Source: an optimization exercise on an open RTL-to-GDS flow (aim: small area, a short achievable clock period and few clock cycles). Production flows keep margins and buffers that such runs may drop. At most, simulation tests tie the RTL to the original design; equivalence was not proved. Not every run is shown, and edits may drop behaviour that the tests do not exercise. For runs 2 and 9, only the layout was checked, not whether the RTL still works. No activity file was given, so power comes from the tool's default toggle rates.

==> design.v <==
module ifetch(
  input clk,rst,
  input stall,             
  input redirect,          
  input [9:0] target,      
  output [9:0] fetch_addr,
  output reg [9:0] pc_id   
);
  assign fetch_addr = redirect ? target : (stall ? pc_id : pc_id + 10'd1);
  always@(posedge clk)begin
    if (rst) pc_id <= 10'h3ff;    
    else pc_id <= fetch_addr;
  end
endmodule
module decode(
  input clk,
  input [31:0] IR,
  input we,                
  input [4:0] rd_w,
  input [31:0] wdata,
  output [31:0] A,         
  output [31:0] B,         
  output [31:0] D,         
  output [31:0] Imm,
  output use_rs1, use_rs2, use_rd,
  output writes_rd,
  output is_ld, is_st, is_br, is_hlt
);
  reg [31:0] reg_b [1:31]; 
  wire [5:0] op = IR[31:26];
  wire [4:0] rd = IR[25:21];
  wire [4:0] rs1 = IR[20:16];
  wire [4:0] rs2 = IR[15:11];
  wire is_alu = ~op[5] & (op[3:0] <= 4'd5);
  assign is_ld  = (op == 6'b110000);
  assign is_st  = (op == 6'b110001);
  assign is_br  = (op[5:1] == 5'b11010);
  assign is_hlt = (op == 6'b111111);
  assign use_rs1 = is_alu | is_ld | is_st | is_br;
  assign use_rs2 = is_alu & ~op[4];
  assign use_rd  = is_st;
  assign writes_rd = (is_alu | is_ld) & (rd != 5'd0);
  assign Imm = {{16{IR[15]}},IR[15:0]};
  assign A = (rs1 == 5'd0) ? 32'd0 : reg_b[rs1];
  assign B = (rs2 == 5'd0) ? 32'd0 : reg_b[rs2];
  assign D = (rd  == 5'd0) ? 32'd0 : reg_b[rd];
  always@(posedge clk)begin
    if (we) reg_b[rd_w] <= wdata;
  end
endmodule
module exe(
  input [31:0] A,
  input [31:0] B,
  input [31:0] Imm,
  input [5:0] opcode,
  input [9:0] NPC,         
  input is_br,
  output reg [31:0] ALU_out,
  output [9:0] target,
  output cond
);
  wire [31:0] a = A;
  wire [31:0] b = opcode[4] ? Imm : B;
  always@(*) begin 
    if(~opcode[5])begin
      case(opcode[3:0])
        4'd0: ALU_out = a+b;
        4'd1: ALU_out = a-b;
        4'd2: ALU_out = a^b;
        4'd3: ALU_out = a&b;
        4'd4: ALU_out = a|b;
        4'd5: ALU_out = (a>b)?32'd1:32'd0;
        default: ALU_out = 32'd0;
      endcase
    end             
    else begin
      ALU_out = a+b;  
    end
  end
  assign cond = is_br & (opcode[0] ^ (A == 32'd0));  
  assign target = NPC + Imm[9:0];
endmodule
module wb(
  input is_ld,
  input [31:0] ALU, LMD,
  output [31:0] data
);
  assign data = is_ld ? LMD : ALU;
endmodule
module mips32(
  input clk,
  input rst,
  output [9:0] imem_addr,
  input [31:0] imem_rdata,
  output [9:0] dmem_addr,
  output [31:0] dmem_wdata,
  output dmem_we,
  output dmem_re,
  input [31:0] dmem_rdata,
  output halted
);
  reg v_id;             
  reg stop;             
  reg redirect;         
  reg [9:0] target_r;
  reg halt_r;
  reg v_ex, ld_ex, st_ex, br_ex, hlt_ex, wr_ex;
  reg [4:0] rd_ex;
  reg [5:0] op_ex;
  reg [31:0] Ax, Bx, Dx, Ix;
  reg [9:0] npc_ex;
  reg v_mem, ld_mem, st_mem, hlt_mem, wr_mem;
  reg [4:0] rd_mem;
  reg [31:0] alu_mem, D_mem;
  reg v_wb, ld_wb, wr_wb;
  reg [4:0] rd_wb;
  reg [31:0] alu_wb;
  wire [9:0] pc_id;
  wire [31:0] A, B, D, Imm;
  wire use_rs1, use_rs2, use_rd, writes_rd, is_ld, is_st, is_br, is_hlt;
  wire [31:0] alux, w_data;
  wire [9:0] targetx;
  wire sel;
  wire [31:0] IR = imem_rdata;
  wire [4:0] rd  = IR[25:21];
  wire [4:0] rs1 = IR[20:16];
  wire [4:0] rs2 = IR[15:11];
  wire live_id = v_id & ~stop;
  wire hz_ex  = v_ex  & ld_ex  & wr_ex  &
                ((use_rs1 & (rd_ex == rs1)) | (use_rs2 & (rd_ex == rs2)) | (use_rd & (rd_ex == rd)));
  wire hz_mem = v_mem & ld_mem & wr_mem &
                ((use_rs1 & (rd_mem == rs1)) | (use_rs2 & (rd_mem == rs2)) | (use_rd & (rd_mem == rd)));
  wire ld_hzd = live_id & (hz_ex | hz_mem);
  wire taken = v_ex & sel;
  ifetch i_f (
    .clk(clk), .rst(rst),
    .stall(ld_hzd), .redirect(redirect), .target(target_r),
    .fetch_addr(imem_addr), .pc_id(pc_id)
  );
  decode id(
    .clk(clk), .IR(IR),
    .we(v_wb & wr_wb), .rd_w(rd_wb), .wdata(w_data),
    .A(A), .B(B), .D(D), .Imm(Imm),
    .use_rs1(use_rs1), .use_rs2(use_rs2), .use_rd(use_rd), .writes_rd(writes_rd),
    .is_ld(is_ld), .is_st(is_st), .is_br(is_br), .is_hlt(is_hlt)
  );
  reg [31:0] fA, fB, fD;
  always@(*)begin
    if (rs1 == 5'd0) fA = 32'd0;
    else if (v_ex & wr_ex & ~ld_ex & (rd_ex == rs1)) fA = alux;
    else if (v_mem & wr_mem & ~ld_mem & (rd_mem == rs1)) fA = alu_mem;
    else if (v_wb & wr_wb & (rd_wb == rs1)) fA = w_data;
    else fA = A;
    if (rs2 == 5'd0) fB = 32'd0;
    else if (v_ex & wr_ex & ~ld_ex & (rd_ex == rs2)) fB = alux;
    else if (v_mem & wr_mem & ~ld_mem & (rd_mem == rs2)) fB = alu_mem;
    else if (v_wb & wr_wb & (rd_wb == rs2)) fB = w_data;
    else fB = B;
    if (rd == 5'd0) fD = 32'd0;
    else if (v_ex & wr_ex & ~ld_ex & (rd_ex == rd)) fD = alux;
    else if (v_mem & wr_mem & ~ld_mem & (rd_mem == rd)) fD = alu_mem;
    else if (v_wb & wr_wb & (rd_wb == rd)) fD = w_data;
    else fD = D;
  end
  always@(posedge clk)begin
    if (rst) begin
      v_id <= 1'b0;
      stop <= 1'b0;
      redirect <= 1'b0;
      v_ex <= 1'b0;
    end
    else begin
      v_id <= ~taken;                        
      redirect <= taken;
      if (live_id & is_hlt & ~taken) stop <= 1'b1;
      v_ex <= live_id & ~ld_hzd & ~taken;    
    end
    target_r <= targetx;
    ld_ex <= is_ld;
    st_ex <= is_st;
    br_ex <= is_br;
    hlt_ex <= is_hlt;
    wr_ex <= writes_rd;
    rd_ex <= rd;
    op_ex <= IR[31:26];
    Ax <= fA;
    Bx <= fB;
    Dx <= fD;
    Ix <= Imm;
    npc_ex <= pc_id + 10'd1;
  end
  exe ex(
    .A(Ax), .B(Bx), .Imm(Ix), .opcode(op_ex), .NPC(npc_ex), .is_br(br_ex),
    .ALU_out(alux), .target(targetx), .cond(sel)
  );
  always@(posedge clk)begin
    if (rst) v_mem <= 1'b0;
    else v_mem <= v_ex;
    ld_mem <= ld_ex;
    st_mem <= st_ex;
    hlt_mem <= hlt_ex;
    wr_mem <= wr_ex;
    rd_mem <= rd_ex;
    alu_mem <= alux;
    D_mem <= Dx;
  end
  assign dmem_addr = alu_mem[9:0];
  assign dmem_wdata = D_mem;
  assign dmem_we = v_mem & st_mem;
  assign dmem_re = v_mem & ld_mem;
  always@(posedge clk)begin
    if (rst) begin
      v_wb <= 1'b0;
      halt_r <= 1'b0;
    end
    else begin
      v_wb <= v_mem;
      if (v_mem & hlt_mem) halt_r <= 1'b1;
    end
    ld_wb <= ld_mem;
    wr_wb <= wr_mem;
    rd_wb <= rd_mem;
    alu_wb <= alu_mem;
  end
  wb w_b(.is_ld(ld_wb), .ALU(alu_wb), .LMD(dmem_rdata), .data(w_data));
  assign halted = halt_r;
endmodule
==> run.sh <==
#!/bin/bash
# synth_recipe.tcl (not shown) runs the flow's synth.tcl, then flattens the netlist and writes it again
# the make line also repeats each setting of config.mk as NAME=value (left out here)
make -C /OpenROAD-flow-scripts/flow DESIGN_CONFIG=/design/flow/config.mk WORK_HOME=/design/flow/orfs CLKGATE_MAP_FILE= SYNTH_SCRIPT=/design/flow/synth_recipe.tcl finish
==> config.mk <==
export PLATFORM = sky130hd
export DESIGN_NAME = mips32
export DESIGN_NICKNAME = mips32
export VERILOG_FILES = /design/flow/design.v
export SDC_FILE = /design/flow/constraint.sdc
export NUM_CORES = 8
export LEC_CHECK = 0
export CAP_MARGIN = 20
export CORE_MARGIN = 2
export CORE_UTILIZATION = 40
export SLEW_MARGIN = 20
==> constraint.sdc <==
create_clock -name core_clock -period 8.0 [get_ports {clk}]
set_input_delay 1.6000 -clock core_clock [delete_from_list [all_inputs] [get_ports {clk}]]
set_output_delay 1.6000 -clock core_clock [all_outputs]
set_load 0.01 [all_outputs]
==> reports/metrics.csv, run 1 <==
stage;metric;value;unit
global_route;GRT Residual Overflow;0;
floorplanning;die area;178700;sq um
global_route;largest net degree at the start of global routing;118;
cells_and_area;fin nets;4981;
critical_path;crit-path leading delay family;buffers and inverters;
global_route;met1 Usage GRT;0.3635;
run_status;status;complete, no violations;
placed_design;Placed Instances;6979;
power;sequential power;0.00804;W
sta;fin crit period;6379;ps
critical_path;cell mode on critical path;clkdlybuf4s50_1;
cts;H-tree depth;4;
cts;CTS buffer count;138;
cts;CTS sink cnt;1269;
drt;drt first pass iters;8;
drt;wire per inst;35.80;microns
floorplanning;Die Span Y;422.7;microns
synth;synth cell count leaders;edfxtp_1 (992), mux4_2 (727), nor2_1 (334), mux2i_1 (332), a211oi_1 (288);
cells_and_area;final core utilization;0.4489;
cts;clock root buffer;clkbuf_16;
drt;met3 WL post-DR;28.26;mm
floorplanning;# rows;153;
power;power density over cell area;228.4;nW/um^2
cells_and_area;Largest register FFs;992;
synth;predominant post-synthesis flop cell;edfxtp_1;
placed_design;DP Area;73560;sq um
cells_and_area;share of layout cells above drive strength 1;0.2421;
power;Biggest consumer;sequential cells;
power;peak supply drop;164.3;uV
cells_and_area;Multi-input gate area;32480;sq um
synth;Post-Synthesis Cells;4827;
power;Leakage;26.37;nW
sta;Achievable Freq;0.1568;GHz
synth;Seq/Total Area, Yosys;0.5038;
cts;Max Root-Sink Buffers;3;
synth;EDFF count, synth;992;
power;internal power;0.01266;W
floorplanning;Initial Util;0.4031;
min_path;Tightest Hold Check Type;reg -> reg;
cells_and_area;Reg area;35340;sq um
critical_path;Worst path max stage delay;590;ps
critical_path;CP arrival;4780;ps
cts;# Post-CTS Setup Buffers;0;
critical_path;FF-to-FF Start;op_ex[4];
sta;Max Clock Skew;32.49;ps
drt;top sig layer;met4;
global_route;global-route wire length before repair;362.8;mm
global_route;busiest grt layer;met2;
min_path;Hold Path Stages;0;
cts;Worst-Skew Late Latency;820;ps
synth;Yosys top cell area share;0.4247;
power;combinational share of power;0.185;
sta;Worst-Margin Slew;1255;ps
synth;yosys warns;4;
critical_path;reg-to-reg endpoint;Dx[0];
critical_path;CP endpoint kind;primary output;
power;clock power share;0.364;
cells_and_area;Finished Layout Cells;7235;
sta;fin. max-slew vios;0;
cells_and_area;Largest Register;id.reg_b;
drt;DRC;0;
floorplanning;I/O pin cnt;121;
cells_and_area;Area Growth Syn to Fin;11.39;%
synth;most common cell in the netlist;edfxtp_1;
critical_path;startpoint types;input port;
synth;area leader, netlist;edfxtp_1;
critical_path;Register-to-Register Path Depth;12;
cts;post_cts resized;0;
power;total power draw;0.01785;W
sta;final setup fails;0;
sta;Final period util;0.7974;
placed_design;GPL Wtd Cong;0.9674;
min_path;hold path start;Dx[25];
placed_design;port bufs;120;
sta;Final Hold Viols;0;
power;combinational power;0.00331;W
sta;RSZ-0062 raised after global routing;false;
drt;routed vias/inst;6.731;
cts;Reg clk slew, reported paths;60;ps
sta;worst hold slack;324.8;ps
critical_path;Max stage delay cell, worst path;clkdlybuf4s50_1;
cts;CTS tree;yes;
global_route;initial antenna violation count;4;
synth;synth unique cells;94;
job;# Max-Cap Violations;0;
drt;met2 wire length;118.3;mm
cells_and_area;commonest non-fill, non-tap cell in the layout;edfxtp_1;
global_route;GRT Overall Usage;0.2855;
synth;synthesized cell area;70140;sq um
cells_and_area;Filler cells;15190;
floorplanning;Die X;422.7;microns
power;Seq pwr share;0.450;
critical_path;critical path class;in -> out;
critical_path;required time of the worst setup path;6400;ps
power;Switch Pwr;0.005188;W
critical_path;CP max FO;10;
power;clock network power;0.00650;W
synth;post-synthesis async set-or-reset flop share;0;
drt;Final ANT Viol Nets;0;
placed_design;worst slack at placement;1601;ps
placed_design;hpwl dp;159.9;mm
drt;M1 wire length;94.11;mm
critical_path;Cell Chain, Critical Path;clkdlybuf4s50_1 > nor2_1 > nor4bb_1 > nand3_1 > a31oi_1 > o21ai_1 > nor2b_1 > xnor2_1 > o21ai_0 > clkdlybuf4s50_1;
sta;Slew headroom;0.1632;
synth;top cells by area, synth;edfxtp_1 (42%), mux4_2 (23%), dfxtp_1 (7.9%);
cts;cts hold-fix bufs;0;
drt;1st-iter DRT viols;6956;
cells_and_area;final instance area;78120;sq um
synth;syn_nets;5014;
global_route;vias in the first global route;47440;
critical_path;R2R setup slack;1970;ps
synth;Seq cells post-synth;1269;
sta;Setup TNS;0;ps
synth;Mean Syn Cell Area;14.53;sq um
sta;fin worst setup slack;1621;ps
critical_path;CP bufs+invs;2;
min_path;Min-Delay Endpoint;D_mem[25];
floorplanning;CORE AREA;174000;sq um
power;sw frac;0.2907;
cells_and_area;commonest cells after routing, fill and taps aside;edfxtp_1 (992), mux4_2 (727), mux2i_1 (332), nor2_1 (303), a211oi_1 (288);
Testbench counts for the RTL of run 1, summed over its fixed seeds: cycles 313,575.
[run 1: layout make-up]
cell class	instances	share of cell area
flip-flops and latches	1269	0.4523
diodes	7	0.0002242
clock buffers	172	0.04987
clock inverters	77	0.008296
well taps	2325	0.03724
inverters	150	0.007207
repair buffers	245	0.02910
multi-input cells	2990	0.4158
[run 1: cell families after synthesis]
| group | synth area share |
|---|---|
| adders and majority gates | 0.02191 |
| AOI/OAI and AO/OA | 0.09530 |
| muxes | 0.2845 |
| buffers and inverters | 0.03734 |
| DFF | 0.5038 |
| and+or+nand+nor | 0.04442 |
| xor gates and xnor gates | 0.01274 |
[run 1: worst max-delay path by stage]
| stage | startpoint | end | cells past startpoint |
|---|---|---|---|
| after CTS | imem_rdata[29] | imem_addr[4] | 10 |
| final | imem_rdata[29] | imem_addr[4] | 10 |
| after global routing | imem_rdata[31] | imem_addr[3] | 10 |
| after global placement | imem_rdata[29] | imem_addr[4] | 10 |
| after detailed placement | imem_rdata[31] | imem_addr[4] | 10 |
| after floorplan | imem_rdata[20] | imem_addr[3] | 9 |
Run 1, signal wires on met1:
Supply wires on this layer in grey.
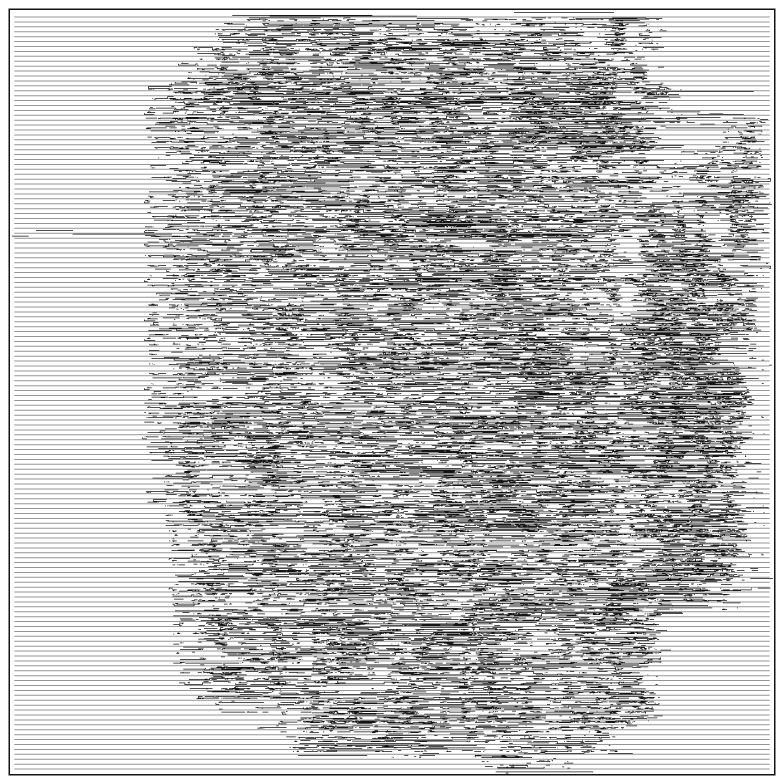
share of all routed wire = 36%
nets with wire on the layer = 4725
longest straight run = 92.5 microns
main direction = horizontal

Run 1, metal 2:
The bar under the picture is 100 microns long.
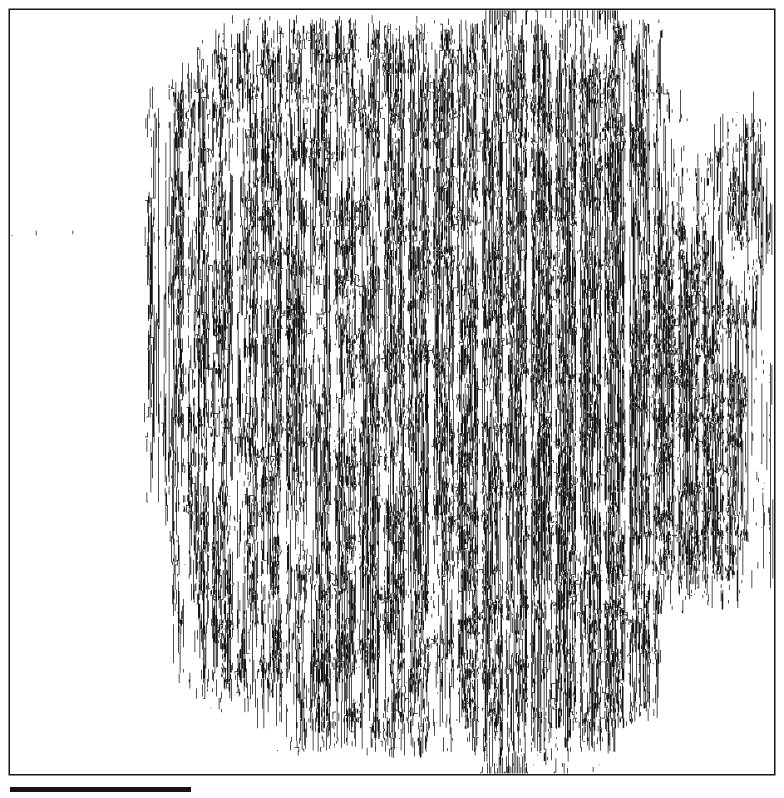
main direction = vertical
share of all routed wire = 46%
nets with wire on the layer = 4205
vias: 48700
WL final: 259.0 mm
M2 GR Usage: 0.4403

Run 1, met3 routing:
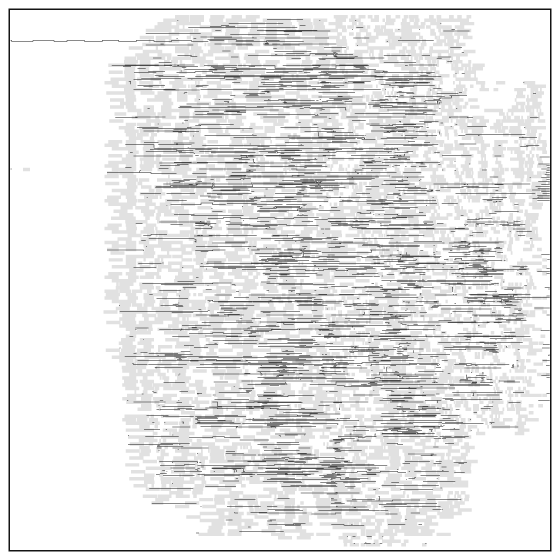
main direction = horizontal
nets with wire on the layer = 702
longest straight run = 191 microns
wire length on this layer = 28.3 mm
GRT met3 Usage: 0.06825

Run 1, clock wiring as the flow saved it:
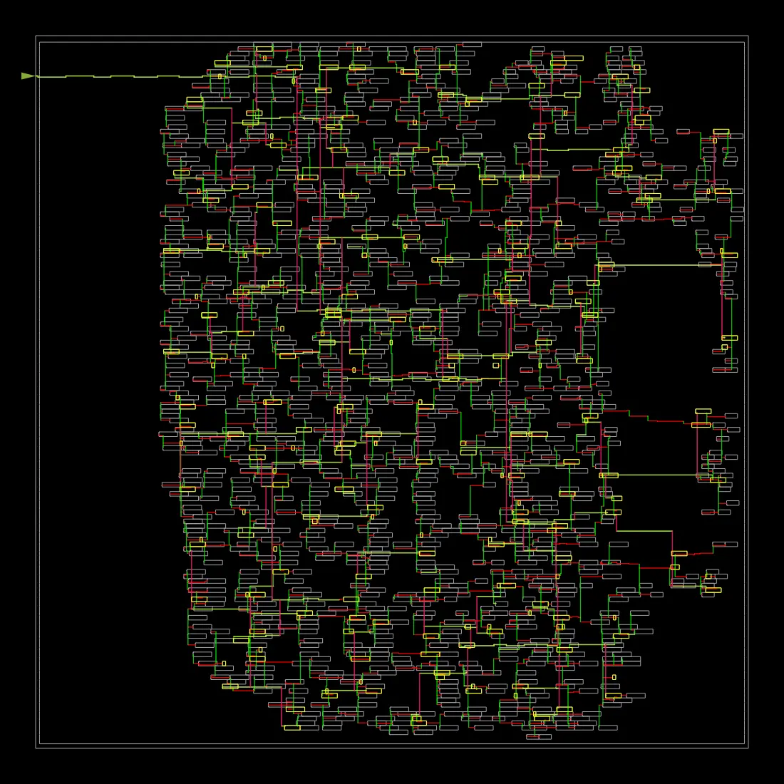

## Run 2: files that changed since run 1, shown whole
==> design.v <==
module mips32(
  input clk,
  input rst,
  output [9:0] imem_addr,
  input [31:0] imem_rdata,
  output [9:0] dmem_addr,
  output [31:0] dmem_wdata,
  output dmem_we,
  output dmem_re,
  input [31:0] dmem_rdata,
  output halted
);
  localparam NB = 4;       
  reg [9:0] fpc;           
  reg v_id;                
  reg hold;                
  reg [31:0] ir_hold;
  reg [9:0] pc_id;
  reg pred_id;             
  reg stop;                
  reg halt_r;
  reg [NB-1:0] bt_v;
  reg [9:0] bt_pc [0:NB-1];
  reg [9:0] bt_tg [0:NB-1];
  reg [1:0] bt_ptr;
  reg v_ex, ld_ex, st_ex, br_ex, bnez_ex, wr_ex, pred_ex;
  reg f_add, f_sub, f_slt, f_xor, f_and, f_or;
  reg [4:0] rd_ex;
  reg [31:0] Ax, Bx;
  reg [9:0] Tx;            
  reg [9:0] pc_ex;
  reg a_mem, a_wbl, a_wba, a_rf;    
  reg b_mem, b_wbl, b_wba, b_rf;    
  reg ld_mem, wr_mem, we_mem, re_mem;
  reg [4:0] rd_mem;
  reg [31:0] alu_mem, d_mem;
  reg [9:0] addr_mem;
  reg ld_wb, wr_wb;
  reg [4:0] rd_wb;
  reg [31:0] alu_wb;
  reg [31:0] rf [1:31];
  wire [31:0] w_data = ld_wb ? dmem_rdata : alu_wb;
  wire [31:0] opa = ({32{a_mem}} & alu_mem) | ({32{a_wbl}} & dmem_rdata)
                  | ({32{a_wba}} & alu_wb)  | ({32{a_rf}}  & Ax);
  wire [31:0] opb = ({32{b_mem}} & alu_mem) | ({32{b_wbl}} & dmem_rdata)
                  | ({32{b_wba}} & alu_wb)  | ({32{b_rf}}  & Bx);
  wire [31:0] bb = (f_sub | f_slt) ? ~opb : opb;
  wire [33:0] sum2 = {1'b0, opa, 1'b1} + {1'b0, bb, f_sub};    
  wire [32:0] sum = sum2[33:1];
  wire [31:0] alux = ({32{f_add | f_sub}} & sum[31:0])
                   | ({32{f_slt}} & {31'd0, sum[32]})
                   | ({32{f_xor}} & (opa ^ opb))
                   | ({32{f_and}} & (opa & opb))
                   | ({32{f_or}}  & (opa | opb));
  wire taken = bnez_ex ^ (opa == 32'd0);
  wire misp = v_ex & br_ex & (taken ^ pred_ex);
  wire [9:0] fix_pc = taken ? Tx : pc_ex + 10'd1;
  wire bt_alloc = v_ex & br_ex & taken & ~pred_ex;
  wire [31:0] IR = hold ? ir_hold : imem_rdata;
  wire [5:0] op  = IR[31:26];
  wire [4:0] rd  = IR[25:21];
  wire [4:0] rs1 = IR[20:16];
  wire [4:0] rs2 = IR[15:11];
  wire [4:0] rsb = op[5] ? rd : rs2;       
  wire is_alu = ~op[5] & (op[3:0] <= 4'd5);
  wire is_ld  = (op == 6'b110000);
  wire is_st  = (op == 6'b110001);
  wire is_br  = (op[5:1] == 5'b11010);
  wire is_hlt = (op == 6'b111111);
  wire is_imm = ~op[5] & op[4];
  wire use_a  = is_alu | is_ld | is_st | is_br;
  wire use_b  = (is_alu & ~op[4]) | is_st;
  wire live   = v_id & ~stop & ~misp;
  wire ex_a  = v_ex & wr_ex & (rd_ex == rs1);
  wire ex_b  = v_ex & wr_ex & (rd_ex == rsb);
  wire mem_a = wr_mem & (rd_mem == rs1);
  wire mem_b = wr_mem & (rd_mem == rsb);
  wire wb_a  = wr_wb & (rd_wb == rs1);
  wire wb_b  = wr_wb & (rd_wb == rsb);
  wire stall = live & ld_ex & ((use_a & ex_a) | (use_b & ex_b));
  reg [31:0] ra, rb;
  integer k;
  always @(*) begin
    ra = 32'd0;
    rb = 32'd0;
    for (k = 1; k < 32; k = k + 1) begin
      ra = ra | ({32{rs1 == k}} & rf[k]);
      rb = rb | ({32{rsb == k}} & rf[k]);
    end
  end
  wire [31:0] simm = {{16{IR[15]}}, IR[15:0]};
  wire [9:0] target = pc_id + 10'd1 + IR[9:0];
  reg bt_hit;
  reg [9:0] bt_next;
  always @(*) begin
    bt_hit = 1'b0;
    bt_next = fpc + 10'd1;
    for (k = 0; k < NB; k = k + 1)
      if (bt_v[k] & (bt_pc[k] == fpc)) begin
        bt_hit = 1'b1;
        bt_next = bt_tg[k];
      end
  end
  assign imem_addr = fpc;
  always @(posedge clk) begin
    if (rst) begin
      fpc <= 10'd0;
      v_id <= 1'b0;
      hold <= 1'b0;
      stop <= 1'b0;
      halt_r <= 1'b0;
      v_ex <= 1'b0;
      wr_mem <= 1'b0;
      we_mem <= 1'b0;
      re_mem <= 1'b0;
      wr_wb <= 1'b0;
      bt_v <= {NB{1'b0}};
      bt_ptr <= 2'd0;
    end
    else begin
      fpc <= misp ? fix_pc : stall ? fpc : bt_next;
      v_id <= ~misp;
      hold <= stall;
      if (live & is_hlt) stop <= 1'b1;
      halt_r <= stop;
      v_ex <= live & ~stall & (use_a | is_hlt);
      wr_mem <= v_ex & wr_ex;
      we_mem <= v_ex & st_ex;
      re_mem <= v_ex & ld_ex;
      wr_wb <= wr_mem;
      if (bt_alloc) begin
        bt_v[bt_ptr] <= 1'b1;
        bt_ptr <= bt_ptr + 2'd1;
      end
    end
    ir_hold <= IR;
    if (~stall) begin
      pc_id <= fpc;
      pred_id <= bt_hit;
    end
    if (bt_alloc) begin
      bt_pc[bt_ptr] <= pc_ex;
      bt_tg[bt_ptr] <= Tx;
    end
    ld_ex <= is_ld;
    st_ex <= is_st;
    br_ex <= is_br;
    bnez_ex <= op[0];
    pred_ex <= pred_id;
    pc_ex <= pc_id;
    wr_ex <= (is_alu | is_ld) & (rd != 5'd0);
    rd_ex <= rd;
    f_add <= ~op[5] & (op[3:0] == 4'd0);
    f_sub <= ~op[5] & (op[3:0] == 4'd1);
    f_xor <= ~op[5] & (op[3:0] == 4'd2);
    f_and <= ~op[5] & (op[3:0] == 4'd3);
    f_or  <= ~op[5] & (op[3:0] == 4'd4);
    f_slt <= ~op[5] & (op[3:0] == 4'd5);
    a_mem <= ex_a;
    a_wbl <= ~ex_a & mem_a & ld_mem;
    a_wba <= ~ex_a & mem_a & ~ld_mem;
    a_rf  <= ~ex_a & ~mem_a;
    b_mem <= ~is_imm & ex_b;
    b_wbl <= ~is_imm & ~ex_b & mem_b & ld_mem;
    b_wba <= ~is_imm & ~ex_b & mem_b & ~ld_mem;
    b_rf  <= is_imm | (~ex_b & ~mem_b);
    Ax <= wb_a ? w_data : ra;
    Bx <= is_imm ? simm : wb_b ? w_data : rb;
    Tx <= is_br ? target : IR[9:0];
    ld_mem <= ld_ex;
    rd_mem <= rd_ex;
    alu_mem <= alux;
    d_mem <= opb;
    addr_mem <= opa[9:0] + Tx;
    ld_wb <= ld_mem;
    rd_wb <= rd_mem;
    alu_wb <= alu_mem;
    if (wr_wb) rf[rd_wb] <= w_data;
  end
  assign dmem_addr  = addr_mem;
  assign dmem_wdata = d_mem;
  assign dmem_we    = we_mem;
  assign dmem_re    = re_mem;
  assign halted     = halt_r;
endmodule
Run 2, clock wiring as the flow saved it:
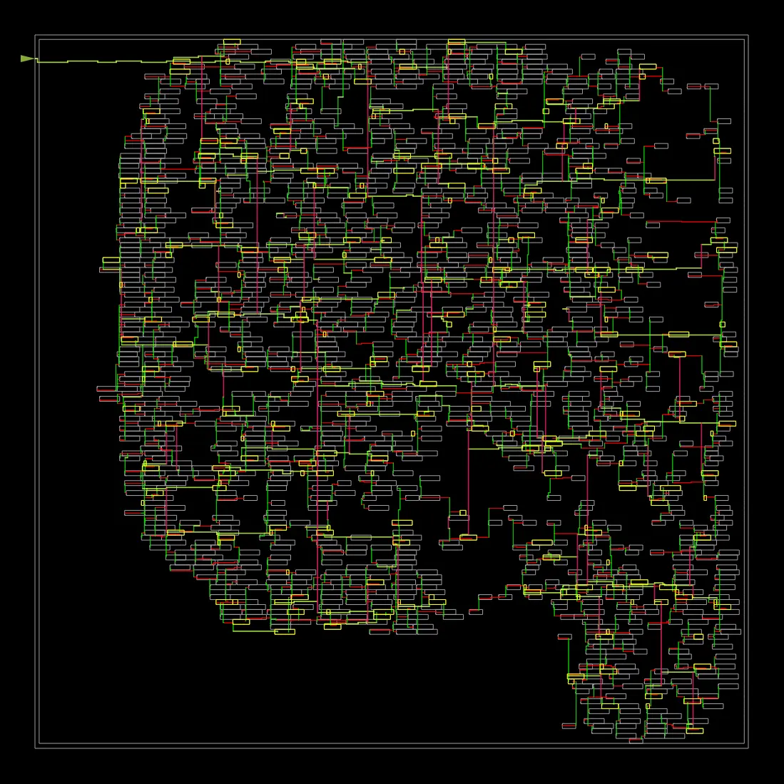
Seq Cell Count: 1361
CTS sink cnt: 1361

==> run 2 against run 1 <==
Maximum frequency rose by 8.6%. First-iteration DRC count rose by 75%. Largest cell class unchanged. Power fell by 5.7%. Die area fell by 14%. Sequential power barely moved.
==> reports/metrics.csv, run 2 <==
stage;metric;value;unit;change
critical_path;total stage count of the critical path;13;;+3
sta;worst hold slack;347.5;ps;+22.66 ps
power;Leakage;23.62;nW;-10%
floorplanning;die area;153200;sq um;-14%
critical_path;required time of the worst setup path;8670;ps;+2270 ps
min_path;Min-Delay Endpoint;pred_ex;;
synth;syn_nets;4711;;-6.0%
global_route;GRT Overall Usage;0.3632;;+0.07768
synth;area leader, netlist;edfxtp_1;;
power;combinational power;0.00192;W;-42%
sta;final setup fails;0;;unchanged
placed_design;worst slack at placement;1692;ps;+90.60 ps
min_path;Hold Path Stages;0;;unchanged
cts;# Post-CTS Setup Buffers;0;;unchanged
synth;EDFF count, synth;1083;;+9.2%
synth;Post-Synthesis Cells;4520;;-6.4%
cts;post_cts resized;0;;unchanged
critical_path;Register-to-Register Path Depth;13;;+1
drt;Final ANT Viol Nets;0;;unchanged
cells_and_area;Finished Layout Cells;6806;;-5.9%
synth;Seq cells post-synth;1361;;+7.2%
sta;fin crit period;5871;ps;-507.6 ps
sta;Setup TNS;0;ps;unchanged
synth;Yosys top cell area share;0.5418;;+0.1170
floorplanning;I/O pin cnt;121;;unchanged
cells_and_area;fin nets;4838;;-2.9%
synth;top cells by area, synth;edfxtp_1 (54%), dfxtp_1 (9.3%), a22oi_1 (5.6%);;
cells_and_area;Area Growth Syn to Fin;15.52;%;
synth;most common cell in the netlist;edfxtp_1;;
placed_design;DP Area;64440;sq um;-12%
cells_and_area;Reg area;38090;sq um;+7.8%
cells_and_area;final instance area;69340;sq um;-11%
critical_path;startpoint types;input port;;
global_route;global-route wire length before repair;381.9;mm;+5.3%
cells_and_area;share of layout cells above drive strength 1;0.1278;;-0.1143
synth;post-synthesis async set-or-reset flop share;0;;unchanged
critical_path;CP endpoint;Bx[0];;
cts;cts hold-fix bufs;0;;unchanged
floorplanning;# rows;142;;-7.2%
sta;fin worst setup slack;2129;ps;+507.6 ps
drt;WL final;285.7;mm;+10%
synth;synth cell count leaders;edfxtp_1 (1083), a22oi_1 (450), a22o_1 (290), dfxtp_1 (278), clkbuf_1 (238);;
power;peak supply drop;174.3;uV;+6.1%
sta;Slew headroom;0.1247;;-0.03855
cts;Reg clk slew, reported paths;60;ps;about the same
cts;Max Root-Sink Buffers;3;;unchanged
synth;synth unique cells;88;;-6.4%
drt;DRC;0;;unchanged
sta;Final Hold Viols;0;;unchanged
drt;vias;50580;;+3.9%
sta;Worst-Margin Slew;1312;ps;+56.65 ps
drt;drt first pass iters;15;;+7
cells_and_area;Largest Register;rf;;
floorplanning;CORE AREA;149400;sq um;-14%
global_route;initial antenna violation count;26;;+22
power;Switch Pwr;0.004468;W;-14%
placed_design;GPL Wtd Cong;1.020;;+5.5%
synth;Seq/Total Area, Yosys;0.6345;;+0.1307
critical_path;R2R setup slack;2200;ps;+230 ps
power;total power draw;0.01683;W;-5.7%
cts;Worst-Skew Late Latency;810;ps;about the same
power;Seq pwr share;0.478;;+0.028
critical_path;Max stage delay cell, worst path;a2bb2oi_2;;
drt;1st-iter DRT viols;12140;;+75%
sta;RSZ-0062 raised after global routing;false;;
critical_path;crit-path leading delay family;compound AO/OA/AOI/OAI gates;;
global_route;GRT Residual Overflow;0;;unchanged
cells_and_area;commonest non-fill, non-tap cell in the layout;edfxtp_1;;
cells_and_area;final core utilization;0.4641;;+0.01514
sta;Final period util;0.7339;;-0.06344
critical_path;CP max FO;16;;+6
critical_path;Worst path max stage delay;970;ps;+380 ps
cells_and_area;Largest register FFs;992;;unchanged
power;sw frac;0.2655;;-0.02524
placed_design;Placed Instances;6517;;-6.6%
min_path;Tightest Hold Check Type;reg -> reg;;
synth;Mean Syn Cell Area;13.28;sq um;-8.6%
critical_path;Cell Chain, Critical Path;clkdlybuf4s50_1 > mux2i_4 > inv_2 > nand2_1 > a2bb2oi_2 > nor2_4 > buf_4 > a22o_1 > a221oi_1 > nand4_1 > or4_1 > o221ai_1 > o21ai_0;;
global_route;vias in the first global route;46030;;-3.0%
power;sequential power;0.00804;W;about the same
synth;synthesized cell area;60030;sq um;-14%
placed_design;port bufs;120;;unchanged
power;clock power share;0.408;;+0.044
cells_and_area;biggest regs;rf: 992 flops, bt_pc: 40 flops, bt_tg: 40 flops;;
drt;wire per inst;41.97;microns;+17%
critical_path;reg-to-reg endpoint;Bx[0];;
cells_and_area;Filler cells;13080;;-14%
cells_and_area;Multi-input gate area;20900;sq um;-36%
power;internal power;0.01236;W;-2.3%
global_route;largest net degree at the start of global routing;39;;-67%
placed_design;hpwl dp;165.4;mm;+3.4%
power;clock network power;0.00686;W;+5.5%
min_path;hold path start;pred_id;;
critical_path;critical path class;in -> reg;;
job;# Max-Cap Violations;0;;unchanged
floorplanning;Die X;391.4;microns;-7.4%
synth;yosys warns;1;;-3
critical_path;CP arrival;6540;ps;+1760 ps
critical_path;CP endpoint kind;register;;
run_status;status;complete, no violations;;
drt;routed vias/inst;7.432;;+10%
cts;CTS tree;yes;;
power;Biggest consumer;sequential cells;;
sta;Achievable Freq;0.1703;GHz;+8.6%
cells_and_area;commonest cells after routing, fill and taps aside;edfxtp_1 (1083), a22oi_1 (450), a22o_1 (289), dfxtp_1 (275), nand2_1 (228);;
critical_path;FF-to-FF Start;hold;;
floorplanning;Initial Util;0.4017;;-0.001314
sta;fin. max-slew vios;0;;unchanged
critical_path;CP startpoint;imem_rdata[14];;
synth;predominant post-synthesis flop cell;edfxtp_1;;
power;power density over cell area;242.7;nW/um^2;+6.2%
sta;Max Clock Skew;72.19;ps;+39.70 ps
critical_path;CP bufs+invs;3;;+1
power;combinational share of power;0.114;;-0.071
floorplanning;Die Span Y;391.4;microns;-7.4%
Run 2, clock tree branches:
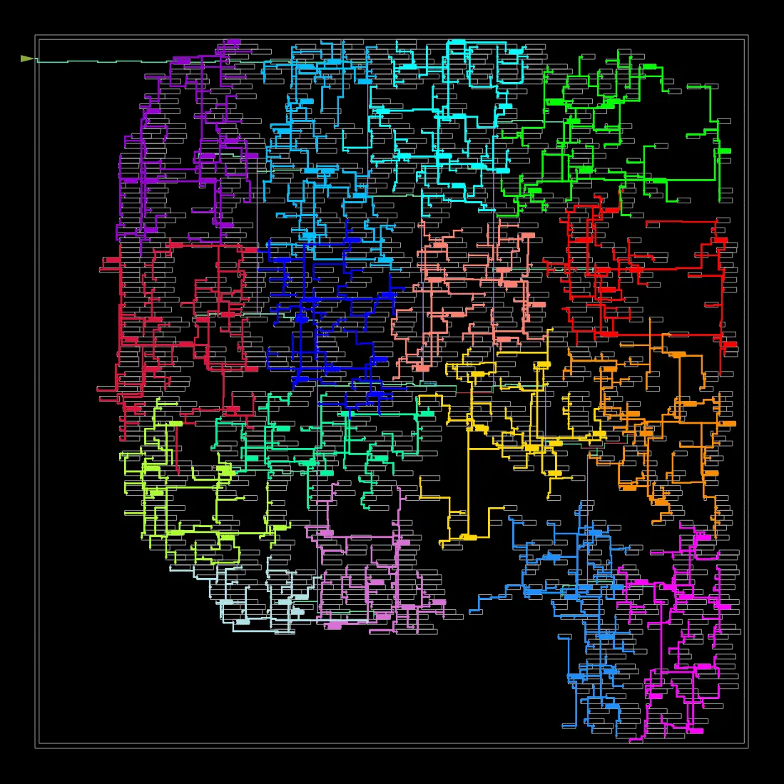
CTS buffer count: 142
clock root buffer: clkbuf_16
H-tree depth: 4

run 2: cell types whose count changed after synthesis, sizes merged, moves of 102 or more:
cell / before / now
a22oi: 7 / 452
nand2: 102 / 229
a21oi: 289 / 103
a22o: 0 / 291
mux2i: 332 / 45
a211oi: 290 / 8
nor2: 335 / 164
a221oi: 22 / 178
mux4: 727 / 0
buf: 164 / 62
run 2: final cells by class:
class                           instances  share of cell area
Antenna cell                           24           0.0008661
Clock buffer                          173             0.05530
Clock inverter                         90             0.01380
Inverter                              140            0.007578
Multi-Input combinational cell       2719              0.3013
Sequential cell                      1361              0.5493
Tap cell                             2016             0.03638
Timing Repair Buffer                  283             0.03542
run 2: kinds of logic after synthesis:
kind of cell / after synthesis / synth area share
AOI/OAI and AO/OA: 1480 / 0.1953
xor gates and xnor gates: 161 / 0.02349
adders and majority gates: 125 / 0.02643
buffers and inverters: 440 / 0.02916
DFF: 1361 / 0.6345
muxes: 113 / 0.02126
and+or+nand+nor: 840 / 0.06987
run 2: layer usage:
layer	part of all wire	vias to the layer above	global-route usage
met5	0.00072	-	0.002552
met3	0.18	1776	0.1923
met2	0.40	5790	0.5064
met1	0.33	24330	0.4367
met4	0.084	24	0.2277
li1	-	18660	-
Run 2, M4 wires:
Supply wires on this layer in grey.
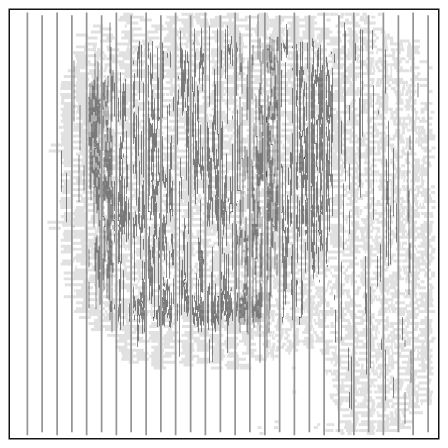

## Run 3: files that changed since run 2, shown whole
==> design.v <==
module mips32(
  input clk,
  input rst,
  output [9:0] imem_addr,
  input [31:0] imem_rdata,
  output [9:0] dmem_addr,
  output [31:0] dmem_wdata,
  output dmem_we,
  output dmem_re,
  input [31:0] dmem_rdata,
  output halted
);
  localparam NB = 4;       
  reg [9:0] fpc;           
  reg v_q, pred_q;         
  reg [9:0] pc_q;
  reg v_sk, pred_sk;       
  reg [9:0] pc_sk;
  reg [31:0] sk;
  reg v_id, pred_id;       
  reg [9:0] pc_id;
  reg [31:0] ir;
  reg [31:1] sa, sb;       
  reg stop;                
  reg halt_r;
  reg [NB-1:0] bt_v;
  reg [9:0] bt_pc [0:NB-1];
  reg [9:0] bt_tg [0:NB-1];
  reg [1:0] bt_ptr;
  reg v_ex, ld_ex, st_ex, br_ex, bnez_ex, wr_ex, pred_ex;
  reg f_arith, f_cin, f_slt, f_xor, f_and, f_or;
  reg [4:0] rd_ex;
  reg [31:0] Ax, Bx;
  reg [9:0] Tx;            
  reg [9:0] pc_ex;
  reg ld_mem, wr_mem, we_mem, re_mem;
  reg [4:0] rd_mem;
  reg [31:0] alu_mem, d_mem;
  reg [9:0] addr_mem;
  reg ld_wb, wr_wb;
  reg [4:0] rd_wb;
  reg [31:0] alu_wb;
  reg [31:0] rf [1:31];
  wire [31:0] w_data = ld_wb ? dmem_rdata : alu_wb;
  wire [31:0] opa = Ax;
  wire [31:0] opb = Bx;
  wire [33:0] sum2 = {1'b0, opa, 1'b1} + {1'b0, opb, f_cin};   
  wire [32:0] sum = sum2[33:1];
  wire [31:0] alux = ({32{f_arith}} & sum[31:0])
                   | ({32{f_slt}} & {31'd0, sum[32]})
                   | ({32{f_xor}} & (opa ^ opb))
                   | ({32{f_and}} & (opa & opb))
                   | ({32{f_or}}  & (opa | opb));
  wire taken = bnez_ex ^ (opa == 32'd0);
  wire misp = v_ex & br_ex & (taken ^ pred_ex);
  wire [9:0] fix_pc = taken ? Tx : pc_ex + 10'd1;
  wire bt_alloc = v_ex & br_ex & taken & ~pred_ex;
  wire [5:0] op  = ir[31:26];
  wire [4:0] rd  = ir[25:21];
  wire [4:0] rs1 = ir[20:16];
  wire [4:0] rs2 = ir[15:11];
  wire [4:0] rsb = op[5] ? rd : rs2;       
  wire is_alu = ~op[5] & (op[3:0] <= 4'd5);
  wire is_ld  = (op == 6'b110000);
  wire is_st  = (op == 6'b110001);
  wire is_br  = (op[5:1] == 5'b11010);
  wire is_hlt = (op == 6'b111111);
  wire is_imm = ~op[5] & op[4];
  wire use_a  = is_alu | is_ld | is_st | is_br;
  wire use_b  = (is_alu & ~op[4]) | is_st;
  reg ex_a, ex_b, mem_a, mem_b, wb_a, wb_b, hz;
  wire stall = v_id & ~stop & hz;
  wire live = v_id & ~stop & ~misp;
  reg [31:0] ra, rb;
  integer k;
  always @(*) begin
    ra = 32'd0;
    rb = 32'd0;
    for (k = 1; k < 32; k = k + 1) begin
      ra = ra | ({32{sa[k]}} & rf[k]);
      rb = rb | ({32{sb[k]}} & rf[k]);
    end
  end
  wire is_inv = ~op[5] & ((op[3:0] == 4'd1) | (op[3:0] == 4'd5));    
  wire [31:0] simm = {{16{ir[15]}}, ir[15:0]};
  wire [9:0] target = pc_id + 10'd1 + ir[9:0];
  reg bt_hit;
  reg [9:0] bt_next;
  always @(*) begin
    bt_hit = 1'b0;
    bt_next = fpc + 10'd1;
    for (k = 0; k < NB; k = k + 1)
      if (bt_v[k] & (bt_pc[k] == fpc)) begin
        bt_hit = 1'b1;
        bt_next = bt_tg[k];
      end
  end
  wire drop = stall & v_sk & v_q;
  wire [31:0] ir_in = v_sk ? sk : imem_rdata;
  wire [4:0] rs1_in = ir_in[20:16];
  wire [4:0] rsb_in = ir_in[31] ? ir_in[25:21] : ir_in[15:11];
  reg [31:1] sa_in, sb_in;
  always @(*)
    for (k = 1; k < 32; k = k + 1) begin
      sa_in[k] = (rs1_in == k);
      sb_in[k] = (rsb_in == k);
    end
  wire [5:0] op_in = ir_in[31:26];
  wire alu_in = ~op_in[5] & (op_in[3:0] <= 4'd5);
  wire use_a_in = alu_in | (op_in == 6'b110000) | (op_in == 6'b110001) | (op_in[5:1] == 5'b11010);
  wire use_b_in = (alu_in & ~op_in[4]) | (op_in == 6'b110001);
  wire [4:0] rs1_n = stall ? rs1 : rs1_in;
  wire [4:0] rsb_n = stall ? rsb : rsb_in;
  wire use_a_n = stall ? use_a : use_a_in;
  wire use_b_n = stall ? use_b : use_b_in;
  wire issue = v_id & ~stop & ~stall;      
  wire wr_id = (is_alu | is_ld) & (rd != 5'd0);
  wire ex_a_n  = issue & wr_id & (rd == rs1_in);
  wire ex_b_n  = issue & wr_id & (rd == rsb_in);
  wire mem_a_n = v_ex & wr_ex & (rd_ex == rs1_n);
  wire mem_b_n = v_ex & wr_ex & (rd_ex == rsb_n);
  wire wb_a_n  = wr_mem & (rd_mem == rs1_n);
  wire wb_b_n  = wr_mem & (rd_mem == rsb_n);
  wire hz_n = (is_ld & ((use_a_in & ex_a_n) | (use_b_in & ex_b_n))) |
              (ld_ex & ((use_a_n & mem_a_n) | (use_b_n & mem_b_n)));
  assign imem_addr = fpc;
  always @(posedge clk) begin
    if (rst) begin
      fpc <= 10'd0;
      v_q <= 1'b0;
      v_sk <= 1'b0;
      v_id <= 1'b0;
      stop <= 1'b0;
      halt_r <= 1'b0;
      v_ex <= 1'b0;
      wr_mem <= 1'b0;
      we_mem <= 1'b0;
      re_mem <= 1'b0;
      wr_wb <= 1'b0;
      bt_v <= {NB{1'b0}};
      bt_ptr <= 2'd0;
    end
    else begin
      fpc <= misp ? fix_pc : drop ? pc_q : bt_next;
      v_q <= ~misp & ~drop;
      if (misp) begin
        v_sk <= 1'b0;
        v_id <= 1'b0;
      end
      else if (stall) begin
        if (~v_sk) v_sk <= v_q;
      end
      else begin
        v_sk <= v_sk & v_q;
        v_id <= v_sk | v_q;
      end
      if (live & ~stall & is_hlt) stop <= 1'b1;
      halt_r <= stop;
      v_ex <= live & ~stall & use_a;
      wr_mem <= v_ex & wr_ex;
      we_mem <= v_ex & st_ex;
      re_mem <= v_ex & ld_ex;
      wr_wb <= wr_mem;
      if (bt_alloc) begin
        bt_v[bt_ptr] <= 1'b1;
        bt_ptr <= bt_ptr + 2'd1;
      end
    end
    ex_a <= ex_a_n;
    ex_b <= ex_b_n;
    mem_a <= mem_a_n;
    mem_b <= mem_b_n;
    wb_a <= wb_a_n;
    wb_b <= wb_b_n;
    hz <= hz_n;
    pc_q <= fpc;
    pred_q <= bt_hit;
    if (~stall | ~v_sk) begin
      sk <= imem_rdata;
      pc_sk <= pc_q;
      pred_sk <= pred_q;
    end
    if (~stall) begin
      ir <= ir_in;
      sa <= sa_in;
      sb <= sb_in;
      pc_id <= v_sk ? pc_sk : pc_q;
      pred_id <= v_sk ? pred_sk : pred_q;
    end
    if (bt_alloc) begin
      bt_pc[bt_ptr] <= pc_ex;
      bt_tg[bt_ptr] <= Tx;
    end
    ld_ex <= is_ld;
    st_ex <= is_st;
    br_ex <= is_br;
    bnez_ex <= op[0];
    pred_ex <= pred_id;
    pc_ex <= pc_id;
    wr_ex <= wr_id;
    rd_ex <= rd;
    f_arith <= ~op[5] & ((op[3:0] == 4'd0) | (op[3:0] == 4'd1));
    f_cin <= ~op[5] & (op[3:0] == 4'd1);
    f_xor <= ~op[5] & (op[3:0] == 4'd2);
    f_and <= ~op[5] & (op[3:0] == 4'd3);
    f_or  <= ~op[5] & (op[3:0] == 4'd4);
    f_slt <= ~op[5] & (op[3:0] == 4'd5);
    Ax <= ex_a ? alux : mem_a ? alu_mem : wb_a ? w_data : ra;
    Bx <= {32{is_inv}} ^ (is_imm ? simm : ex_b ? alux : mem_b ? alu_mem : wb_b ? w_data : rb);
    Tx <= is_br ? target : ir[9:0];
    ld_mem <= ld_ex;
    rd_mem <= rd_ex;
    alu_mem <= alux;
    d_mem <= opb;
    addr_mem <= opa[9:0] + Tx;
    ld_wb <= ld_mem;
    rd_wb <= rd_mem;
    alu_wb <= alu_mem;
    if (wr_wb) rf[rd_wb] <= w_data;
  end
  assign dmem_addr  = addr_mem;
  assign dmem_wdata = d_mem;
  assign dmem_we    = we_mem;
  assign dmem_re    = re_mem;
  assign halted     = halt_r;
endmodule
==> config.mk <==
export PLATFORM = sky130hd
export DESIGN_NAME = mips32
export DESIGN_NICKNAME = mips32
export VERILOG_FILES = /design/flow/design.v
export SDC_FILE = /design/flow/constraint.sdc
export NUM_CORES = 8
export LEC_CHECK = 0
export CAP_MARGIN = 20
export CORE_MARGIN = 2
export CORE_UTILIZATION = 40
export SETUP_SLACK_MARGIN = 5
export SLEW_MARGIN = 20
Run 3, M4 wires:
Supply wires on this layer in grey.
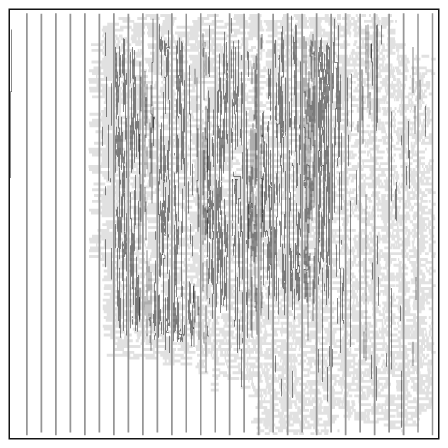
wire length on this layer = 23.4 mm
share of all routed wire = 8.5%
nets with wire on the layer = 226
longest straight run = 177 microns
main direction = vertical
vias: 50030
WL final: 275.3 mm

==> run 3 against run 2 <==
Routed wire length down 3.6%. Cell area is 6.1% higher. Flip-flop and latch count increased by 122. Sequential power increased by 11%. Largest cell class unchanged. Hold slack got worse by 22 ps. Critical path depth is 5 lower.
==> reports/metrics.csv, run 3 <==
stage;metric;value;unit;change
placed_design;DP Area;66970;sq um;+3.9%
critical_path;crit-path leading delay family;compound AO/OA/AOI/OAI gates;;
min_path;Tightest Hold Check Type;reg -> reg;;
synth;predominant post-synthesis flop cell;edfxtp_1;;
floorplanning;die area;160800;sq um;+5.0%
synth;syn_nets;4802;;+1.9%
sta;Slew headroom;0.2032;;+0.07849
job;# Max-Cap Violations;0;;unchanged
power;combinational power;0.00227;W;+18%
sta;Final Hold Viols;0;;unchanged
power;Switch Pwr;0.004767;W;+6.7%
cts;post_cts resized;280;;+280
cells_and_area;Largest Register;rf;;
power;peak supply drop;245.9;uV;+41%
critical_path;Cell Chain, Critical Path;buf_6 > a22o_1 > a221oi_1 > nand4_1 > nor3_4 > a211oi_1 > a21oi_1 > o21ai_0;;
run_status;status;complete, no violations;;
sta;Final period util;0.3868;;-0.3471
synth;EDFF count, synth;1220;;+13%
synth;Seq cells post-synth;1483;;+9.0%
cts;CTS tree;yes;;
cells_and_area;Multi-input gate area;20580;sq um;-1.5%
cells_and_area;fin nets;4978;;+2.9%
synth;Seq/Total Area, Yosys;0.6647;;+0.03022
critical_path;CP startpoint;sa[16];;
cells_and_area;final instance area;73550;sq um;+6.1%
global_route;vias in the first global route;46990;;+2.1%
cells_and_area;commonest non-fill, non-tap cell in the layout;edfxtp_1;;
synth;xor/xnor cell area share of the yosys netlist;0.02070;;-0.002788
synth;compound-cell area share of the yosys netlist;0.1834;;-0.01196
critical_path;Max stage delay cell, worst path;edfxtp_1;;
critical_path;critical path class;reg -> reg;;
floorplanning;Die Span Y;401.0;microns;+2.5%
cells_and_area;biggest regs;rf: 992 flops, bt_pc: 40 flops, bt_tg: 40 flops;;
critical_path;FF-to-FF Start;sa[16];;
cts;cts hold-fix bufs;0;;unchanged
power;Biggest consumer;sequential cells;;
critical_path;required time of the worst setup path;8640;ps;-30 ps
global_route;GRT Overall Usage;0.3292;;-0.03393
power;power density over cell area;247.7;nW/um^2;+2.1%
critical_path;CP endpoint kind;register;;
sta;fin crit period;3094;ps;-2777 ps
cells_and_area;Largest register FFs;992;;unchanged
sta;Worst-Margin Slew;1195;ps;-116.6 ps
synth;Yosys top cell area share;0.5812;;+0.03941
synth;synth unique cells;88;;unchanged
global_route;largest net degree at the start of global routing;80;;+110%
placed_design;hpwl dp;144.8;mm;-12%
critical_path;CP arrival;3730;ps;-2810 ps
synth;top cells by area, synth;edfxtp_1 (58%), dfxtp_1 (8.4%), a22oi_1 (5.4%);;
global_route;global-route wire length before repair;372.0;mm;-2.6%
cells_and_area;Area Growth Syn to Fin;16.68;%;
drt;Final ANT Viol Nets;0;;unchanged
synth;Post-Synth Adder-Cell Area;0.01882;;-0.007613
placed_design;port bufs;120;;unchanged
power;internal power;0.01345;W;+8.8%
power;Seq pwr share;0.489;;+0.011
sta;RSZ-0062 raised after global routing;true;;
critical_path;startpoint types;register;;
power;combinational share of power;0.125;;+0.011
placed_design;GPL Wtd Cong;0.9267;;-9.2%
synth;area leader, netlist;edfxtp_1;;
synth;post-synthesis async set-or-reset flop share;0;;unchanged
drt;drt first pass iters;14;;-1
cts;# Post-CTS Setup Buffers;38;;+38
min_path;hold path start;pred_id;;
power;clock power share;0.387;;-0.021
drt;DRC;0;;unchanged
floorplanning;Die X;401.0;microns;+2.5%
sta;Achievable Freq;0.3232;GHz;+90%
power;Leakage;25.11;nW;+6.3%
global_route;GRT Residual Overflow;0;;unchanged
floorplanning;I/O pin cnt;121;;unchanged
synth;Post-Synthesis Cells;4643;;+2.7%
cells_and_area;share of layout cells above drive strength 1;0.1505;;+0.02271
synth;synth cell count leaders;edfxtp_1 (1220), a22oi_1 (456), a221oi_1 (265), dfxtp_1 (263), a22o_1 (256);;
floorplanning;# rows;145;;+2.1%
synth;Mean Syn Cell Area;13.58;sq um;+2.2%
synth;simple-gate share of the synthesized area;0.06459;;-0.005279
sta;fin. max-slew vios;0;;unchanged
power;sw frac;0.2617;;-0.003796
synth;yosys warns;1;;unchanged
drt;routed vias/inst;7.140;;-3.9%
critical_path;CP bufs+invs;1;;-2
floorplanning;CORE AREA;156400;sq um;+4.7%
cts;CTS buffer count;149;;+4.9%
cts;Max Root-Sink Buffers;3;;unchanged
drt;wire per inst;39.29;microns;-6.4%
cts;Reg clk slew, reported paths;60;ps;about the same
cts;clock root buffer;clkbuf_16;;
sta;Max Clock Skew;37.82;ps;-34.37 ps
cells_and_area;Reg area;41990;sq um;+10%
power;sequential power;0.00890;W;+11%
cts;H-tree depth;4;;unchanged
synth;main combinational cell family by area after synthesis;compound AO/OA/AOI/OAI gates;;
global_route;initial antenna violation count;9;;-65%
synth;most common cell in the netlist;edfxtp_1;;
sta;Setup TNS;0;ps;unchanged
cells_and_area;Filler cells;13670;;+4.5%
cells_and_area;commonest cells after routing, fill and taps aside;edfxtp_1 (1220), a22oi_1 (456), a221oi_1 (257), a22o_1 (256), dfxtp_1 (227);;
floorplanning;Initial Util;0.4031;;+0.001337
sta;final setup fails;0;;unchanged
critical_path;CP max FO;25;;+9
drt;1st-iter DRT viols;10600;;-13%
synth;synthesized cell area;63040;sq um;+5.0%
synth;post-synthesis mux area share;0.01943;;-0.001828
critical_path;Worst path max stage delay;750;ps;-220 ps
Testbench counts for the RTL of run 3, summed over its fixed seeds: cycles 269,706.
Run 3, clock wiring as the flow saved it:
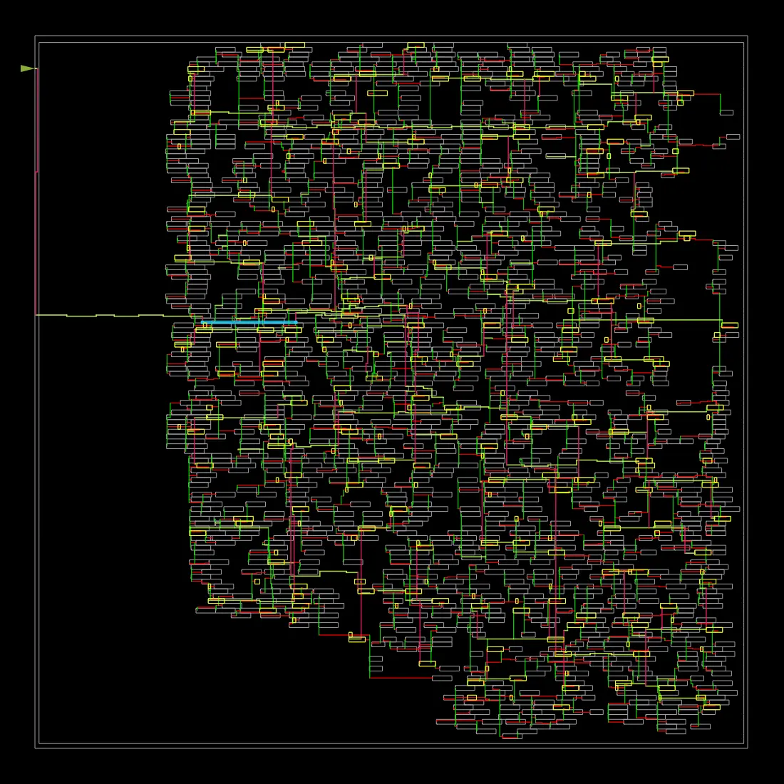
Seq Cell Count: 1483
clock network power: 0.00704 W
Worst-Skew Late Latency: 830 ps
CTS sink cnt: 1483

[run 3: metrics by stage]
stage	total power (W)	utilization	hold WS, ps	setup WS [ps]	std cells
after CTS	0.01801	0.4649	333.4	4999	6963
after global routing	0.01861	0.4703	348.3	4943	7003
final	0.01822	0.4703	325.9	4906	7006
after global placement	0.01103	0.4282	316.9	3770	6649
after floorplan	0.01016	-	309.6	4671	4643
after detailed placement	0.01104	0.4282	321.8	3806	6649
[run 3: per-layer routing]
layer | wire [microns] | share of wire | GRT usage
met3 | 45310 | 0.16 | 0.1462
met4 | 23450 | 0.085 | 0.2170
met1 | 91730 | 0.33 | 0.3927
met5 | 459 | 0.0017 | 0.009515
met2 | 114300 | 0.42 | 0.4795
[run 3: cell type report]
cell class	instances	area share
Clock buffer	195	0.05619
Multi-Input combinational cell	2693	0.2798
Inverter	158	0.008233
Sequential cell	1483	0.5709
Timing Repair Buffer	334	0.04004
Antenna cell	4	0.0001361
Clock inverter	81	0.009713
Tap cell	2058	0.03501
[run 3: final timing paths]
path / to / slack [ps] / cells past startpoint
max: Ax[28] / 4910 / 8
min: pred_ex / 330 / 0
max reg2reg: Ax[28] / 4910 / 8
min reg2reg: pred_ex / 330 / 0
Run 3, signal wires on met1:
Supply wires on this layer in grey.
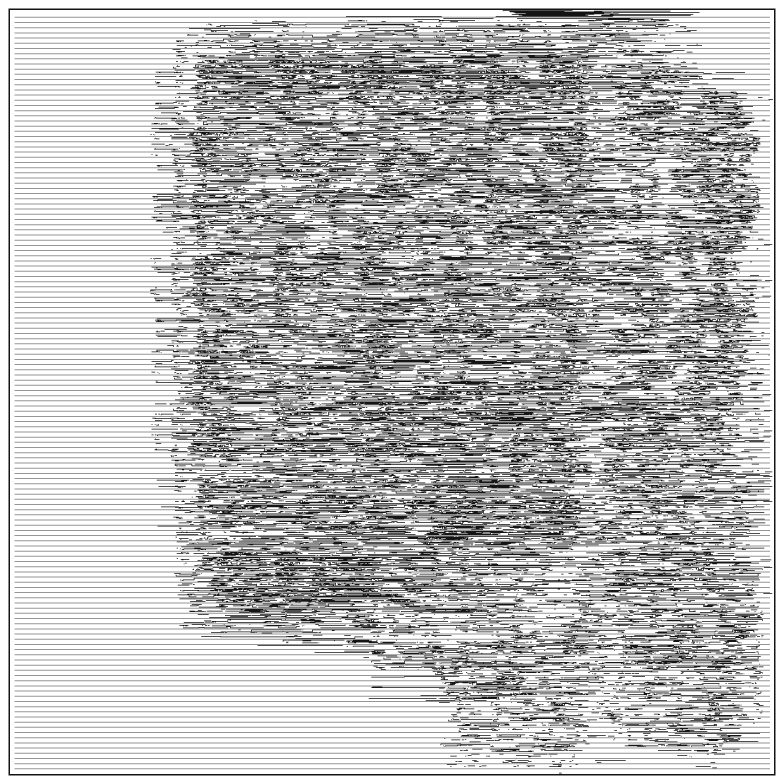

==> run 4, diff against run 3 <==
--- a/config.mk
+++ b/config.mk
@@ -10,2 +10,3 @@
 export CORE_UTILIZATION = 40
+export PLACE_DENSITY = 0.5
 export SETUP_SLACK_MARGIN = 5
Run 4, signal wires on met1:
Supply wires on this layer in grey.
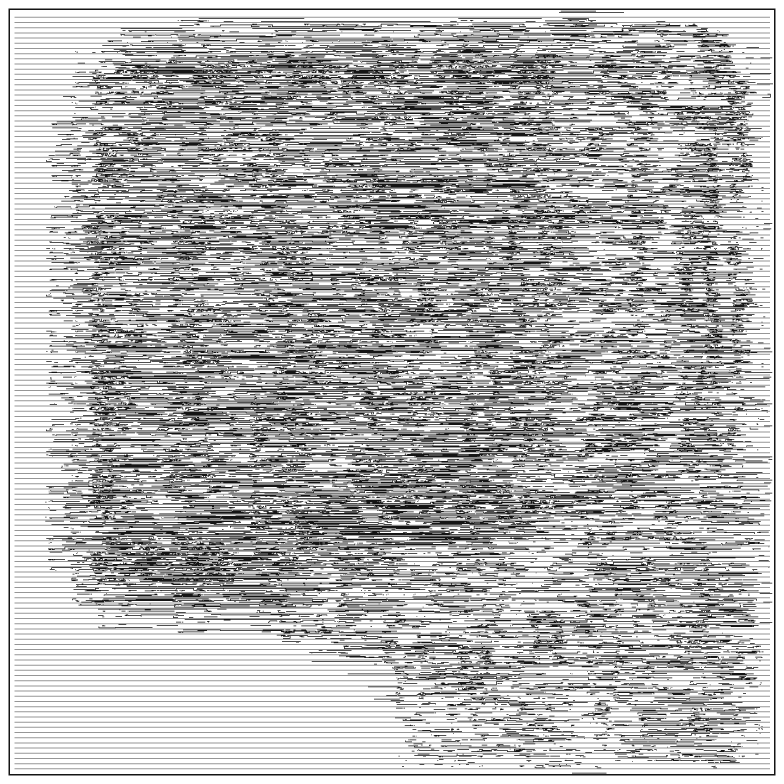
longest straight run = 143 microns
wire length on this layer = 106 mm

==> run 4 against run 3 <==
Global-route usage up 2.2 points. Synthesized area unchanged. Maximum frequency down 1.7%. Sequential share of layout area decreased by 1.0 points. Synthesized cell count unchanged. First-iteration DRC count down 11%. Sequential power about the same. Routed wire length is 7.1% higher. Via count fell by 0.66%. Worst setup slack got worse by 53 ps. Critical path type is now in -> reg. Largest cell class unchanged.
==> reports/metrics.csv, run 4 <==
stage;metric;value;unit;change
power;combinational power;0.00240;W;+6%
global_route;M2 GR Usage;0.5284;;+0.04887
cts;CTS buffer count;159;;+6.7%
drt;vias;49700;;-0.66%
power;clock power share;0.400;;+0.013
sta;final setup fails;0;;unchanged
synth;post-synthesis async set-or-reset flop share;0;;unchanged
min_path;Min-Delay Endpoint;ld_wb;;
floorplanning;CORE AREA;156400;sq um;unchanged
cells_and_area;bufs w/o clock;373;;+12%
sta;Slew headroom;0.1883;;-0.01487
placed_design;GPL Wtd Cong;0.9190;;-0.83%
cells_and_area;Largest register FFs;992;;unchanged
synth;predominant post-synthesis flop cell;edfxtp_1;;
drt;Final ANT Viol Nets;0;;unchanged
synth;Post-Synthesis Cells;4643;;unchanged
critical_path;FF-to-FF Start;sa[11];;
critical_path;CP max FO;31;;+24%
min_path;Hold Path Stages;0;;unchanged
power;clock network power;0.00755;W;+7.2%
sta;worst hold slack;329.2;ps;+3.339 ps
cells_and_area;count of multi-input gates;2693;;unchanged
placed_design;Placed Instances;6669;;+0.30%
synth;synth cell count leaders;edfxtp_1 (1220), a22oi_1 (456), a221oi_1 (265), dfxtp_1 (263), a22o_1 (256);;
global_route;GRT met3 Usage;0.1367;;-0.009411
global_route;busiest grt layer;met2;;
global_route;GRT Residual Overflow;0;;unchanged
cells_and_area;Seq Cell Count;1483;;unchanged
synth;synthesized cell area;63040;sq um;unchanged
power;Seq pwr share;0.472;;-0.017
power;peak supply drop;241.4;uV;-1.8%
power;sw frac;0.2647;;+0.003056
sta;Final period util;0.3935;;+0.006669
power;Switch Pwr;0.004988;W;+4.6%
global_route;global-route wire length before repair;391.8;mm;+5.3%
global_route;GRT Overall Usage;0.3509;;+0.02167
cts;Max Root-Sink Buffers;3;;unchanged
critical_path;Cell Chain, Critical Path;clkdlybuf4s50_1 > mux2i_1 > inv_1;;
critical_path;crit-path leading delay family;buffers and inverters;;
sta;Setup TNS;0;ps;unchanged
cts;clock root buffer;clkbuf_16;;
cells_and_area;commonest non-fill, non-tap cell in the layout;edfxtp_1;;
floorplanning;die area;160800;sq um;unchanged
critical_path;required time of the worst setup path;8370;ps;-270 ps
cts;cts hold-fix bufs;0;;unchanged
min_path;Tightest Hold Check Type;reg -> reg;;
cts;Reg clk slew, reported paths;60;ps;about the same
placed_design;hpwl dp;155.3;mm;+7.2%
cells_and_area;commonest cells after routing, fill and taps aside;edfxtp_1 (1220), a22oi_1 (455), a22o_1 (256), a221oi_1 (247), dfxtp_1 (229);;
cells_and_area;Filler cells;13740;;+0.47%
cells_and_area;share of layout cells above drive strength 1;0.1675;;+0.01702
synth;Mean Syn Cell Area;13.58;sq um;unchanged
drt;M1 wire length;106.4;mm;+16%
cells_and_area;sequential fraction of total cell area;0.5605;;-0.01037
critical_path;critical path class;in -> reg;;
sta;Achievable Freq;0.3177;GHz;-1.7%
cells_and_area;multi-input gate share of total cell area;0.2776;;-0.002210
sta;Max Clock Skew;30.99;ps;-6.831 ps
floorplanning;I/O pin cnt;121;;unchanged
synth;yosys warns;1;;unchanged
placed_design;port bufs;120;;unchanged
job;# Max-Cap Violations;0;;unchanged
global_route;vias in the first global route;46640;;-0.73%
cells_and_area;final instance area;74920;sq um;+1.9%
cells_and_area;fin nets;5028;;+1.0%
drt;met3 WL post-DR;43.01;mm;-5.1%
floorplanning;Die Span Y;401.0;microns;unchanged
drt;met2 wire length;126.1;mm;+10%
cells_and_area;Layout non-clock buf frac;0.04868;;+0.008640
cells_and_area;Largest Register;rf;;
cells_and_area;number of diodes;8;;+4
synth;Seq cells post-synth;1483;;unchanged
cells_and_area;Finished Layout Cells;7063;;+0.81%
cells_and_area;largest class;registers;;
power;Leakage;25.58;nW;+1.8%
critical_path;R2R setup slack;4910;ps;about the same
placed_design;DP Area;67180;sq um;+0.31%
critical_path;CP endpoint kind;register;;
synth;syn_nets;4802;;unchanged
cts;Worst-Skew Late Latency;820;ps;about the same
critical_path;startpoint types;input port;;
power;power density over cell area;251.5;nW/um^2;+1.5%
critical_path;Max stage delay cell, worst path;mux2i_1;;
drt;drt first pass iters;8;;-6
sta;fin. max-slew vios;0;;unchanged
cts;H-tree depth;4;;unchanged
cts;post_cts resized;323;;+15%
cells_and_area;Clock-cell share;0.06994;;+0.004043
floorplanning;Die X;401.0;microns;unchanged
synth;Yosys top cell area share;0.5812;;unchanged
synth;EDFF count, synth;1220;;unchanged
sta;fin crit period;3148;ps;+53.35 ps
global_route;met1 Usage GRT;0.4379;;+0.04516
cells_and_area;Inverters;159;;+0.63%
drt;wire per inst;41.76;microns;+6.3%
critical_path;reg-to-reg endpoint;Ax[20];;
sta;Final Hold Viols;0;;unchanged
drt;routed vias/inst;7.036;;-1.5%
drt;WL final;294.9;mm;+7.1%
floorplanning;n_taps;2058;;unchanged
power;Biggest consumer;sequential cells;;
cells_and_area;Area Growth Syn to Fin;18.85;%;
drt;1st-iter DRT viols;9485;;-11%
run_status;status;complete, no violations;;
synth;most common cell in the netlist;edfxtp_1;;
cts;# Post-CTS Setup Buffers;32;;-16%
Run 4, met3 routing:
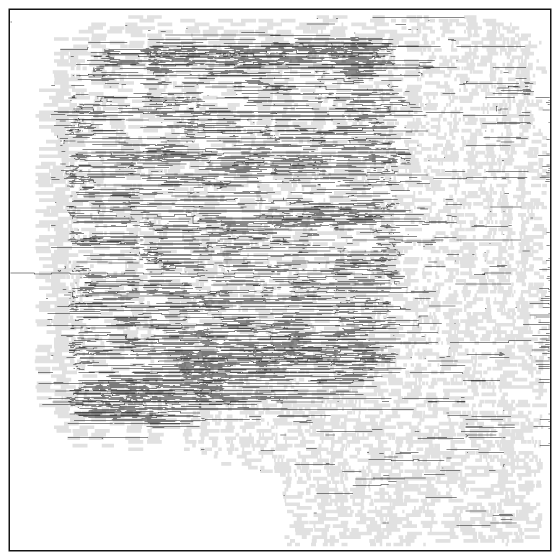
share of all routed wire = 15%
main direction = horizontal

## run 4: changes by cell type in the layout (fill, tap and decap cells not counted), sizes merged, moves of 4 or more
cell and change:
diode +4, clkinvlp +12, bufinv +6, inv -6, buf +42, clkinv -11
clkbuf +12
## run 4: worst max path at each step
stage / start / endpoint / slack, ps / cells past startpoint
after global routing: Ax[4] / Bx[27] / 4900 / 12
after global placement: Ax[21] / bt_tg[0][4] / 3870 / 7
after CTS: Ax[0] / Bx[22] / 5000 / 12
after floorplan: imem_rdata[31] / hz / 4670 / 10
final: dmem_rdata[12] / rf[17][12] / 4850 / 3
after detailed placement: Ax[21] / bt_tg[0][5] / 3780 / 7
## run 4: kinds of logic (layout without fill, tap and decap cells)
group,Yosys count,in the layout,synth area share
xor+xnor,149,149,0.02070
compound gates,1530,1530,0.1834
simple gates,809,809,0.06459
flops,1483,1483,0.6647
buf+inv,467,821,0.02840
other cells,0,8,0
fa+ha+maj,93,93,0.01882
mux,112,112,0.01943
## run 4: metrics by stage
step,worst slack (ps),total power (W)
after global routing,4897,0.01930
after floorplan,4671,0.01016
after global placement,3872,0.01110
after detailed placement,3780,0.01111
after CTS,4996,0.01860
final,4852,0.01884
Run 4, clock wiring as the flow saved it:
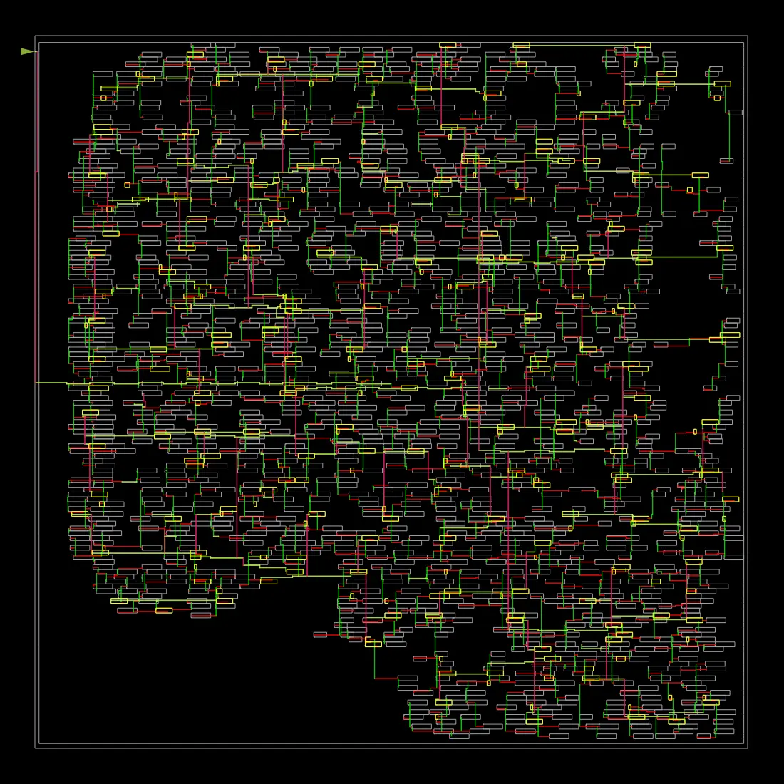

==> run 5, diff against run 4 <==
--- a/config.mk
+++ b/config.mk
@@ -10,3 +10,4 @@
 export CORE_UTILIZATION = 40
-export PLACE_DENSITY = 0.5
+export CTS_CLUSTER_DIAMETER = 100
+export CTS_CLUSTER_SIZE = 20
 export SETUP_SLACK_MARGIN = 5
Run 5, clock wiring as the flow saved it:
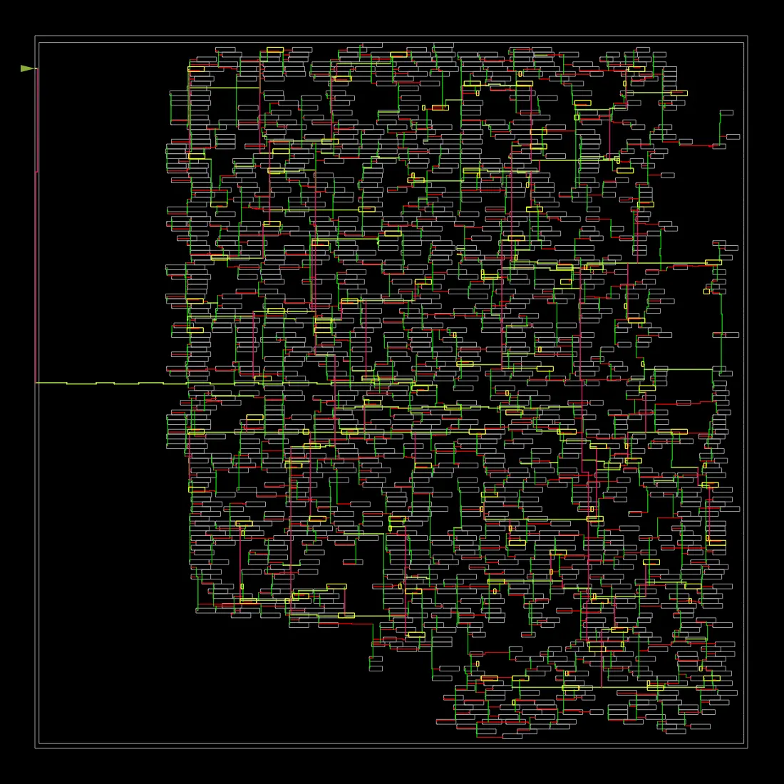
CTS buffer count: 84
clock network power: 0.00461 W
Max Clock Skew: 43.72 ps

Run 5, M4 wires:
Supply wires on this layer in grey.
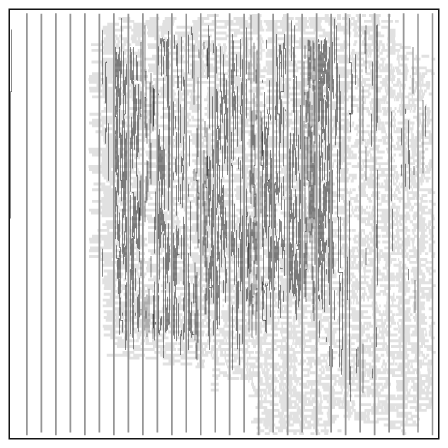
nets with wire on the layer = 211
share of all routed wire = 8.6%
main direction = vertical
wire length on this layer = 23.5 mm
longest straight run = 177 microns

==> run 5 against run 4 <==
Critical path type is now reg -> reg. Synthesized area unchanged. Combinational power down 5%. First-iteration DRC count grew 3.4%. Power is 16% lower. Routed wire length fell by 7.3%. Sequential share of layout area is 2.9 points higher. Clock power fell by 39%. Maximum frequency up 0.37%. Global-route usage shrank 2.4 points. Die area did not move.
==> reports/metrics.csv, run 5 <==
stage;metric;value;unit;change
run_status;status;complete, no violations;;
cells_and_area;Area Growth Syn to Fin;12.98;%;
cells_and_area;sequential fraction of total cell area;0.5895;;+0.02900
synth;post-synthesis mux area share;0.01943;;unchanged
synth;xor/xnor cell area share of the yosys netlist;0.02070;;unchanged
cells_and_area;commonest non-fill, non-tap cell in the layout;edfxtp_1;;
synth;Seq cells post-synth;1483;;unchanged
synth;predominant post-synthesis flop cell;edfxtp_1;;
global_route;global-route wire length before repair;369.3;mm;-5.8%
cells_and_area;share of layout cells above drive strength 1;0.1234;;-0.04412
drt;WL final;273.5;mm;-7.3%
floorplanning;# rows;145;;
power;power density over cell area;221.6;nW/um^2;-12%
critical_path;Max stage delay cell, worst path;nor4_4;;
cts;Reg clk slew, reported paths;90;ps;+30 ps
sta;Final Hold Viols;0;;unchanged
cells_and_area;largest class;registers;;
global_route;GRT Overall Usage;0.3267;;-0.02422
sta;Achievable Freq;0.3189;GHz;+0.37%
cells_and_area;Inverters;159;;unchanged
power;total power draw;0.01579;W;-16%
placed_design;GPL Wtd Cong;0.9267;;+0.84%
placed_design;hpwl dp;144.8;mm;-6.8%
critical_path;total stage count of the critical path;9;;+6
synth;compound-cell area share of the yosys netlist;0.1834;;unchanged
global_route;GRT met3 Usage;0.1319;;-0.004825
cells_and_area;Finished Layout Cells;6859;;-2.9%
synth;EDFF count, synth;1220;;unchanged
cells_and_area;count of multi-input gates;2693;;unchanged
critical_path;startpoint types;register;;
critical_path;Cell Chain, Critical Path;buf_4 > a221oi_1 > nand3_1 > nor4_4 > a211oi_1 > a211oi_1 > a211oi_1 > a21oi_1 > xnor2_1;;
cts;# Post-CTS Setup Buffers;40;;+25%
cts;Worst-Skew Late Latency;770;ps;-50 ps
placed_design;port bufs;120;;unchanged
critical_path;crit-path leading delay family;compound AO/OA/AOI/OAI gates;;
cells_and_area;bufs w/o clock;333;;-11%
power;Leakage;23.94;nW;-6.4%
sta;Setup TNS;0;ps;unchanged
cts;H-tree depth;3;;-1
synth;synthesized cell area;63040;sq um;unchanged
sta;final setup fails;0;;unchanged
cts;cts hold-fix bufs;0;;unchanged
synth;synth cell count leaders;edfxtp_1 (1220), a22oi_1 (456), a221oi_1 (265), dfxtp_1 (263), a22o_1 (256);;
synth;simple-gate share of the synthesized area;0.06459;;unchanged
min_path;Hold Path Stages;0;;unchanged
floorplanning;Die Span Y;401.0;microns;unchanged
drt;Final ANT Viol Nets;0;;unchanged
drt;drt first pass iters;9;;+1
drt;routed vias/inst;7.157;;+1.7%
drt;M1 wire length;92.05;mm;-13%
cells_and_area;commonest cells after routing, fill and taps aside;edfxtp_1 (1220), a22oi_1 (456), a221oi_1 (257), a22o_1 (256), dfxtp_1 (226);;
sta;fin crit period;3136;ps;-11.56 ps
synth;syn_nets;4802;;unchanged
floorplanning;I/O pin cnt;121;;unchanged
cells_and_area;Largest register FFs;992;;unchanged
global_route;M2 GR Usage;0.4784;;-0.05002
critical_path;critical path class;reg -> reg;;
sta;Final period util;0.3920;;-0.001445
cells_and_area;fin nets;4913;;-2.3%
global_route;met1 Usage GRT;0.3965;;-0.04140
cells_and_area;number of diodes;3;;-5
cells_and_area;Clock-cell share;0.03359;;-0.03635
critical_path;required time of the worst setup path;8680;ps;+310 ps
sta;fin. max-slew vios;0;;unchanged
synth;Mean Syn Cell Area;13.58;sq um;unchanged
cts;post_cts resized;228;;-29%
placed_design;Placed Instances;6649;;-0.30%
critical_path;CP endpoint kind;register;;
cells_and_area;Largest Register;rf;;
cells_and_area;Seq Cell Count;1483;;unchanged
critical_path;FF-to-FF Start;sb[19];;
critical_path;R2R setup slack;4860;ps;-50 ps
synth;Post-Synth Adder-Cell Area;0.01882;;unchanged
global_route;busiest grt layer;met2;;
synth;post-synthesis async set-or-reset flop share;0;;unchanged
cells_and_area;Filler cells;13850;;+0.84%
cts;clock root buffer;clkbuf_16;;
sta;Slew headroom;0.1907;;+0.002427
synth;Yosys top cell area share;0.5812;;unchanged
job;# Max-Cap Violations;0;;unchanged
floorplanning;Die X;401.0;microns;unchanged
critical_path;reg-to-reg endpoint;Bx[2];;
cts;Max Root-Sink Buffers;3;;unchanged
synth;Post-Synthesis Cells;4643;;unchanged
synth;most common cell in the netlist;edfxtp_1;;
drt;1st-iter DRT viols;9807;;+3.4%
min_path;Min-Delay Endpoint;ld_wb;;
min_path;Tightest Hold Check Type;reg -> reg;;
floorplanning;CORE AREA;156400;sq um;unchanged
power;peak supply drop;170.7;uV;-29%
drt;met3 WL post-DR;44.17;mm;+2.7%
-- run 5: changes by cell type in the layout (fill, tap and decap cells not counted), sizes merged --
cell	delta
buf	-56
bufinv	-15
clkbuf	-88
clkdlybuf4s15	-10
clkdlybuf4s50	-5
clkinv	-49
clkinvlp	-15
diode	-5
dlygate4sd2	+33
dlymetal6s2s	+2
inv	+4
-- run 5: how the worst max path moves through the flow --
stage | endpoint | start | slack [ps]
6_report | Bx[2] | sb[19] | 4860
2_1_floorplan | hz | imem_rdata[31] | 4670
3_5_place_dp | hz | imem_rdata[31] | 3810
3_3_place_gp | hz | imem_rdata[31] | 3770
5_1_grt | Bx[2] | sb[19] | 4880
4_1_cts | Bx[16] | Ax[2] | 5000
-- run 5: stage by stage --
stage / instance area, sq um / setup WS [ps] / hold slack (ps)
finish: 71220 / 4864 / 335.9
global route: 71210 / 4877 / 353.0
global placement: 66970 / 3770 / 316.9
floorplan: 63060 / 4671 / 309.6
detailed placement: 66970 / 3806 / 321.8
CTS: 70250 / 5002 / 337.1
-- run 5: report_power, final --
group          total, W  internal, W  switching (W)
Clock           0.00461      0.00202        0.00259
Sequential      0.00889      0.00871       0.000181
Combinational   0.00228     0.000781        0.00150
Run 5, met3 routing:
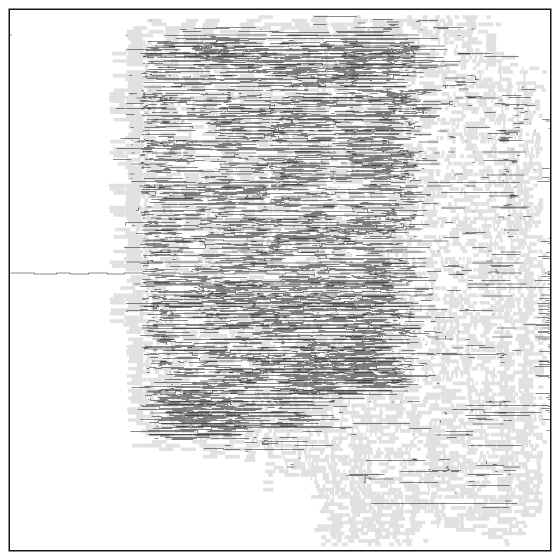

==> run 6, diff against run 5 <==
--- a/design.v
+++ b/design.v
@@ -70,3 +70,3 @@
   wire use_b  = (is_alu & ~op[4]) | is_st;
-  reg ex_a, ex_b, mem_a, mem_b, wb_a, wb_b, hz;
+  reg a_ex, a_mem, a_wb, a_rf, b_imm, b_ex, b_mem, b_wb, b_rf, hz;
   wire stall = v_id & ~stop & hz;
@@ -101,8 +101,2 @@
   wire [4:0] rsb_in = ir_in[31] ? ir_in[25:21] : ir_in[15:11];
-  reg [31:1] sa_in, sb_in;
-  always @(*)
-    for (k = 1; k < 32; k = k + 1) begin
-      sa_in[k] = (rs1_in == k);
-      sb_in[k] = (rsb_in == k);
-    end
   wire [5:0] op_in = ir_in[31:26];
@@ -125,2 +119,10 @@
               (ld_ex & ((use_a_n & mem_a_n) | (use_b_n & mem_b_n)));
+  wire imm_in = ~op_in[5] & op_in[4];
+  wire imm_n = stall ? is_imm : imm_in;
+  reg [31:1] sa_n, sb_n;
+  always @(*)
+    for (k = 1; k < 32; k = k + 1) begin
+      sa_n[k] = (rs1_n == k);
+      sb_n[k] = (rsb_n == k);
+    end
   assign imem_addr = fpc;
@@ -168,9 +170,14 @@
     end
-    ex_a <= ex_a_n;
-    ex_b <= ex_b_n;
-    mem_a <= mem_a_n;
-    mem_b <= mem_b_n;
-    wb_a <= wb_a_n;
-    wb_b <= wb_b_n;
+    a_ex  <= ex_a_n;
+    a_mem <= ~ex_a_n & mem_a_n;
+    a_wb  <= ~ex_a_n & ~mem_a_n & wb_a_n;
+    a_rf  <= ~ex_a_n & ~mem_a_n & ~wb_a_n;
+    b_imm <= imm_n;
+    b_ex  <= ~imm_n & ex_b_n;
+    b_mem <= ~imm_n & ~ex_b_n & mem_b_n;
+    b_wb  <= ~imm_n & ~ex_b_n & ~mem_b_n & wb_b_n;
+    b_rf  <= ~imm_n & ~ex_b_n & ~mem_b_n & ~wb_b_n;
     hz <= hz_n;
+    sa <= sa_n;
+    sb <= sb_n;
     pc_q <= fpc;
@@ -184,4 +191,2 @@
       ir <= ir_in;
-      sa <= sa_in;
-      sb <= sb_in;
       pc_id <= v_sk ? pc_sk : pc_q;
@@ -207,4 +212,5 @@
     f_slt <= ~op[5] & (op[3:0] == 4'd5);
-    Ax <= ex_a ? alux : mem_a ? alu_mem : wb_a ? w_data : ra;
-    Bx <= {32{is_inv}} ^ (is_imm ? simm : ex_b ? alux : mem_b ? alu_mem : wb_b ? w_data : rb);
+    Ax <= ({32{a_ex}} & alux) | ({32{a_mem}} & alu_mem) | ({32{a_wb}} & w_data) | ({32{a_rf}} & ra);
+    Bx <= {32{is_inv}} ^ (({32{b_imm}} & simm) | ({32{b_ex}} & alux) | ({32{b_mem}} & alu_mem)
+                          | ({32{b_wb}} & w_data) | ({32{b_rf}} & rb));
     Tx <= is_br ? target : ir[9:0];
Run 6, met3 routing:
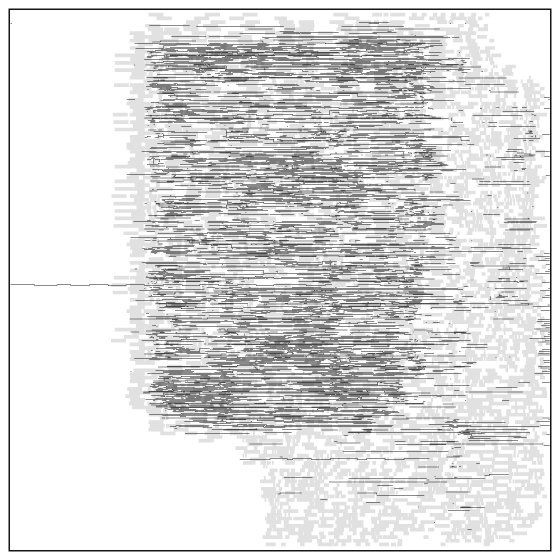
main direction = horizontal
wire length on this layer = 43.7 mm
share of all routed wire = 16%
nets with wire on the layer = 707

Run 6, clock tree branches:
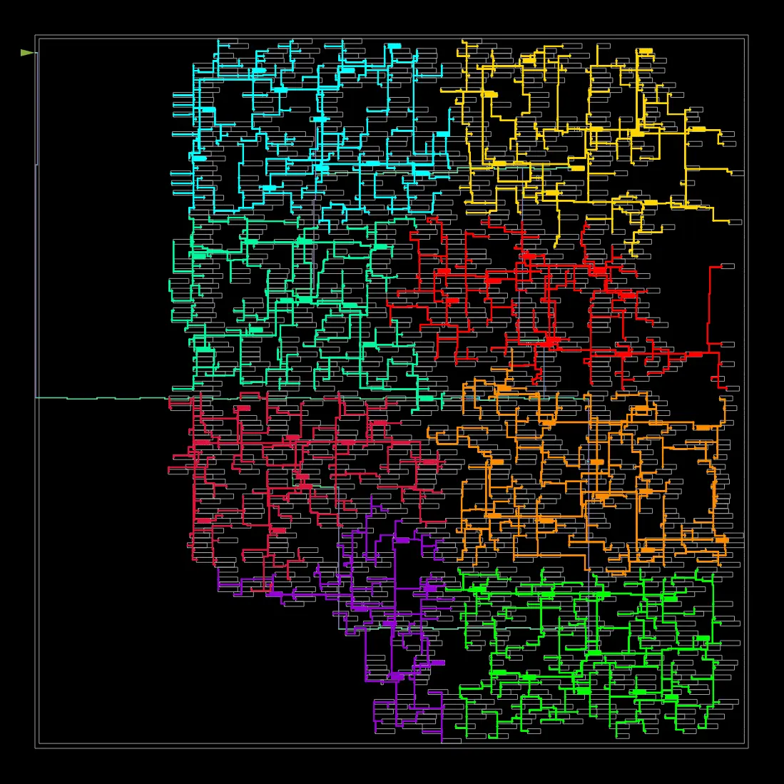
CTS sink cnt: 1486
Seq Cell Count: 1486

==> run 6 against run 5 <==
Still clean. Power decreased by 1.9%. First-iteration DRC count increased by 3.6%. Count of clock-buffer cells in the layout is the same. Synthesized cell count is 4.8% lower. Combinational power is 12% lower. Synthesized area shrank 2.3%. Critical path depth fell by 1. Via count fell by 3.0%. Worst setup slack improved by 45 ps. Maximum frequency is 1.5% higher. Non-clock buffer count fell by 75. Critical path type unchanged.
==> reports/metrics.csv, run 6 <==
stage;metric;value;unit;change
power;sequential power;0.00892;W;about the same
sta;final setup fails;0;;unchanged
placed_design;port bufs;120;;unchanged
global_route;largest net degree at the start of global routing;49;;
power;clock power share;0.295;;+0.003
cells_and_area;final core utilization;0.4496;;
job;# Max-Cap Violations;0;;unchanged
global_route;GRT Overall Usage;0.3264;;about the same
cts;H-tree depth;3;;unchanged
min_path;hold path start;ld_mem;;
floorplanning;CORE AREA;153500;sq um;-1.8%
critical_path;CP max FO;23;;
cts;Max Root-Sink Buffers;3;;unchanged
global_route;global-route wire length before repair;357.9;mm;-3.1%
sta;Setup TNS;0;ps;unchanged
sta;fin. max-slew vios;0;;unchanged
power;clock network power;0.00456;W;-1%
sta;Slew headroom;0.1975;;+0.006779
global_route;GRT Residual Overflow;0;;
synth;synthesized cell area;61610;sq um;-2.3%
power;total power draw;0.01549;W;-1.9%
sta;fin crit period;3091;ps;-45.20 ps
floorplanning;I/O pin cnt;121;;unchanged
synth;post-synthesis mux area share;0.01842;;-0.001011
floorplanning;# rows;144;;-0.69%
cells_and_area;largest class;registers;;
sta;RSZ-0062 raised after global routing;true;;
cts;clock root buffer;clkbuf_16;;
power;Leakage;22.85;nW;-4.5%
floorplanning;Die X;396.5;microns;-1.1%
cts;Reg clk slew, reported paths;90;ps;about the same
synth;simple-gate share of the synthesized area;0.06404;;-0.0005519
min_path;Tightest Hold Check Type;reg -> reg;;
drt;top sig layer;met5;;
synth;Seq/Total Area, Yosys;0.6710;;
global_route;vias in the first global route;44280;;
placed_design;hpwl dp;136.9;mm;-5.5%
cts;CTS tree;yes;;
critical_path;critical path class;reg -> reg;;
drt;vias;47600;;
cells_and_area;count of multi-input gates;2534;;-5.9%
critical_path;Register-to-Register Path Depth;8;;
critical_path;crit-path leading delay family;compound AO/OA/AOI/OAI gates;;
sta;Worst-Margin Slew;1204;ps;
cells_and_area;commonest cells after routing, fill and taps aside;edfxtp_1 (1158), a221oi_1 (327), a22o_1 (311), a22oi_1 (293), dfxtp_1 (209);;
critical_path;CP startpoint;sb[11];;
synth;Post-Synth Adder-Cell Area;0.01925;;+0.0004368
power;internal power;0.01139;W;-1.1%
synth;predominant post-synthesis flop cell;edfxtp_1;;
critical_path;Cell Chain, Critical Path;buf_4 > a22o_1 > a221oi_1 > nand4_1 > o21ai_1 > nand2_1 > a21oi_1 > xnor2_1;;
global_route;initial antenna violation count;11;;
floorplanning;Initial Util;0.4013;;
cells_and_area;Multi-input gate area;19760;sq um;
drt;DRC;0;;
synth;Post-Synthesis Cells;4419;;-4.8%
drt;WL final;265.5;mm;-2.9%
power;combinational share of power;0.130;;-0.015
drt;met2 wire length;111.6;mm;
synth;yosys warns;1;;
cells_and_area;Filler cells;13630;;-1.6%
critical_path;required time of the worst setup path;8630;ps;-50 ps
drt;drt first pass iters;14;;+5
placed_design;GPL Wtd Cong;0.9389;;+1.3%
cts;# Post-CTS Setup Buffers;34;;-15%
synth;area leader, netlist;edfxtp_1;;
global_route;met1 Usage GRT;0.4011;;+0.004571
synth;main combinational cell family by area after synthesis;compound AO/OA/AOI/OAI gates;;
cells_and_area;commonest non-fill, non-tap cell in the layout;edfxtp_1;;
power;power density over cell area;224.4;nW/um^2;+1.2%
cells_and_area;bufs w/o clock;258;;-23%
drt;M1 wire length;89.77;mm;-2.5%
sta;Achievable Freq;0.3235;GHz;+1.5%
cells_and_area;Layout non-clock buf frac;0.03223;;
power;sw frac;0.2648;;-0.006011
cells_and_area;Clock-cell share;0.03434;;+0.0007454
power;Seq pwr share;0.576;;+0.013
synth;syn_nets;4578;;-4.7%
cells_and_area;number of diodes;12;;+9
critical_path;total stage count of the critical path;8;;-1
min_path;Hold Path Stages;0;;unchanged
cells_and_area;Largest Register;rf;;
cells_and_area;Area Growth Syn to Fin;12.03;%;
synth;most common cell in the netlist;edfxtp_1;;
synth;Seq cells post-synth;1486;;+0.20%
power;Biggest consumer;sequential cells;;
cells_and_area;multi-input gate share of total cell area;0.2863;;
cts;Worst-Skew Late Latency;760;ps;about the same
global_route;GRT met3 Usage;0.1337;;+0.001794
power;Switch Pwr;0.004100;W;-4.1%
cells_and_area;Largest register FFs;992;;unchanged
critical_path;CP endpoint kind;register;;
synth;EDFF count, synth;1158;;-5.1%
synth;post-synthesis async set-or-reset flop share;0;;unchanged
synth;synth cell count leaders;edfxtp_1 (1158), dfxtp_1 (328), a221oi_1 (327), a22o_1 (311), a22oi_1 (293);;
power;combinational power;0.00201;W;-12%
floorplanning;Die Span Y;396.5;microns;-1.1%
sta;Final period util;0.3864;;-0.005650
run_status;status;complete, no violations;;
cts;CTS buffer count;84;;unchanged
sta;Final Hold Viols;0;;unchanged
cells_and_area;Inverters;109;;-31%
cells_and_area;sequential fraction of total cell area;0.6036;;+0.01410
synth;top cells by area, synth;edfxtp_1 (56%), dfxtp_1 (11%), a221oi_1 (4.6%);;
synth;compound-cell area share of the yosys netlist;0.1805;;-0.002892
global_route;busiest grt layer;met2;;
drt;1st-iter DRT viols;10160;;+3.6%
critical_path;FF-to-FF Start;sb[11];;
cells_and_area;fin nets;4632;;-5.7%
cts;cts hold-fix bufs;0;;unchanged
floorplanning;n_taps;2044;;
critical_path;CP bufs+invs;1;;
critical_path;CP arrival;3720;ps;
floorplanning;die area;157200;sq um;
cells_and_area;share of layout cells above drive strength 1;0.1317;;+0.008340
drt;routed vias/inst;7.242;;+1.2%
synth;Mean Syn Cell Area;13.94;sq um;+2.7%
cells_and_area;biggest regs;rf: 992 flops, bt_pc: 40 flops, bt_tg: 40 flops;;
power;peak supply drop;168.7;uV;-1.2%
critical_path;Max stage delay cell, worst path;o21ai_1;;
sta;Max Clock Skew;55.65;ps;+11.93 ps
cells_and_area;final-layout clock buffer total;124;;
synth;xor/xnor cell area share of the yosys netlist;0.02204;;+0.001334
drt;met3 WL post-DR;43.72;mm;-1.0%
critical_path;Worst path max stage delay;710;ps;
synth;synth unique cells;86;;
critical_path;startpoint types;register;;
drt;Final ANT Viol Nets;0;;unchanged
synth;Yosys top cell area share;0.5644;;-0.01673
cells_and_area;Reg area;41660;sq um;
global_route;M2 GR Usage;0.4795;;+0.001074
drt;wire per inst;40.39;microns;
cts;post_cts resized;230;;+0.88%
Testbench counts for the RTL of run 6, summed over its fixed seeds: cycles 269,706.
run 6: changes by cell type after synthesis, moves of 51 or more:
| cell | previous run | this run |
|---|---|---|
| nand2_1 | 158 | 209 |
| a22o_1 | 256 | 311 |
| a21oi_1 | 187 | 93 |
| a211oi_1 | 120 | 10 |
| a222oi_1 | 1 | 109 |
| edfxtp_1 | 1220 | 1158 |
| dfxtp_1 | 263 | 328 |
| a221oi_1 | 265 | 327 |
| a22oi_1 | 456 | 293 |
run 6: path summary, 6_finish.rpt:
check | slack [ps] | to
setup / recovery | 4910 | Bx[13]
hold / removal | 330 | ld_wb
setup reg to reg | 4910 | Bx[13]
hold reg to reg | 330 | ld_wb
run 6: cells by family after synthesis:
family | count (synthesis)
flops | 1486
compound gates | 1392
simple gates | 790
buf+inv | 399
xor+xnor | 155
mux | 104
fa+ha+maj | 93
run 6: metrics by stage:
stage | setup slack, ps | hold WS (ps) | cell area (sq um) | std cells
after detailed placement | 3868 | 318.5 | 65310 | 6371
after global placement | 3908 | 311.4 | 65310 | 6371
final | 4909 | 330.9 | 69020 | 6573
after global routing | 4831 | 341.0 | 68990 | 6563
after CTS | 4740 | 334.4 | 68390 | 6535
after floorplan | 4699 | 309.6 | 61640 | 4419
Run 6, metal 2:
The bar under the picture is 100 microns long.
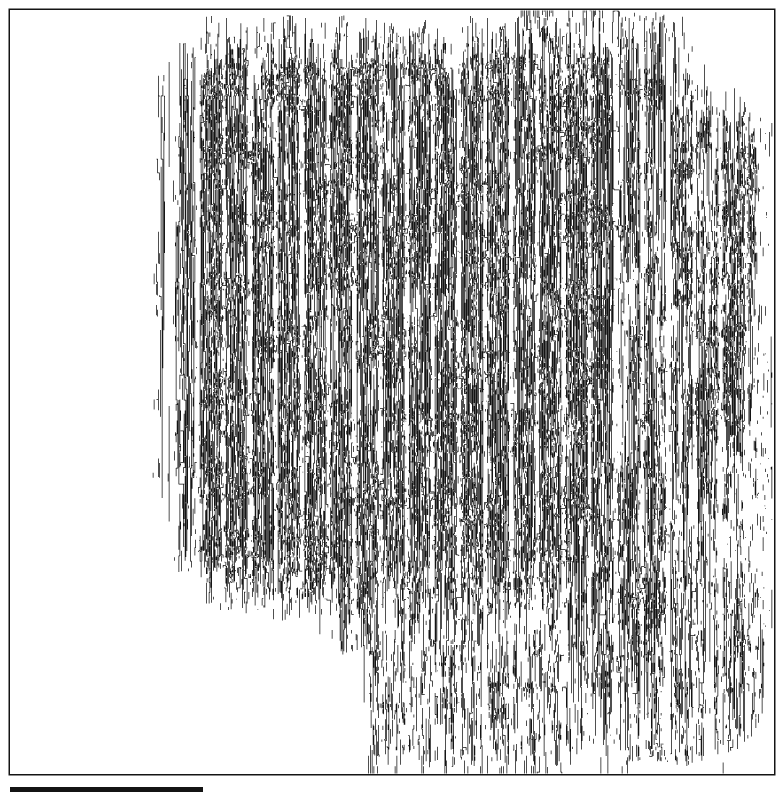

==> run 7, diff against run 6 <==
==> flow/run.sh (new file) <==
#!/bin/bash
# Layout flow: the standard flow's own layout (standard.sh, with the standard synthesis
# unchanged), run with plain buffers rather than delay cells on the ports
# and a deeper setup margin for the timing repair steps.
set -euo pipefail
export BUFFER_PORTS_ARGS="-buffer_cell sky130_fd_sc_hd__buf_4"
export SETUP_SLACK_MARGIN=5.3
bash standard.sh > standard.log 2>&1
==> standard.sh (new file) <==
#!/bin/bash
# synth_recipe.tcl (not shown) runs the flow's synth.tcl, then flattens the netlist and writes it again
# the make line also repeats each setting of config.mk as NAME=value (left out here)
make -C /OpenROAD-flow-scripts/flow DESIGN_CONFIG=/design/flow/config.mk WORK_HOME=/design/flow/orfs CLKGATE_MAP_FILE= SYNTH_SCRIPT=/design/flow/synth_recipe.tcl "${@:-finish}"
--- a/config.mk
+++ b/config.mk
@@ -12,3 +12,2 @@
 export CTS_CLUSTER_SIZE = 20
-export SETUP_SLACK_MARGIN = 5
 export SLEW_MARGIN = 20
removed: run.sh
Run 7, metal 2:
The bar under the picture is 100 microns long.
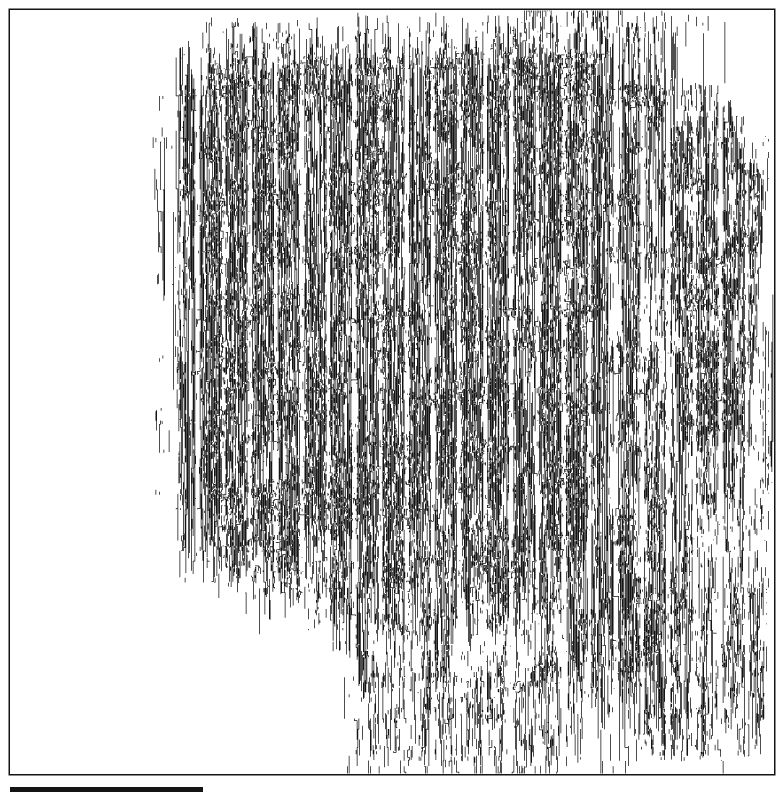
wire length on this layer = 112 mm
nets with wire on the layer = 4079
main direction = vertical

==> run 7 against run 6 <==
Count of clock-buffer cells in the layout up 6. Still clean. Largest power group unchanged. Clock power up 2%. Combinational power up 18%. Critical path depth unchanged. Sequential share of layout area down 1.3 points. Utilization up 1.1 points. Register-to-register slack better by 160 ps. Routed wire length up 2.0%. Sequential power about the same. Clock skew down 4.0 ps. Worst setup slack better by 160 ps. Flip-flop and latch count unchanged.
==> reports/metrics.csv, run 7 <==
stage;metric;value;unit;change
sta;worst hold slack;347.0;ps;+16.11 ps
synth;Yosys top cell area share;0.5644;;unchanged
synth;post-synthesis mux area share;0.01842;;unchanged
power;sw frac;0.2699;;+0.005162
drt;1st-iter DRT viols;10530;;+3.6%
cts;cts hold-fix bufs;0;;unchanged
synth;Post-Synth Adder-Cell Area;0.01925;;unchanged
placed_design;worst slack at placement;4075;ps;+207.3 ps
global_route;vias in the first global route;45420;;+2.6%
synth;post-synthesis async set-or-reset flop share;0;;unchanged
power;internal power;0.01161;W;+2.0%
synth;top cells by area, synth;edfxtp_1 (56%), dfxtp_1 (11%), a221oi_1 (4.6%);;
placed_design;DP Area;65100;sq um;-0.31%
power;clock power share;0.291;;-0.004
global_route;busiest grt layer;met2;;
run_status;status;complete, no violations;;
cts;CTS tree;yes;;
global_route;initial antenna violation count;11;;unchanged
critical_path;CP max FO;17;;-26%
synth;synth unique cells;86;;unchanged
cells_and_area;commonest cells after routing, fill and taps aside;edfxtp_1 (1158), a221oi_1 (325), a22o_1 (311), a22oi_1 (293), buf_4 (268);;
cells_and_area;final core utilization;0.4601;;+0.01051
synth;Post-Synthesis Cells;4419;;unchanged
drt;drt first pass iters;13;;-1
global_route;global-route wire length before repair;363.7;mm;+1.6%
power;Switch Pwr;0.004292;W;+4.7%
power;combinational power;0.00237;W;+18%
cts;CTS buffer count;84;;unchanged
sta;Setup TNS;0;ps;unchanged
floorplanning;CORE AREA;153500;sq um;unchanged
power;Seq pwr share;0.560;;-0.016
critical_path;CP arrival;3540;ps;-180 ps
min_path;Tightest Hold Check Type;reg -> reg;;
synth;yosys warns;1;;unchanged
synth;xor/xnor cell area share of the yosys netlist;0.02204;;unchanged
synth;Seq/Total Area, Yosys;0.6710;;unchanged
power;Leakage;23.61;nW;+3.3%
cells_and_area;fin nets;4744;;+2.4%
cells_and_area;Largest register FFs;992;;unchanged
power;sequential power;0.00890;W;about the same
power;combinational share of power;0.149;;+0.019
power;clock network power;0.00463;W;+2%
drt;Final ANT Viol Nets;0;;unchanged
cells_and_area;Finished Layout Cells;6689;;+1.8%
placed_design;hpwl dp;140.5;mm;+2.6%
placed_design;Placed Instances;6377;;+0.094%
synth;synth cell count leaders;edfxtp_1 (1158), dfxtp_1 (328), a221oi_1 (327), a22o_1 (311), a22oi_1 (293);;
critical_path;required time of the worst setup path;8610;ps;-20 ps
synth;synthesized cell area;61610;sq um;unchanged
cts;Max Root-Sink Buffers;3;;unchanged
power;power density over cell area;225.1;nW/um^2;+0.33%
cells_and_area;commonest non-fill, non-tap cell in the layout;edfxtp_1;;
global_route;GRT Residual Overflow;0;;unchanged
critical_path;FF-to-FF Start;sb[2];;
critical_path;Register-to-Register Path Depth;8;;unchanged
sta;Final Hold Viols;0;;unchanged
synth;predominant post-synthesis flop cell;edfxtp_1;;
cts;clock root buffer;clkbuf_16;;
critical_path;critical path class;reg -> reg;;
cts;Reg clk slew, reported paths;90;ps;about the same
power;peak supply drop;200.2;uV;+19%
cts;H-tree depth;3;;unchanged
synth;EDFF count, synth;1158;;unchanged
sta;RSZ-0062 raised after global routing;true;;
critical_path;CP endpoint kind;register;;
synth;syn_nets;4578;;unchanged
critical_path;CP startpoint;sb[2];;
global_route;largest net degree at the start of global routing;53;;+8.2%
synth;main combinational cell family by area after synthesis;compound AO/OA/AOI/OAI gates;;
Run 7, met3 routing:
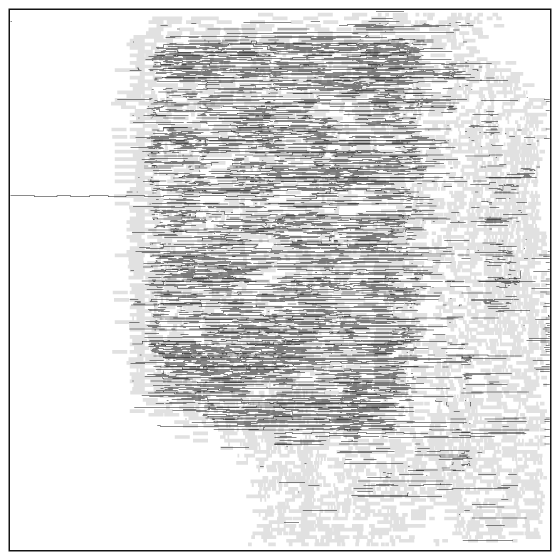
share of all routed wire = 17%
nets with wire on the layer = 814
longest straight run = 194 microns
main direction = horizontal
GRT met3 Usage: 0.1384
vias: 48390
WL final: 270.7 mm

run 7: worst min-delay path by stage:
stage	depth (start not counted)	slack [ps]	endpoint	from
floorplan	0	310	ld_wb	ld_mem
global placement	0	310	ld_wb	ld_mem
detailed placement	0	330	ld_wb	ld_mem
CTS	0	340	ld_wb	ld_mem
global route	0	360	ld_wb	ld_mem
finish	0	350	ld_wb	ld_mem
run 7: cell type report:
type	instances	area, sq um	share of cell area
tap	2044	2557	0.03621
clock inverter	6	72.57	0.001027
sequential	1486	41750	0.5910
inverter	109	419.2	0.005934
timing repair buffer	366	3203	0.04535
clock buffer	130	2317	0.03281
antenna	10	25.02	0.0003543
multi-input combinational	2538	20290	0.2873
run 7: worst max-delay path, cell delays in order, from the launching register on:
cell and delay (ps):
dfxtp_2 920, buf_4 590, a22o_1 260, a221oi_1 60, nand4_1 170, o21ai_0 220
nand2_1 260, a21oi_1 100, xnor2_1 200
run 7: metal layers:
metal	part of all wire	vias up
met5	0.00054	-
met3	0.17	1472
met4	0.085	14
met2	0.42	5011
met1	0.33	23550
li1	-	18350
run 7: what timing repair did:
item	in CTS	in global routing
cloned	0	6
pin swaps	87	84
setup buffers	103	57
gates resized for setup	361	147
setup endpoints to repair	429	264
Run 7, clock wiring as the flow saved it:
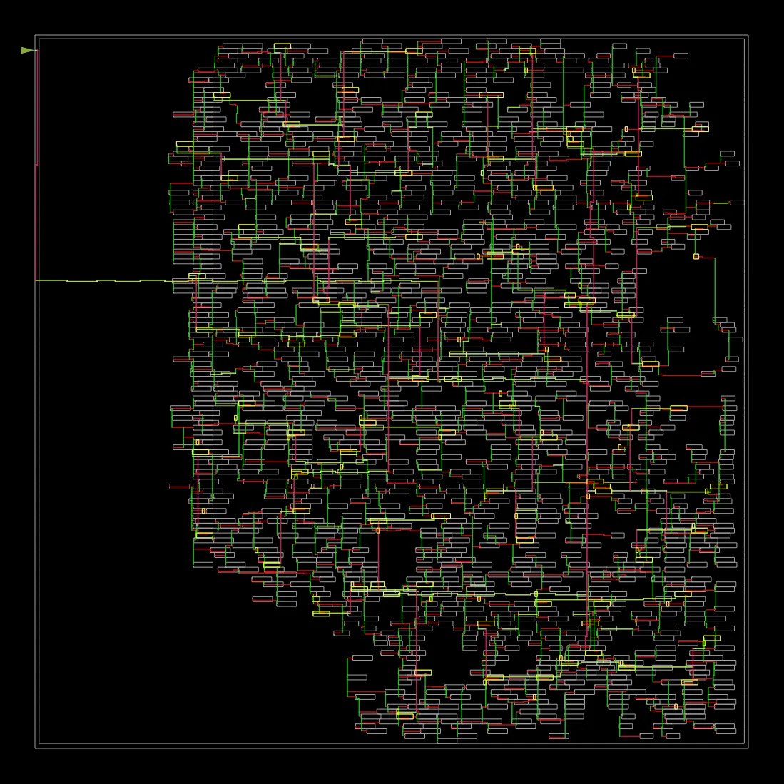

==> run 8, diff against run 7 <==
--- a/design.v
+++ b/design.v
@@ -16,5 +16,2 @@
   reg [9:0] pc_q;
-  reg v_sk, pred_sk;       
-  reg [9:0] pc_sk;
-  reg [31:0] sk;
   reg v_id, pred_id;       
@@ -97,4 +94,4 @@
   end
-  wire drop = stall & v_sk & v_q;
-  wire [31:0] ir_in = v_sk ? sk : imem_rdata;
+  wire drop = stall & v_q;
+  wire [31:0] ir_in = imem_rdata;
   wire [4:0] rs1_in = ir_in[20:16];
@@ -132,3 +129,2 @@
       v_q <= 1'b0;
-      v_sk <= 1'b0;
       v_id <= 1'b0;
@@ -147,13 +143,4 @@
       v_q <= ~misp & ~drop;
-      if (misp) begin
-        v_sk <= 1'b0;
-        v_id <= 1'b0;
-      end
-      else if (stall) begin
-        if (~v_sk) v_sk <= v_q;
-      end
-      else begin
-        v_sk <= v_sk & v_q;
-        v_id <= v_sk | v_q;
-      end
+      if (misp) v_id <= 1'b0;
+      else if (~stall) v_id <= v_q;
       if (live & ~stall & is_hlt) stop <= 1'b1;
@@ -184,11 +171,6 @@
     pred_q <= bt_hit;
-    if (~stall | ~v_sk) begin
-      sk <= imem_rdata;
-      pc_sk <= pc_q;
-      pred_sk <= pred_q;
-    end
     if (~stall) begin
       ir <= ir_in;
-      pc_id <= v_sk ? pc_sk : pc_q;
-      pred_id <= v_sk ? pred_sk : pred_q;
+      pc_id <= pc_q;
+      pred_id <= pred_q;
     end
Run 8, clock wiring as the flow saved it:
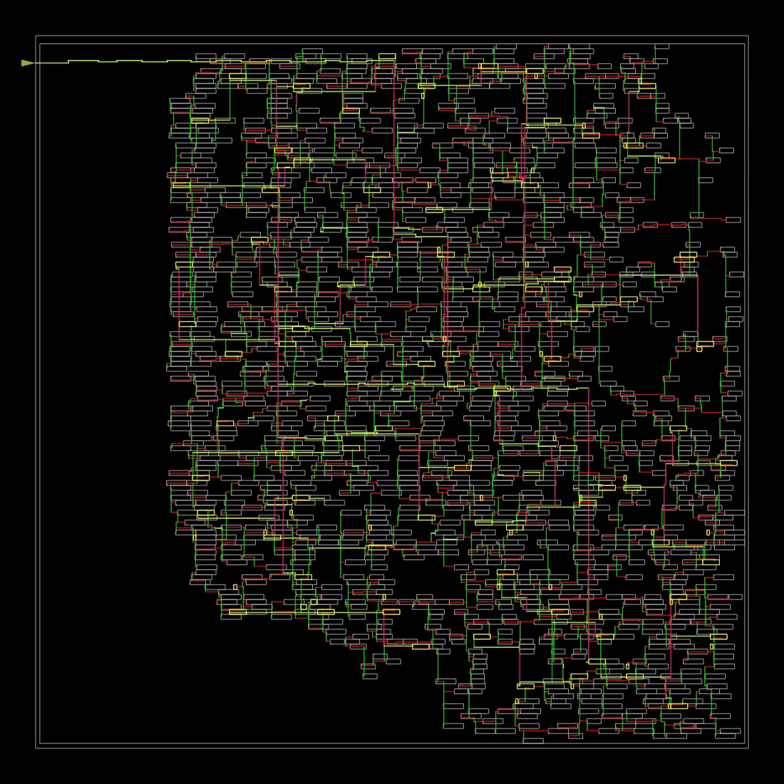
Max Clock Skew: 33.63 ps
Seq Cell Count: 1442

==> run 8 against run 7 <==
Sequential power decreased by 3.4%. Global-route usage increased by 1.3 points. Critical path type unchanged. Still clean. Maximum frequency decreased by 1.7%. Routed wire length increased by 0.91%.
==> reports/metrics.csv, run 8 <==
stage;metric;value;unit;change
drt;1st-iter DRT viols;10460;;-0.60%
cts;Worst-Skew Late Latency;730;ps;
cts;CTS buffer count;82;;-2.4%
sta;final setup fails;0;;
cts;post_cts resized;363;;+0.55%
critical_path;CP endpoint;alu_mem[27];;
critical_path;Cell Chain, Critical Path;fa_2 > a21o_4 > a311oi_4 > o41a_1 > a21o_1 > a21oi_4 > a221o_1 > a211oi_4 > nor2_1 > a21o_1;;
synth;Post-Synthesis Cells;4304;;-2.6%
synth;Yosys top cell area share;0.5597;;-0.004738
drt;routed vias/inst;7.439;;
synth;Seq cells post-synth;1442;;
critical_path;reg-to-reg endpoint;alu_mem[27];;
drt;Final ANT Viol Nets;0;;unchanged
critical_path;Register-to-Register Path Depth;10;;+2
cells_and_area;share of layout cells above drive strength 1;0.1970;;
cts;cts hold-fix bufs;0;;unchanged
drt;DRC;0;;
placed_design;hpwl dp;143.5;mm;+2.2%
drt;WL final;273.2;mm;+0.91%
power;Biggest consumer;sequential cells;;
sta;Slew headroom;0.2219;;
cts;# Post-CTS Setup Buffers;63;;-39%
global_route;largest net degree at the start of global routing;47;;-11%
synth;EDFF count, synth;1115;;-3.7%
job;# Max-Cap Violations;0;;
synth;Mean Syn Cell Area;13.90;sq um;
critical_path;required time of the worst setup path;8640;ps;+30 ps
global_route;global-route wire length before repair;364.1;mm;about the same
global_route;GRT Residual Overflow;0;;unchanged
synth;yosys warns;1;;unchanged
placed_design;worst slack at placement;4027;ps;-48.22 ps
min_path;Hold Path Stages;0;;unchanged
critical_path;CP max FO;4;;-13
critical_path;FF-to-FF Start;f_cin;;
drt;drt first pass iters;11;;-2
power;power density over cell area;223.8;nW/um^2;-0.58%
power;total power draw;0.01536;W;
critical_path;crit-path leading delay family;compound AO/OA/AOI/OAI gates;;
placed_design;port bufs;120;;
cells_and_area;Largest Register;rf;;
critical_path;CP startpoint;f_cin;;
power;clock network power;0.00447;W;-3%
synth;predominant post-synthesis flop cell;edfxtp_1;;
sta;Achievable Freq;0.3348;GHz;
synth;synth unique cells;88;;+2.3%
min_path;Tightest Hold Check Type;reg -> reg;;
sta;RSZ-0062 raised after global routing;true;;
global_route;vias in the first global route;44450;;-2.1%
synth;synth cell count leaders;edfxtp_1 (1115), a221oi_1 (327), dfxtp_1 (327), a22o_1 (313), a22oi_1 (290);;
critical_path;total stage count of the critical path;10;;+2
min_path;Min-Delay Endpoint;ld_wb;;
cells_and_area;final instance area;68630;sq um;
cells_and_area;Finished Layout Cells;6429;;-3.9%
cells_and_area;Reg area;40350;sq um;-3.3%
min_path;hold path start;ld_mem;;
cts;CTS tree;yes;;
cells_and_area;Largest register FFs;992;;unchanged
placed_design;GPL Wtd Cong;0.9442;;
placed_design;DP Area;63340;sq um;-2.7%
critical_path;CP endpoint kind;register;;
power;Seq pwr share;0.560;;about the same
floorplanning;Die X;390.7;microns;
synth;synthesized cell area;59820;sq um;-2.9%
critical_path;CP arrival;3630;ps;+90 ps
sta;fin crit period;2987;ps;
drt;vias;47830;;-1.2%
critical_path;critical path class;reg -> reg;;
sta;worst hold slack;333.3;ps;-13.73 ps
synth;most common cell in the netlist;edfxtp_1;;
synth;post-synthesis async set-or-reset flop share;0;;unchanged
sta;Final Hold Viols;0;;unchanged
global_route;initial antenna violation count;14;;+3
sta;Worst-Margin Slew;1167;ps;
synth;top cells by area, synth;edfxtp_1 (56%), dfxtp_1 (11%), a221oi_1 (4.8%);;
critical_path;R2R setup slack;5010;ps;
power;sw frac;0.2696;;-0.0002937
floorplanning;Die Span Y;390.7;microns;
cts;clock root buffer;clkbuf_16;;
power;clock power share;0.291;;about the same
cells_and_area;Multi-input gate area;19940;sq um;-1.8%
cells_and_area;Filler cells;12840;;
power;Switch Pwr;0.004141;W;-3.5%
cells_and_area;fin nets;4604;;-3.0%
critical_path;Worst path max stage delay;400;ps;-520 ps
synth;syn_nets;4463;;-2.5%
drt;wire per inst;42.49;microns;
cells_and_area;commonest cells after routing, fill and taps aside;edfxtp_1 (1115), a221oi_1 (318), a22o_1 (313), a22oi_1 (290), buf_4 (220);;
power;combinational power;0.00229;W;-3%
sta;Setup TNS;0;ps;unchanged
power;Leakage;23.08;nW;-2.3%
sta;Final period util;0.3734;;
floorplanning;# rows;141;;
critical_path;CP bufs+invs;0;;-1
cts;Max Root-Sink Buffers;3;;unchanged
placed_design;Placed Instances;6174;;-3.2%
critical_path;startpoint types;register;;
critical_path;cell mode on critical path;a21o_1;;
floorplanning;Initial Util;0.4037;;
power;sequential power;0.00860;W;-3.4%
critical_path;Max stage delay cell, worst path;fa_2;;
synth;area leader, netlist;edfxtp_1;;
power;combinational share of power;0.149;;about the same
power;peak supply drop;165.0;uV;-18%
sta;fin worst setup slack;5013;ps;
sta;fin. max-slew vios;0;;
floorplanning;CORE AREA;148200;sq um;-3.5%
synth;Seq/Total Area, Yosys;0.6691;;-0.001892
global_route;GRT Overall Usage;0.3445;;
cts;Reg clk slew, reported paths;90;ps;about the same
cells_and_area;commonest non-fill, non-tap cell in the layout;edfxtp_1;;
cells_and_area;biggest regs;rf: 992 flops, bt_pc: 40 flops, bt_tg: 40 flops;;
floorplanning;die area;152700;sq um;
floorplanning;I/O pin cnt;121;;
cells_and_area;final core utilization;0.4631;;+0.002994
run_status;status;complete, no violations;;
cells_and_area;Area Growth Syn to Fin;14.72;%;
power;internal power;0.01122;W;-3.4%
Testbench counts for the RTL of run 8, summed over its fixed seeds: cycles 271,754.
Run 8, clock tree branches:
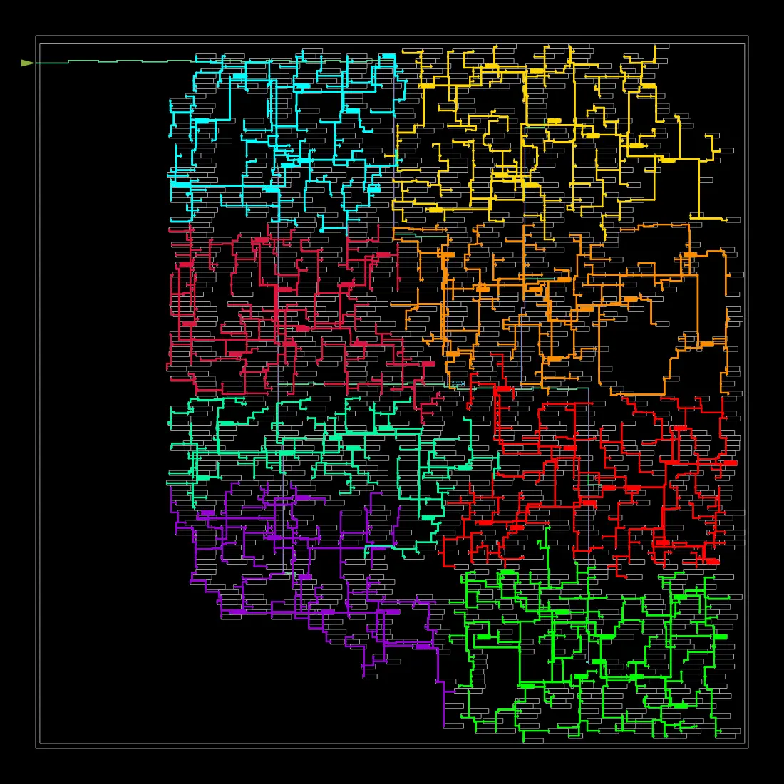
CTS sink cnt: 1442
H-tree depth: 3

==> run 8: cell count changes in the layout (fill, tap and decap cells not counted), sizes merged, moves of 10 or more <==
cell / previous run / this run
buf: 366 / 339
mux2: 72 / 42
nand2: 209 / 178
a21oi: 95 / 110
o21ai: 121 / 100
edfxtp: 1158 / 1115
o221ai: 15 / 5
==> run 8: kinds of logic after synthesis <==
| logic type | synth area share |
|---|---|
| simple gates | 0.06166 |
| compound gates | 0.1876 |
| fa+ha+maj | 0.01983 |
| buf+inv | 0.02539 |
| xor+xnor | 0.02311 |
| mux | 0.01326 |
| flops | 0.6691 |
==> run 8: layer usage <==
layer | vias to the layer above | part of all wire | global-route usage
li1 | 17880 | - | -
met4 | 22 | 0.087 | 0.2254
met3 | 1509 | 0.17 | 0.1500
met2 | 5192 | 0.42 | 0.5087
met1 | 23220 | 0.32 | 0.4075
met5 | - | 0.0016 | 0.004147
==> run 8: area by class of cell <==
class                   count  share of cell area
diodes                     11           0.0004011
clock buffers             121             0.03265
clock inverters             6            0.001112
inverters                 105            0.005907
multi-input cells        2473              0.2905
flip-flops and latches   1442              0.5879
well taps                1930             0.03519
repair buffers            341             0.04634
Run 8, met3 routing:
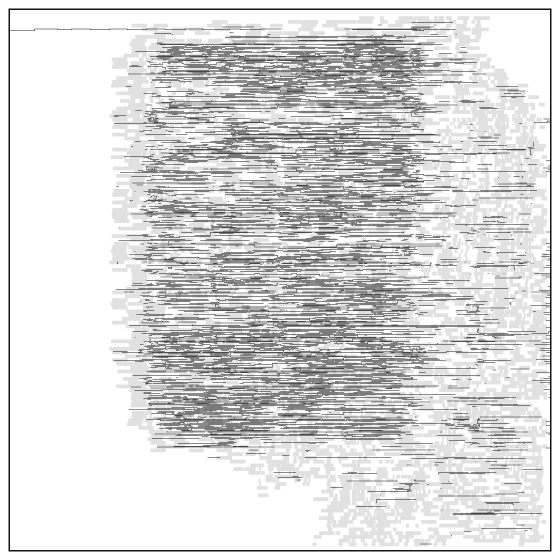

==> run 9, diff against run 8 <==
--- a/design.v
+++ b/design.v
@@ -94,3 +94,2 @@
   end
-  wire drop = stall & v_q;
   wire [31:0] ir_in = imem_rdata;
@@ -114,4 +113,6 @@
   wire wb_b_n  = wr_mem & (rd_mem == rsb_n);
+  wire hold;
   wire hz_n = (is_ld & ((use_a_in & ex_a_n) | (use_b_in & ex_b_n))) |
               (ld_ex & ((use_a_n & mem_a_n) | (use_b_n & mem_b_n)));
+  assign hold = hz_n & (stall ? v_id : v_q) & ~stop;
   wire imm_in = ~op_in[5] & op_in[4];
@@ -141,4 +142,4 @@
     else begin
-      fpc <= misp ? fix_pc : drop ? pc_q : bt_next;
-      v_q <= ~misp & ~drop;
+      fpc <= misp ? fix_pc : hold ? fpc : bt_next;
+      v_q <= ~misp;
       if (misp) v_id <= 1'b0;
Run 9, met3 routing:
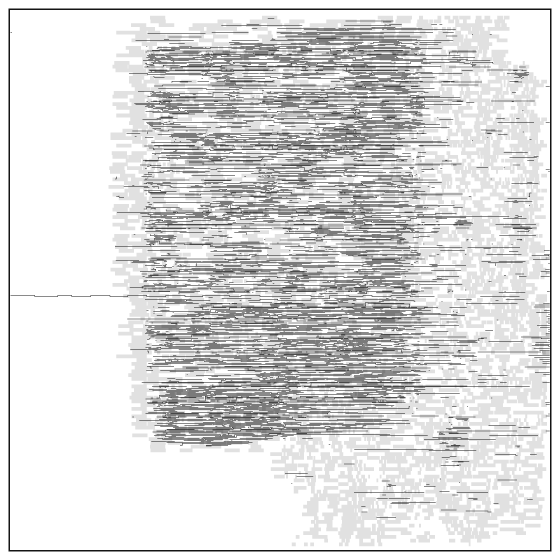
nets with wire on the layer = 716
longest straight run = 195 microns
main direction = horizontal

==> run 9 against run 8 <==
Still clean. Synthesized area fell by 0.14%. Sequential share of layout area rose by 0.61 points. Worst setup slack got worse by 170 ps. Count of clock-buffer cells in the layout did not move. Clock skew barely moved. Synthesized cell count fell by 0.23%. Hold slack improved by 1.5 ps. Non-clock buffer count fell by 44. Routed wire length fell by 2.7%. Critical path depth rose by 2. Maximum frequency fell by 5.4%.
==> reports/metrics.csv, run 9 <==
stage;metric;value;unit;change
run_status;status;complete, no violations;;
drt;top sig layer;met5;;
synth;synth unique cells;80;;-9.1%
global_route;met1 Usage GRT;0.4073;;about the same
critical_path;critical path class;in -> reg;;
cells_and_area;final instance area;67980;sq um;-0.95%
sta;worst hold slack;334.8;ps;+1.475 ps
synth;Post-Synth Adder-Cell Area;0.01986;;+0.00002824
cells_and_area;commonest cells after routing, fill and taps aside;edfxtp_1 (1115), a221oi_1 (321), a22o_1 (311), a22oi_1 (292), buf_4 (203);;
global_route;global-route wire length before repair;357.6;mm;-1.8%
critical_path;CP endpoint kind;register;;
min_path;Tightest Hold Check Type;reg -> reg;;
cells_and_area;Area Growth Syn to Fin;13.79;%;
critical_path;startpoint types;input port;;
synth;post-synthesis async set-or-reset flop share;0;;unchanged
global_route;busiest grt layer;met2;;
synth;top cells by area, synth;edfxtp_1 (56%), dfxtp_1 (11%), a221oi_1 (4.9%);;
cts;Worst-Skew Late Latency;750;ps;+20 ps
drt;drt first pass iters;13;;+2
critical_path;Cell Chain, Critical Path;buf_12 > mux2i_4 > buf_4 > xnor2_1 > nor3_1 > nand4_1 > a2bb2o_1 > and4_1 > nor3_4 > buf_6 > nor2_1 > a41o_1;;
placed_design;GPL Wtd Cong;0.9256;;-2.0%
sta;Final period util;0.3949;;+0.02148
synth;simple-gate share of the synthesized area;0.06439;;+0.002727
placed_design;hpwl dp;138.8;mm;-3.3%
drt;routed vias/inst;7.381;;-0.78%
global_route;M2 GR Usage;0.4922;;-0.01651
synth;predominant post-synthesis flop cell;edfxtp_1;;
critical_path;R2R setup slack;4890;ps;-120 ps
synth;Mean Syn Cell Area;13.91;sq um;about the same
cts;CTS sink cnt;1442;;unchanged
sta;Worst-Margin Slew;1205;ps;+38.05 ps
cts;Reg clk slew, reported paths;80;ps;about the same
cells_and_area;Largest register FFs;992;;unchanged
floorplanning;CORE AREA;148000;sq um;-0.12%
global_route;GRT met3 Usage;0.1465;;-0.003561
synth;EDFF count, synth;1115;;unchanged
cells_and_area;Largest Register;rf;;
drt;met2 wire length;110.9;mm;-3.0%
global_route;GRT Residual Overflow;0;;unchanged
critical_path;CP arrival;3780;ps;+150 ps
sta;Slew headroom;0.1965;;-0.02537
power;power density over cell area;226.5;nW/um^2;+1.2%
power;Leakage;22.69;nW;-1.7%
cts;CTS buffer count;82;;unchanged
synth;most common cell in the netlist;edfxtp_1;;
global_route;initial antenna violation count;18;;+4
cells_and_area;fin nets;4553;;-1.1%
floorplanning;die area;152400;sq um;-0.14%
floorplanning;I/O pin cnt;121;;unchanged
min_path;hold path start;ld_mem;;
cells_and_area;final core utilization;0.4593;;-0.003860
placed_design;Placed Instances;6157;;-0.28%
sta;fin crit period;3159;ps;+171.9 ps
drt;1st-iter DRT viols;9682;;-7.5%
synth;Seq/Total Area, Yosys;0.6701;;+0.0009530
cts;H-tree depth;3;;unchanged
sta;RSZ-0062 raised after global routing;true;;
synth;main combinational cell family by area after synthesis;compound AO/OA/AOI/OAI gates;;
drt;M1 wire length;87.58;mm;-0.31%
drt;WL final;265.7;mm;-2.7%
floorplanning;Initial Util;0.4036;;about the same
synth;Seq cells post-synth;1442;;unchanged
critical_path;required time of the worst setup path;8620;ps;-20 ps
critical_path;FF-to-FF Start;stop;;
sta;Setup TNS;0;ps;unchanged
synth;post-synthesis mux area share;0.01370;;+0.0004378
synth;compound-cell area share of the yosys netlist;0.1844;;-0.003252
sta;fin. max-slew vios;0;;unchanged
floorplanning;Die X;390.4;microns;about the same
drt;wire per inst;41.72;microns;-1.8%
power;total power draw;0.01540;W;+0.25%
synth;syn_nets;4453;;-0.22%
drt;Final ANT Viol Nets;0;;unchanged
synth;Yosys top cell area share;0.5605;;+0.0007972
cells_and_area;Finished Layout Cells;6370;;-0.92%
global_route;largest net degree at the start of global routing;49;;+4.3%
critical_path;Max stage delay cell, worst path;a2bb2o_1;;
global_route;GRT Overall Usage;0.3373;;-0.007212
critical_path;Worst path max stage delay;310;ps;-90 ps
synth;Post-Synthesis Cells;4294;;-0.23%
drt;DRC;0;;unchanged
synth;xor/xnor cell area share of the yosys netlist;0.02317;;+0.00005386
power;peak supply drop;168.9;uV;+2.4%
floorplanning;Die Span Y;390.4;microns;about the same
synth;yosys warns;1;;unchanged
placed_design;DP Area;63220;sq um;-0.20%
sta;Max Clock Skew;34.07;ps;+0.4414 ps
critical_path;CP bufs+invs;3;;+3
cts;clock root buffer;clkbuf_16;;
placed_design;port bufs;120;;unchanged
cts;Max Root-Sink Buffers;3;;unchanged
synth;area leader, netlist;edfxtp_1;;
cts;CTS tree;yes;;
global_route;vias in the first global route;44100;;-0.78%
critical_path;crit-path leading delay family;simple AND/OR/NAND/NOR gates;;
synth;synthesized cell area;59740;sq um;-0.14%
placed_design;worst slack at placement;3800;ps;-227.3 ps
floorplanning;# rows;141;;unchanged
drt;vias;47020;;-1.7%
sta;final setup fails;0;;unchanged
job;# Max-Cap Violations;0;;unchanged
drt;met3 WL post-DR;44.91;mm;-4.1%
cells_and_area;commonest non-fill, non-tap cell in the layout;edfxtp_1;;
critical_path;CP max FO;10;;+6
cells_and_area;biggest regs;rf: 992 flops, bt_pc: 40 flops, bt_tg: 40 flops;;
critical_path;CP startpoint;imem_rdata[31];;
cells_and_area;share of layout cells above drive strength 1;0.1879;;-0.009103
sta;Achievable Freq;0.3166;GHz;-5.4%
sta;Final Hold Viols;0;;unchanged
sta;fin worst setup slack;4841;ps;-171.9 ps
synth;synth cell count leaders;edfxtp_1 (1115), a221oi_1 (331), dfxtp_1 (327), a22o_1 (311), a22oi_1 (292);;
Run 9, M4 wires:
Supply wires on this layer in grey.
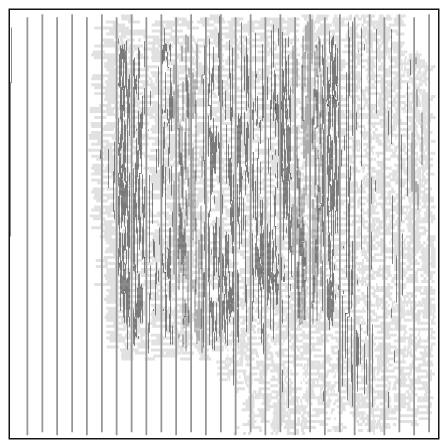
wire length on this layer = 22.0 mm
share of all routed wire = 8.3%
longest straight run = 187 microns
main direction = vertical
nets with wire on the layer = 206

[run 9: cell types whose count changed in the layout (fill, tap and decap cells not counted), sizes merged, moves of 9 or more]
| cell | before | now |
|---|---|---|
| buf | 339 | 297 |
| o21ai | 100 | 122 |
| a21oi | 110 | 92 |
| nand2 | 178 | 192 |
| o211ai | 13 | 4 |
[run 9: final timing paths]
check        cells past startpoint     end
max                             12  fpc[9]
min                              0   ld_wb
max reg2reg                     11  fpc[7]
min reg2reg                      0   ld_wb
[run 9: timing repair]
item,CTS,global route
cloned,2,1
pin swaps,47,78
hold buffers,0,0
setup buffers,55,25
setup endpoints to repair,382,229
resized for setup,341,178
[run 9: cell type report]
type / count / area, sq um
inverters: 98 / 370.4
diodes: 6 / 15.01
well taps: 1930 / 2415
clock buffers: 121 / 2272
flip-flops and latches: 1442 / 40380
fillers: 12910 / 80040
repair buffers: 297 / 2664
multi-input cells: 2473 / 19820
clock inverters: 3 / 37.54
[run 9: where the power goes]
part | total, W | switching (W) | leakage [nW] | internal [W]
Sequential | 0.00867 | 0.000279 | 13.1 | 0.00839
Combinational | 0.00226 | 0.00138 | 8.48 | 0.000877
Clock | 0.00447 | 0.00249 | 1.11 | 0.00198

-- port drivers added, routing unchanged --
How much do the figures lean on ideal ports? The routed layouts below were timed once more, with nothing changed but the port constraints. Step 1 assumes that a clkbuf_16 drives the clock port and a buf_2 every other input. Step 2, shift: input delay + t, output delay - t, t = (earliest + latest rising clock arrival at the registers) / 2. This alone moves slack from input paths to output paths. Slacks: no drivers / after step 1 / after step 2; pairs: no drivers / after step 1.
| run | shift t [ns] | setup slack, ns | worst setup path after step 2 | slew at the worst register clock pin (ns) | pins driven straight from the clock port |
|---|---|---|---|---|---|
| run 1 | 0.897 | 1.621 / 1.599 / 1.599 | input to output | 0.07 / 0.07 | 1 |
| run 2 | 0.877 | 2.129 / 2.196 / 1.318 | input to register | 0.07 / 0.07 | 1 |
| run 3 | 0.901 | 4.906 / 4.906 / 4.184 | input to register | 0.07 / 0.07 | 1 |
| run 4 | 0.889 | 4.852 / 4.905 / 4.016 | input to register | 0.07 / 0.07 | 1 |
| run 5 | 0.823 | 4.864 / 4.864 / 4.216 | input to register | 0.10 / 0.10 | 1 |
| run 6 | 0.822 | 4.909 / 4.909 / 4.239 | input to register | 0.10 / 0.10 | 1 |
| run 7 | 0.835 | 5.064 / 5.056 / 4.486 | input to register | 0.10 / 0.10 | 1 |
| run 8 | 0.811 | 5.013 / 4.988 / 4.508 | input to register | 0.09 / 0.09 | 1 |
| run 9 | 0.808 | 4.841 / 4.845 / 4.037 | input to register | 0.10 / 0.10 | 1 |
After both steps setup and hold are still met in every run listed. For run 4, which loses most, drivers alone change the setup slack by +0.053 ns; drivers and shift together by -0.836 ns.
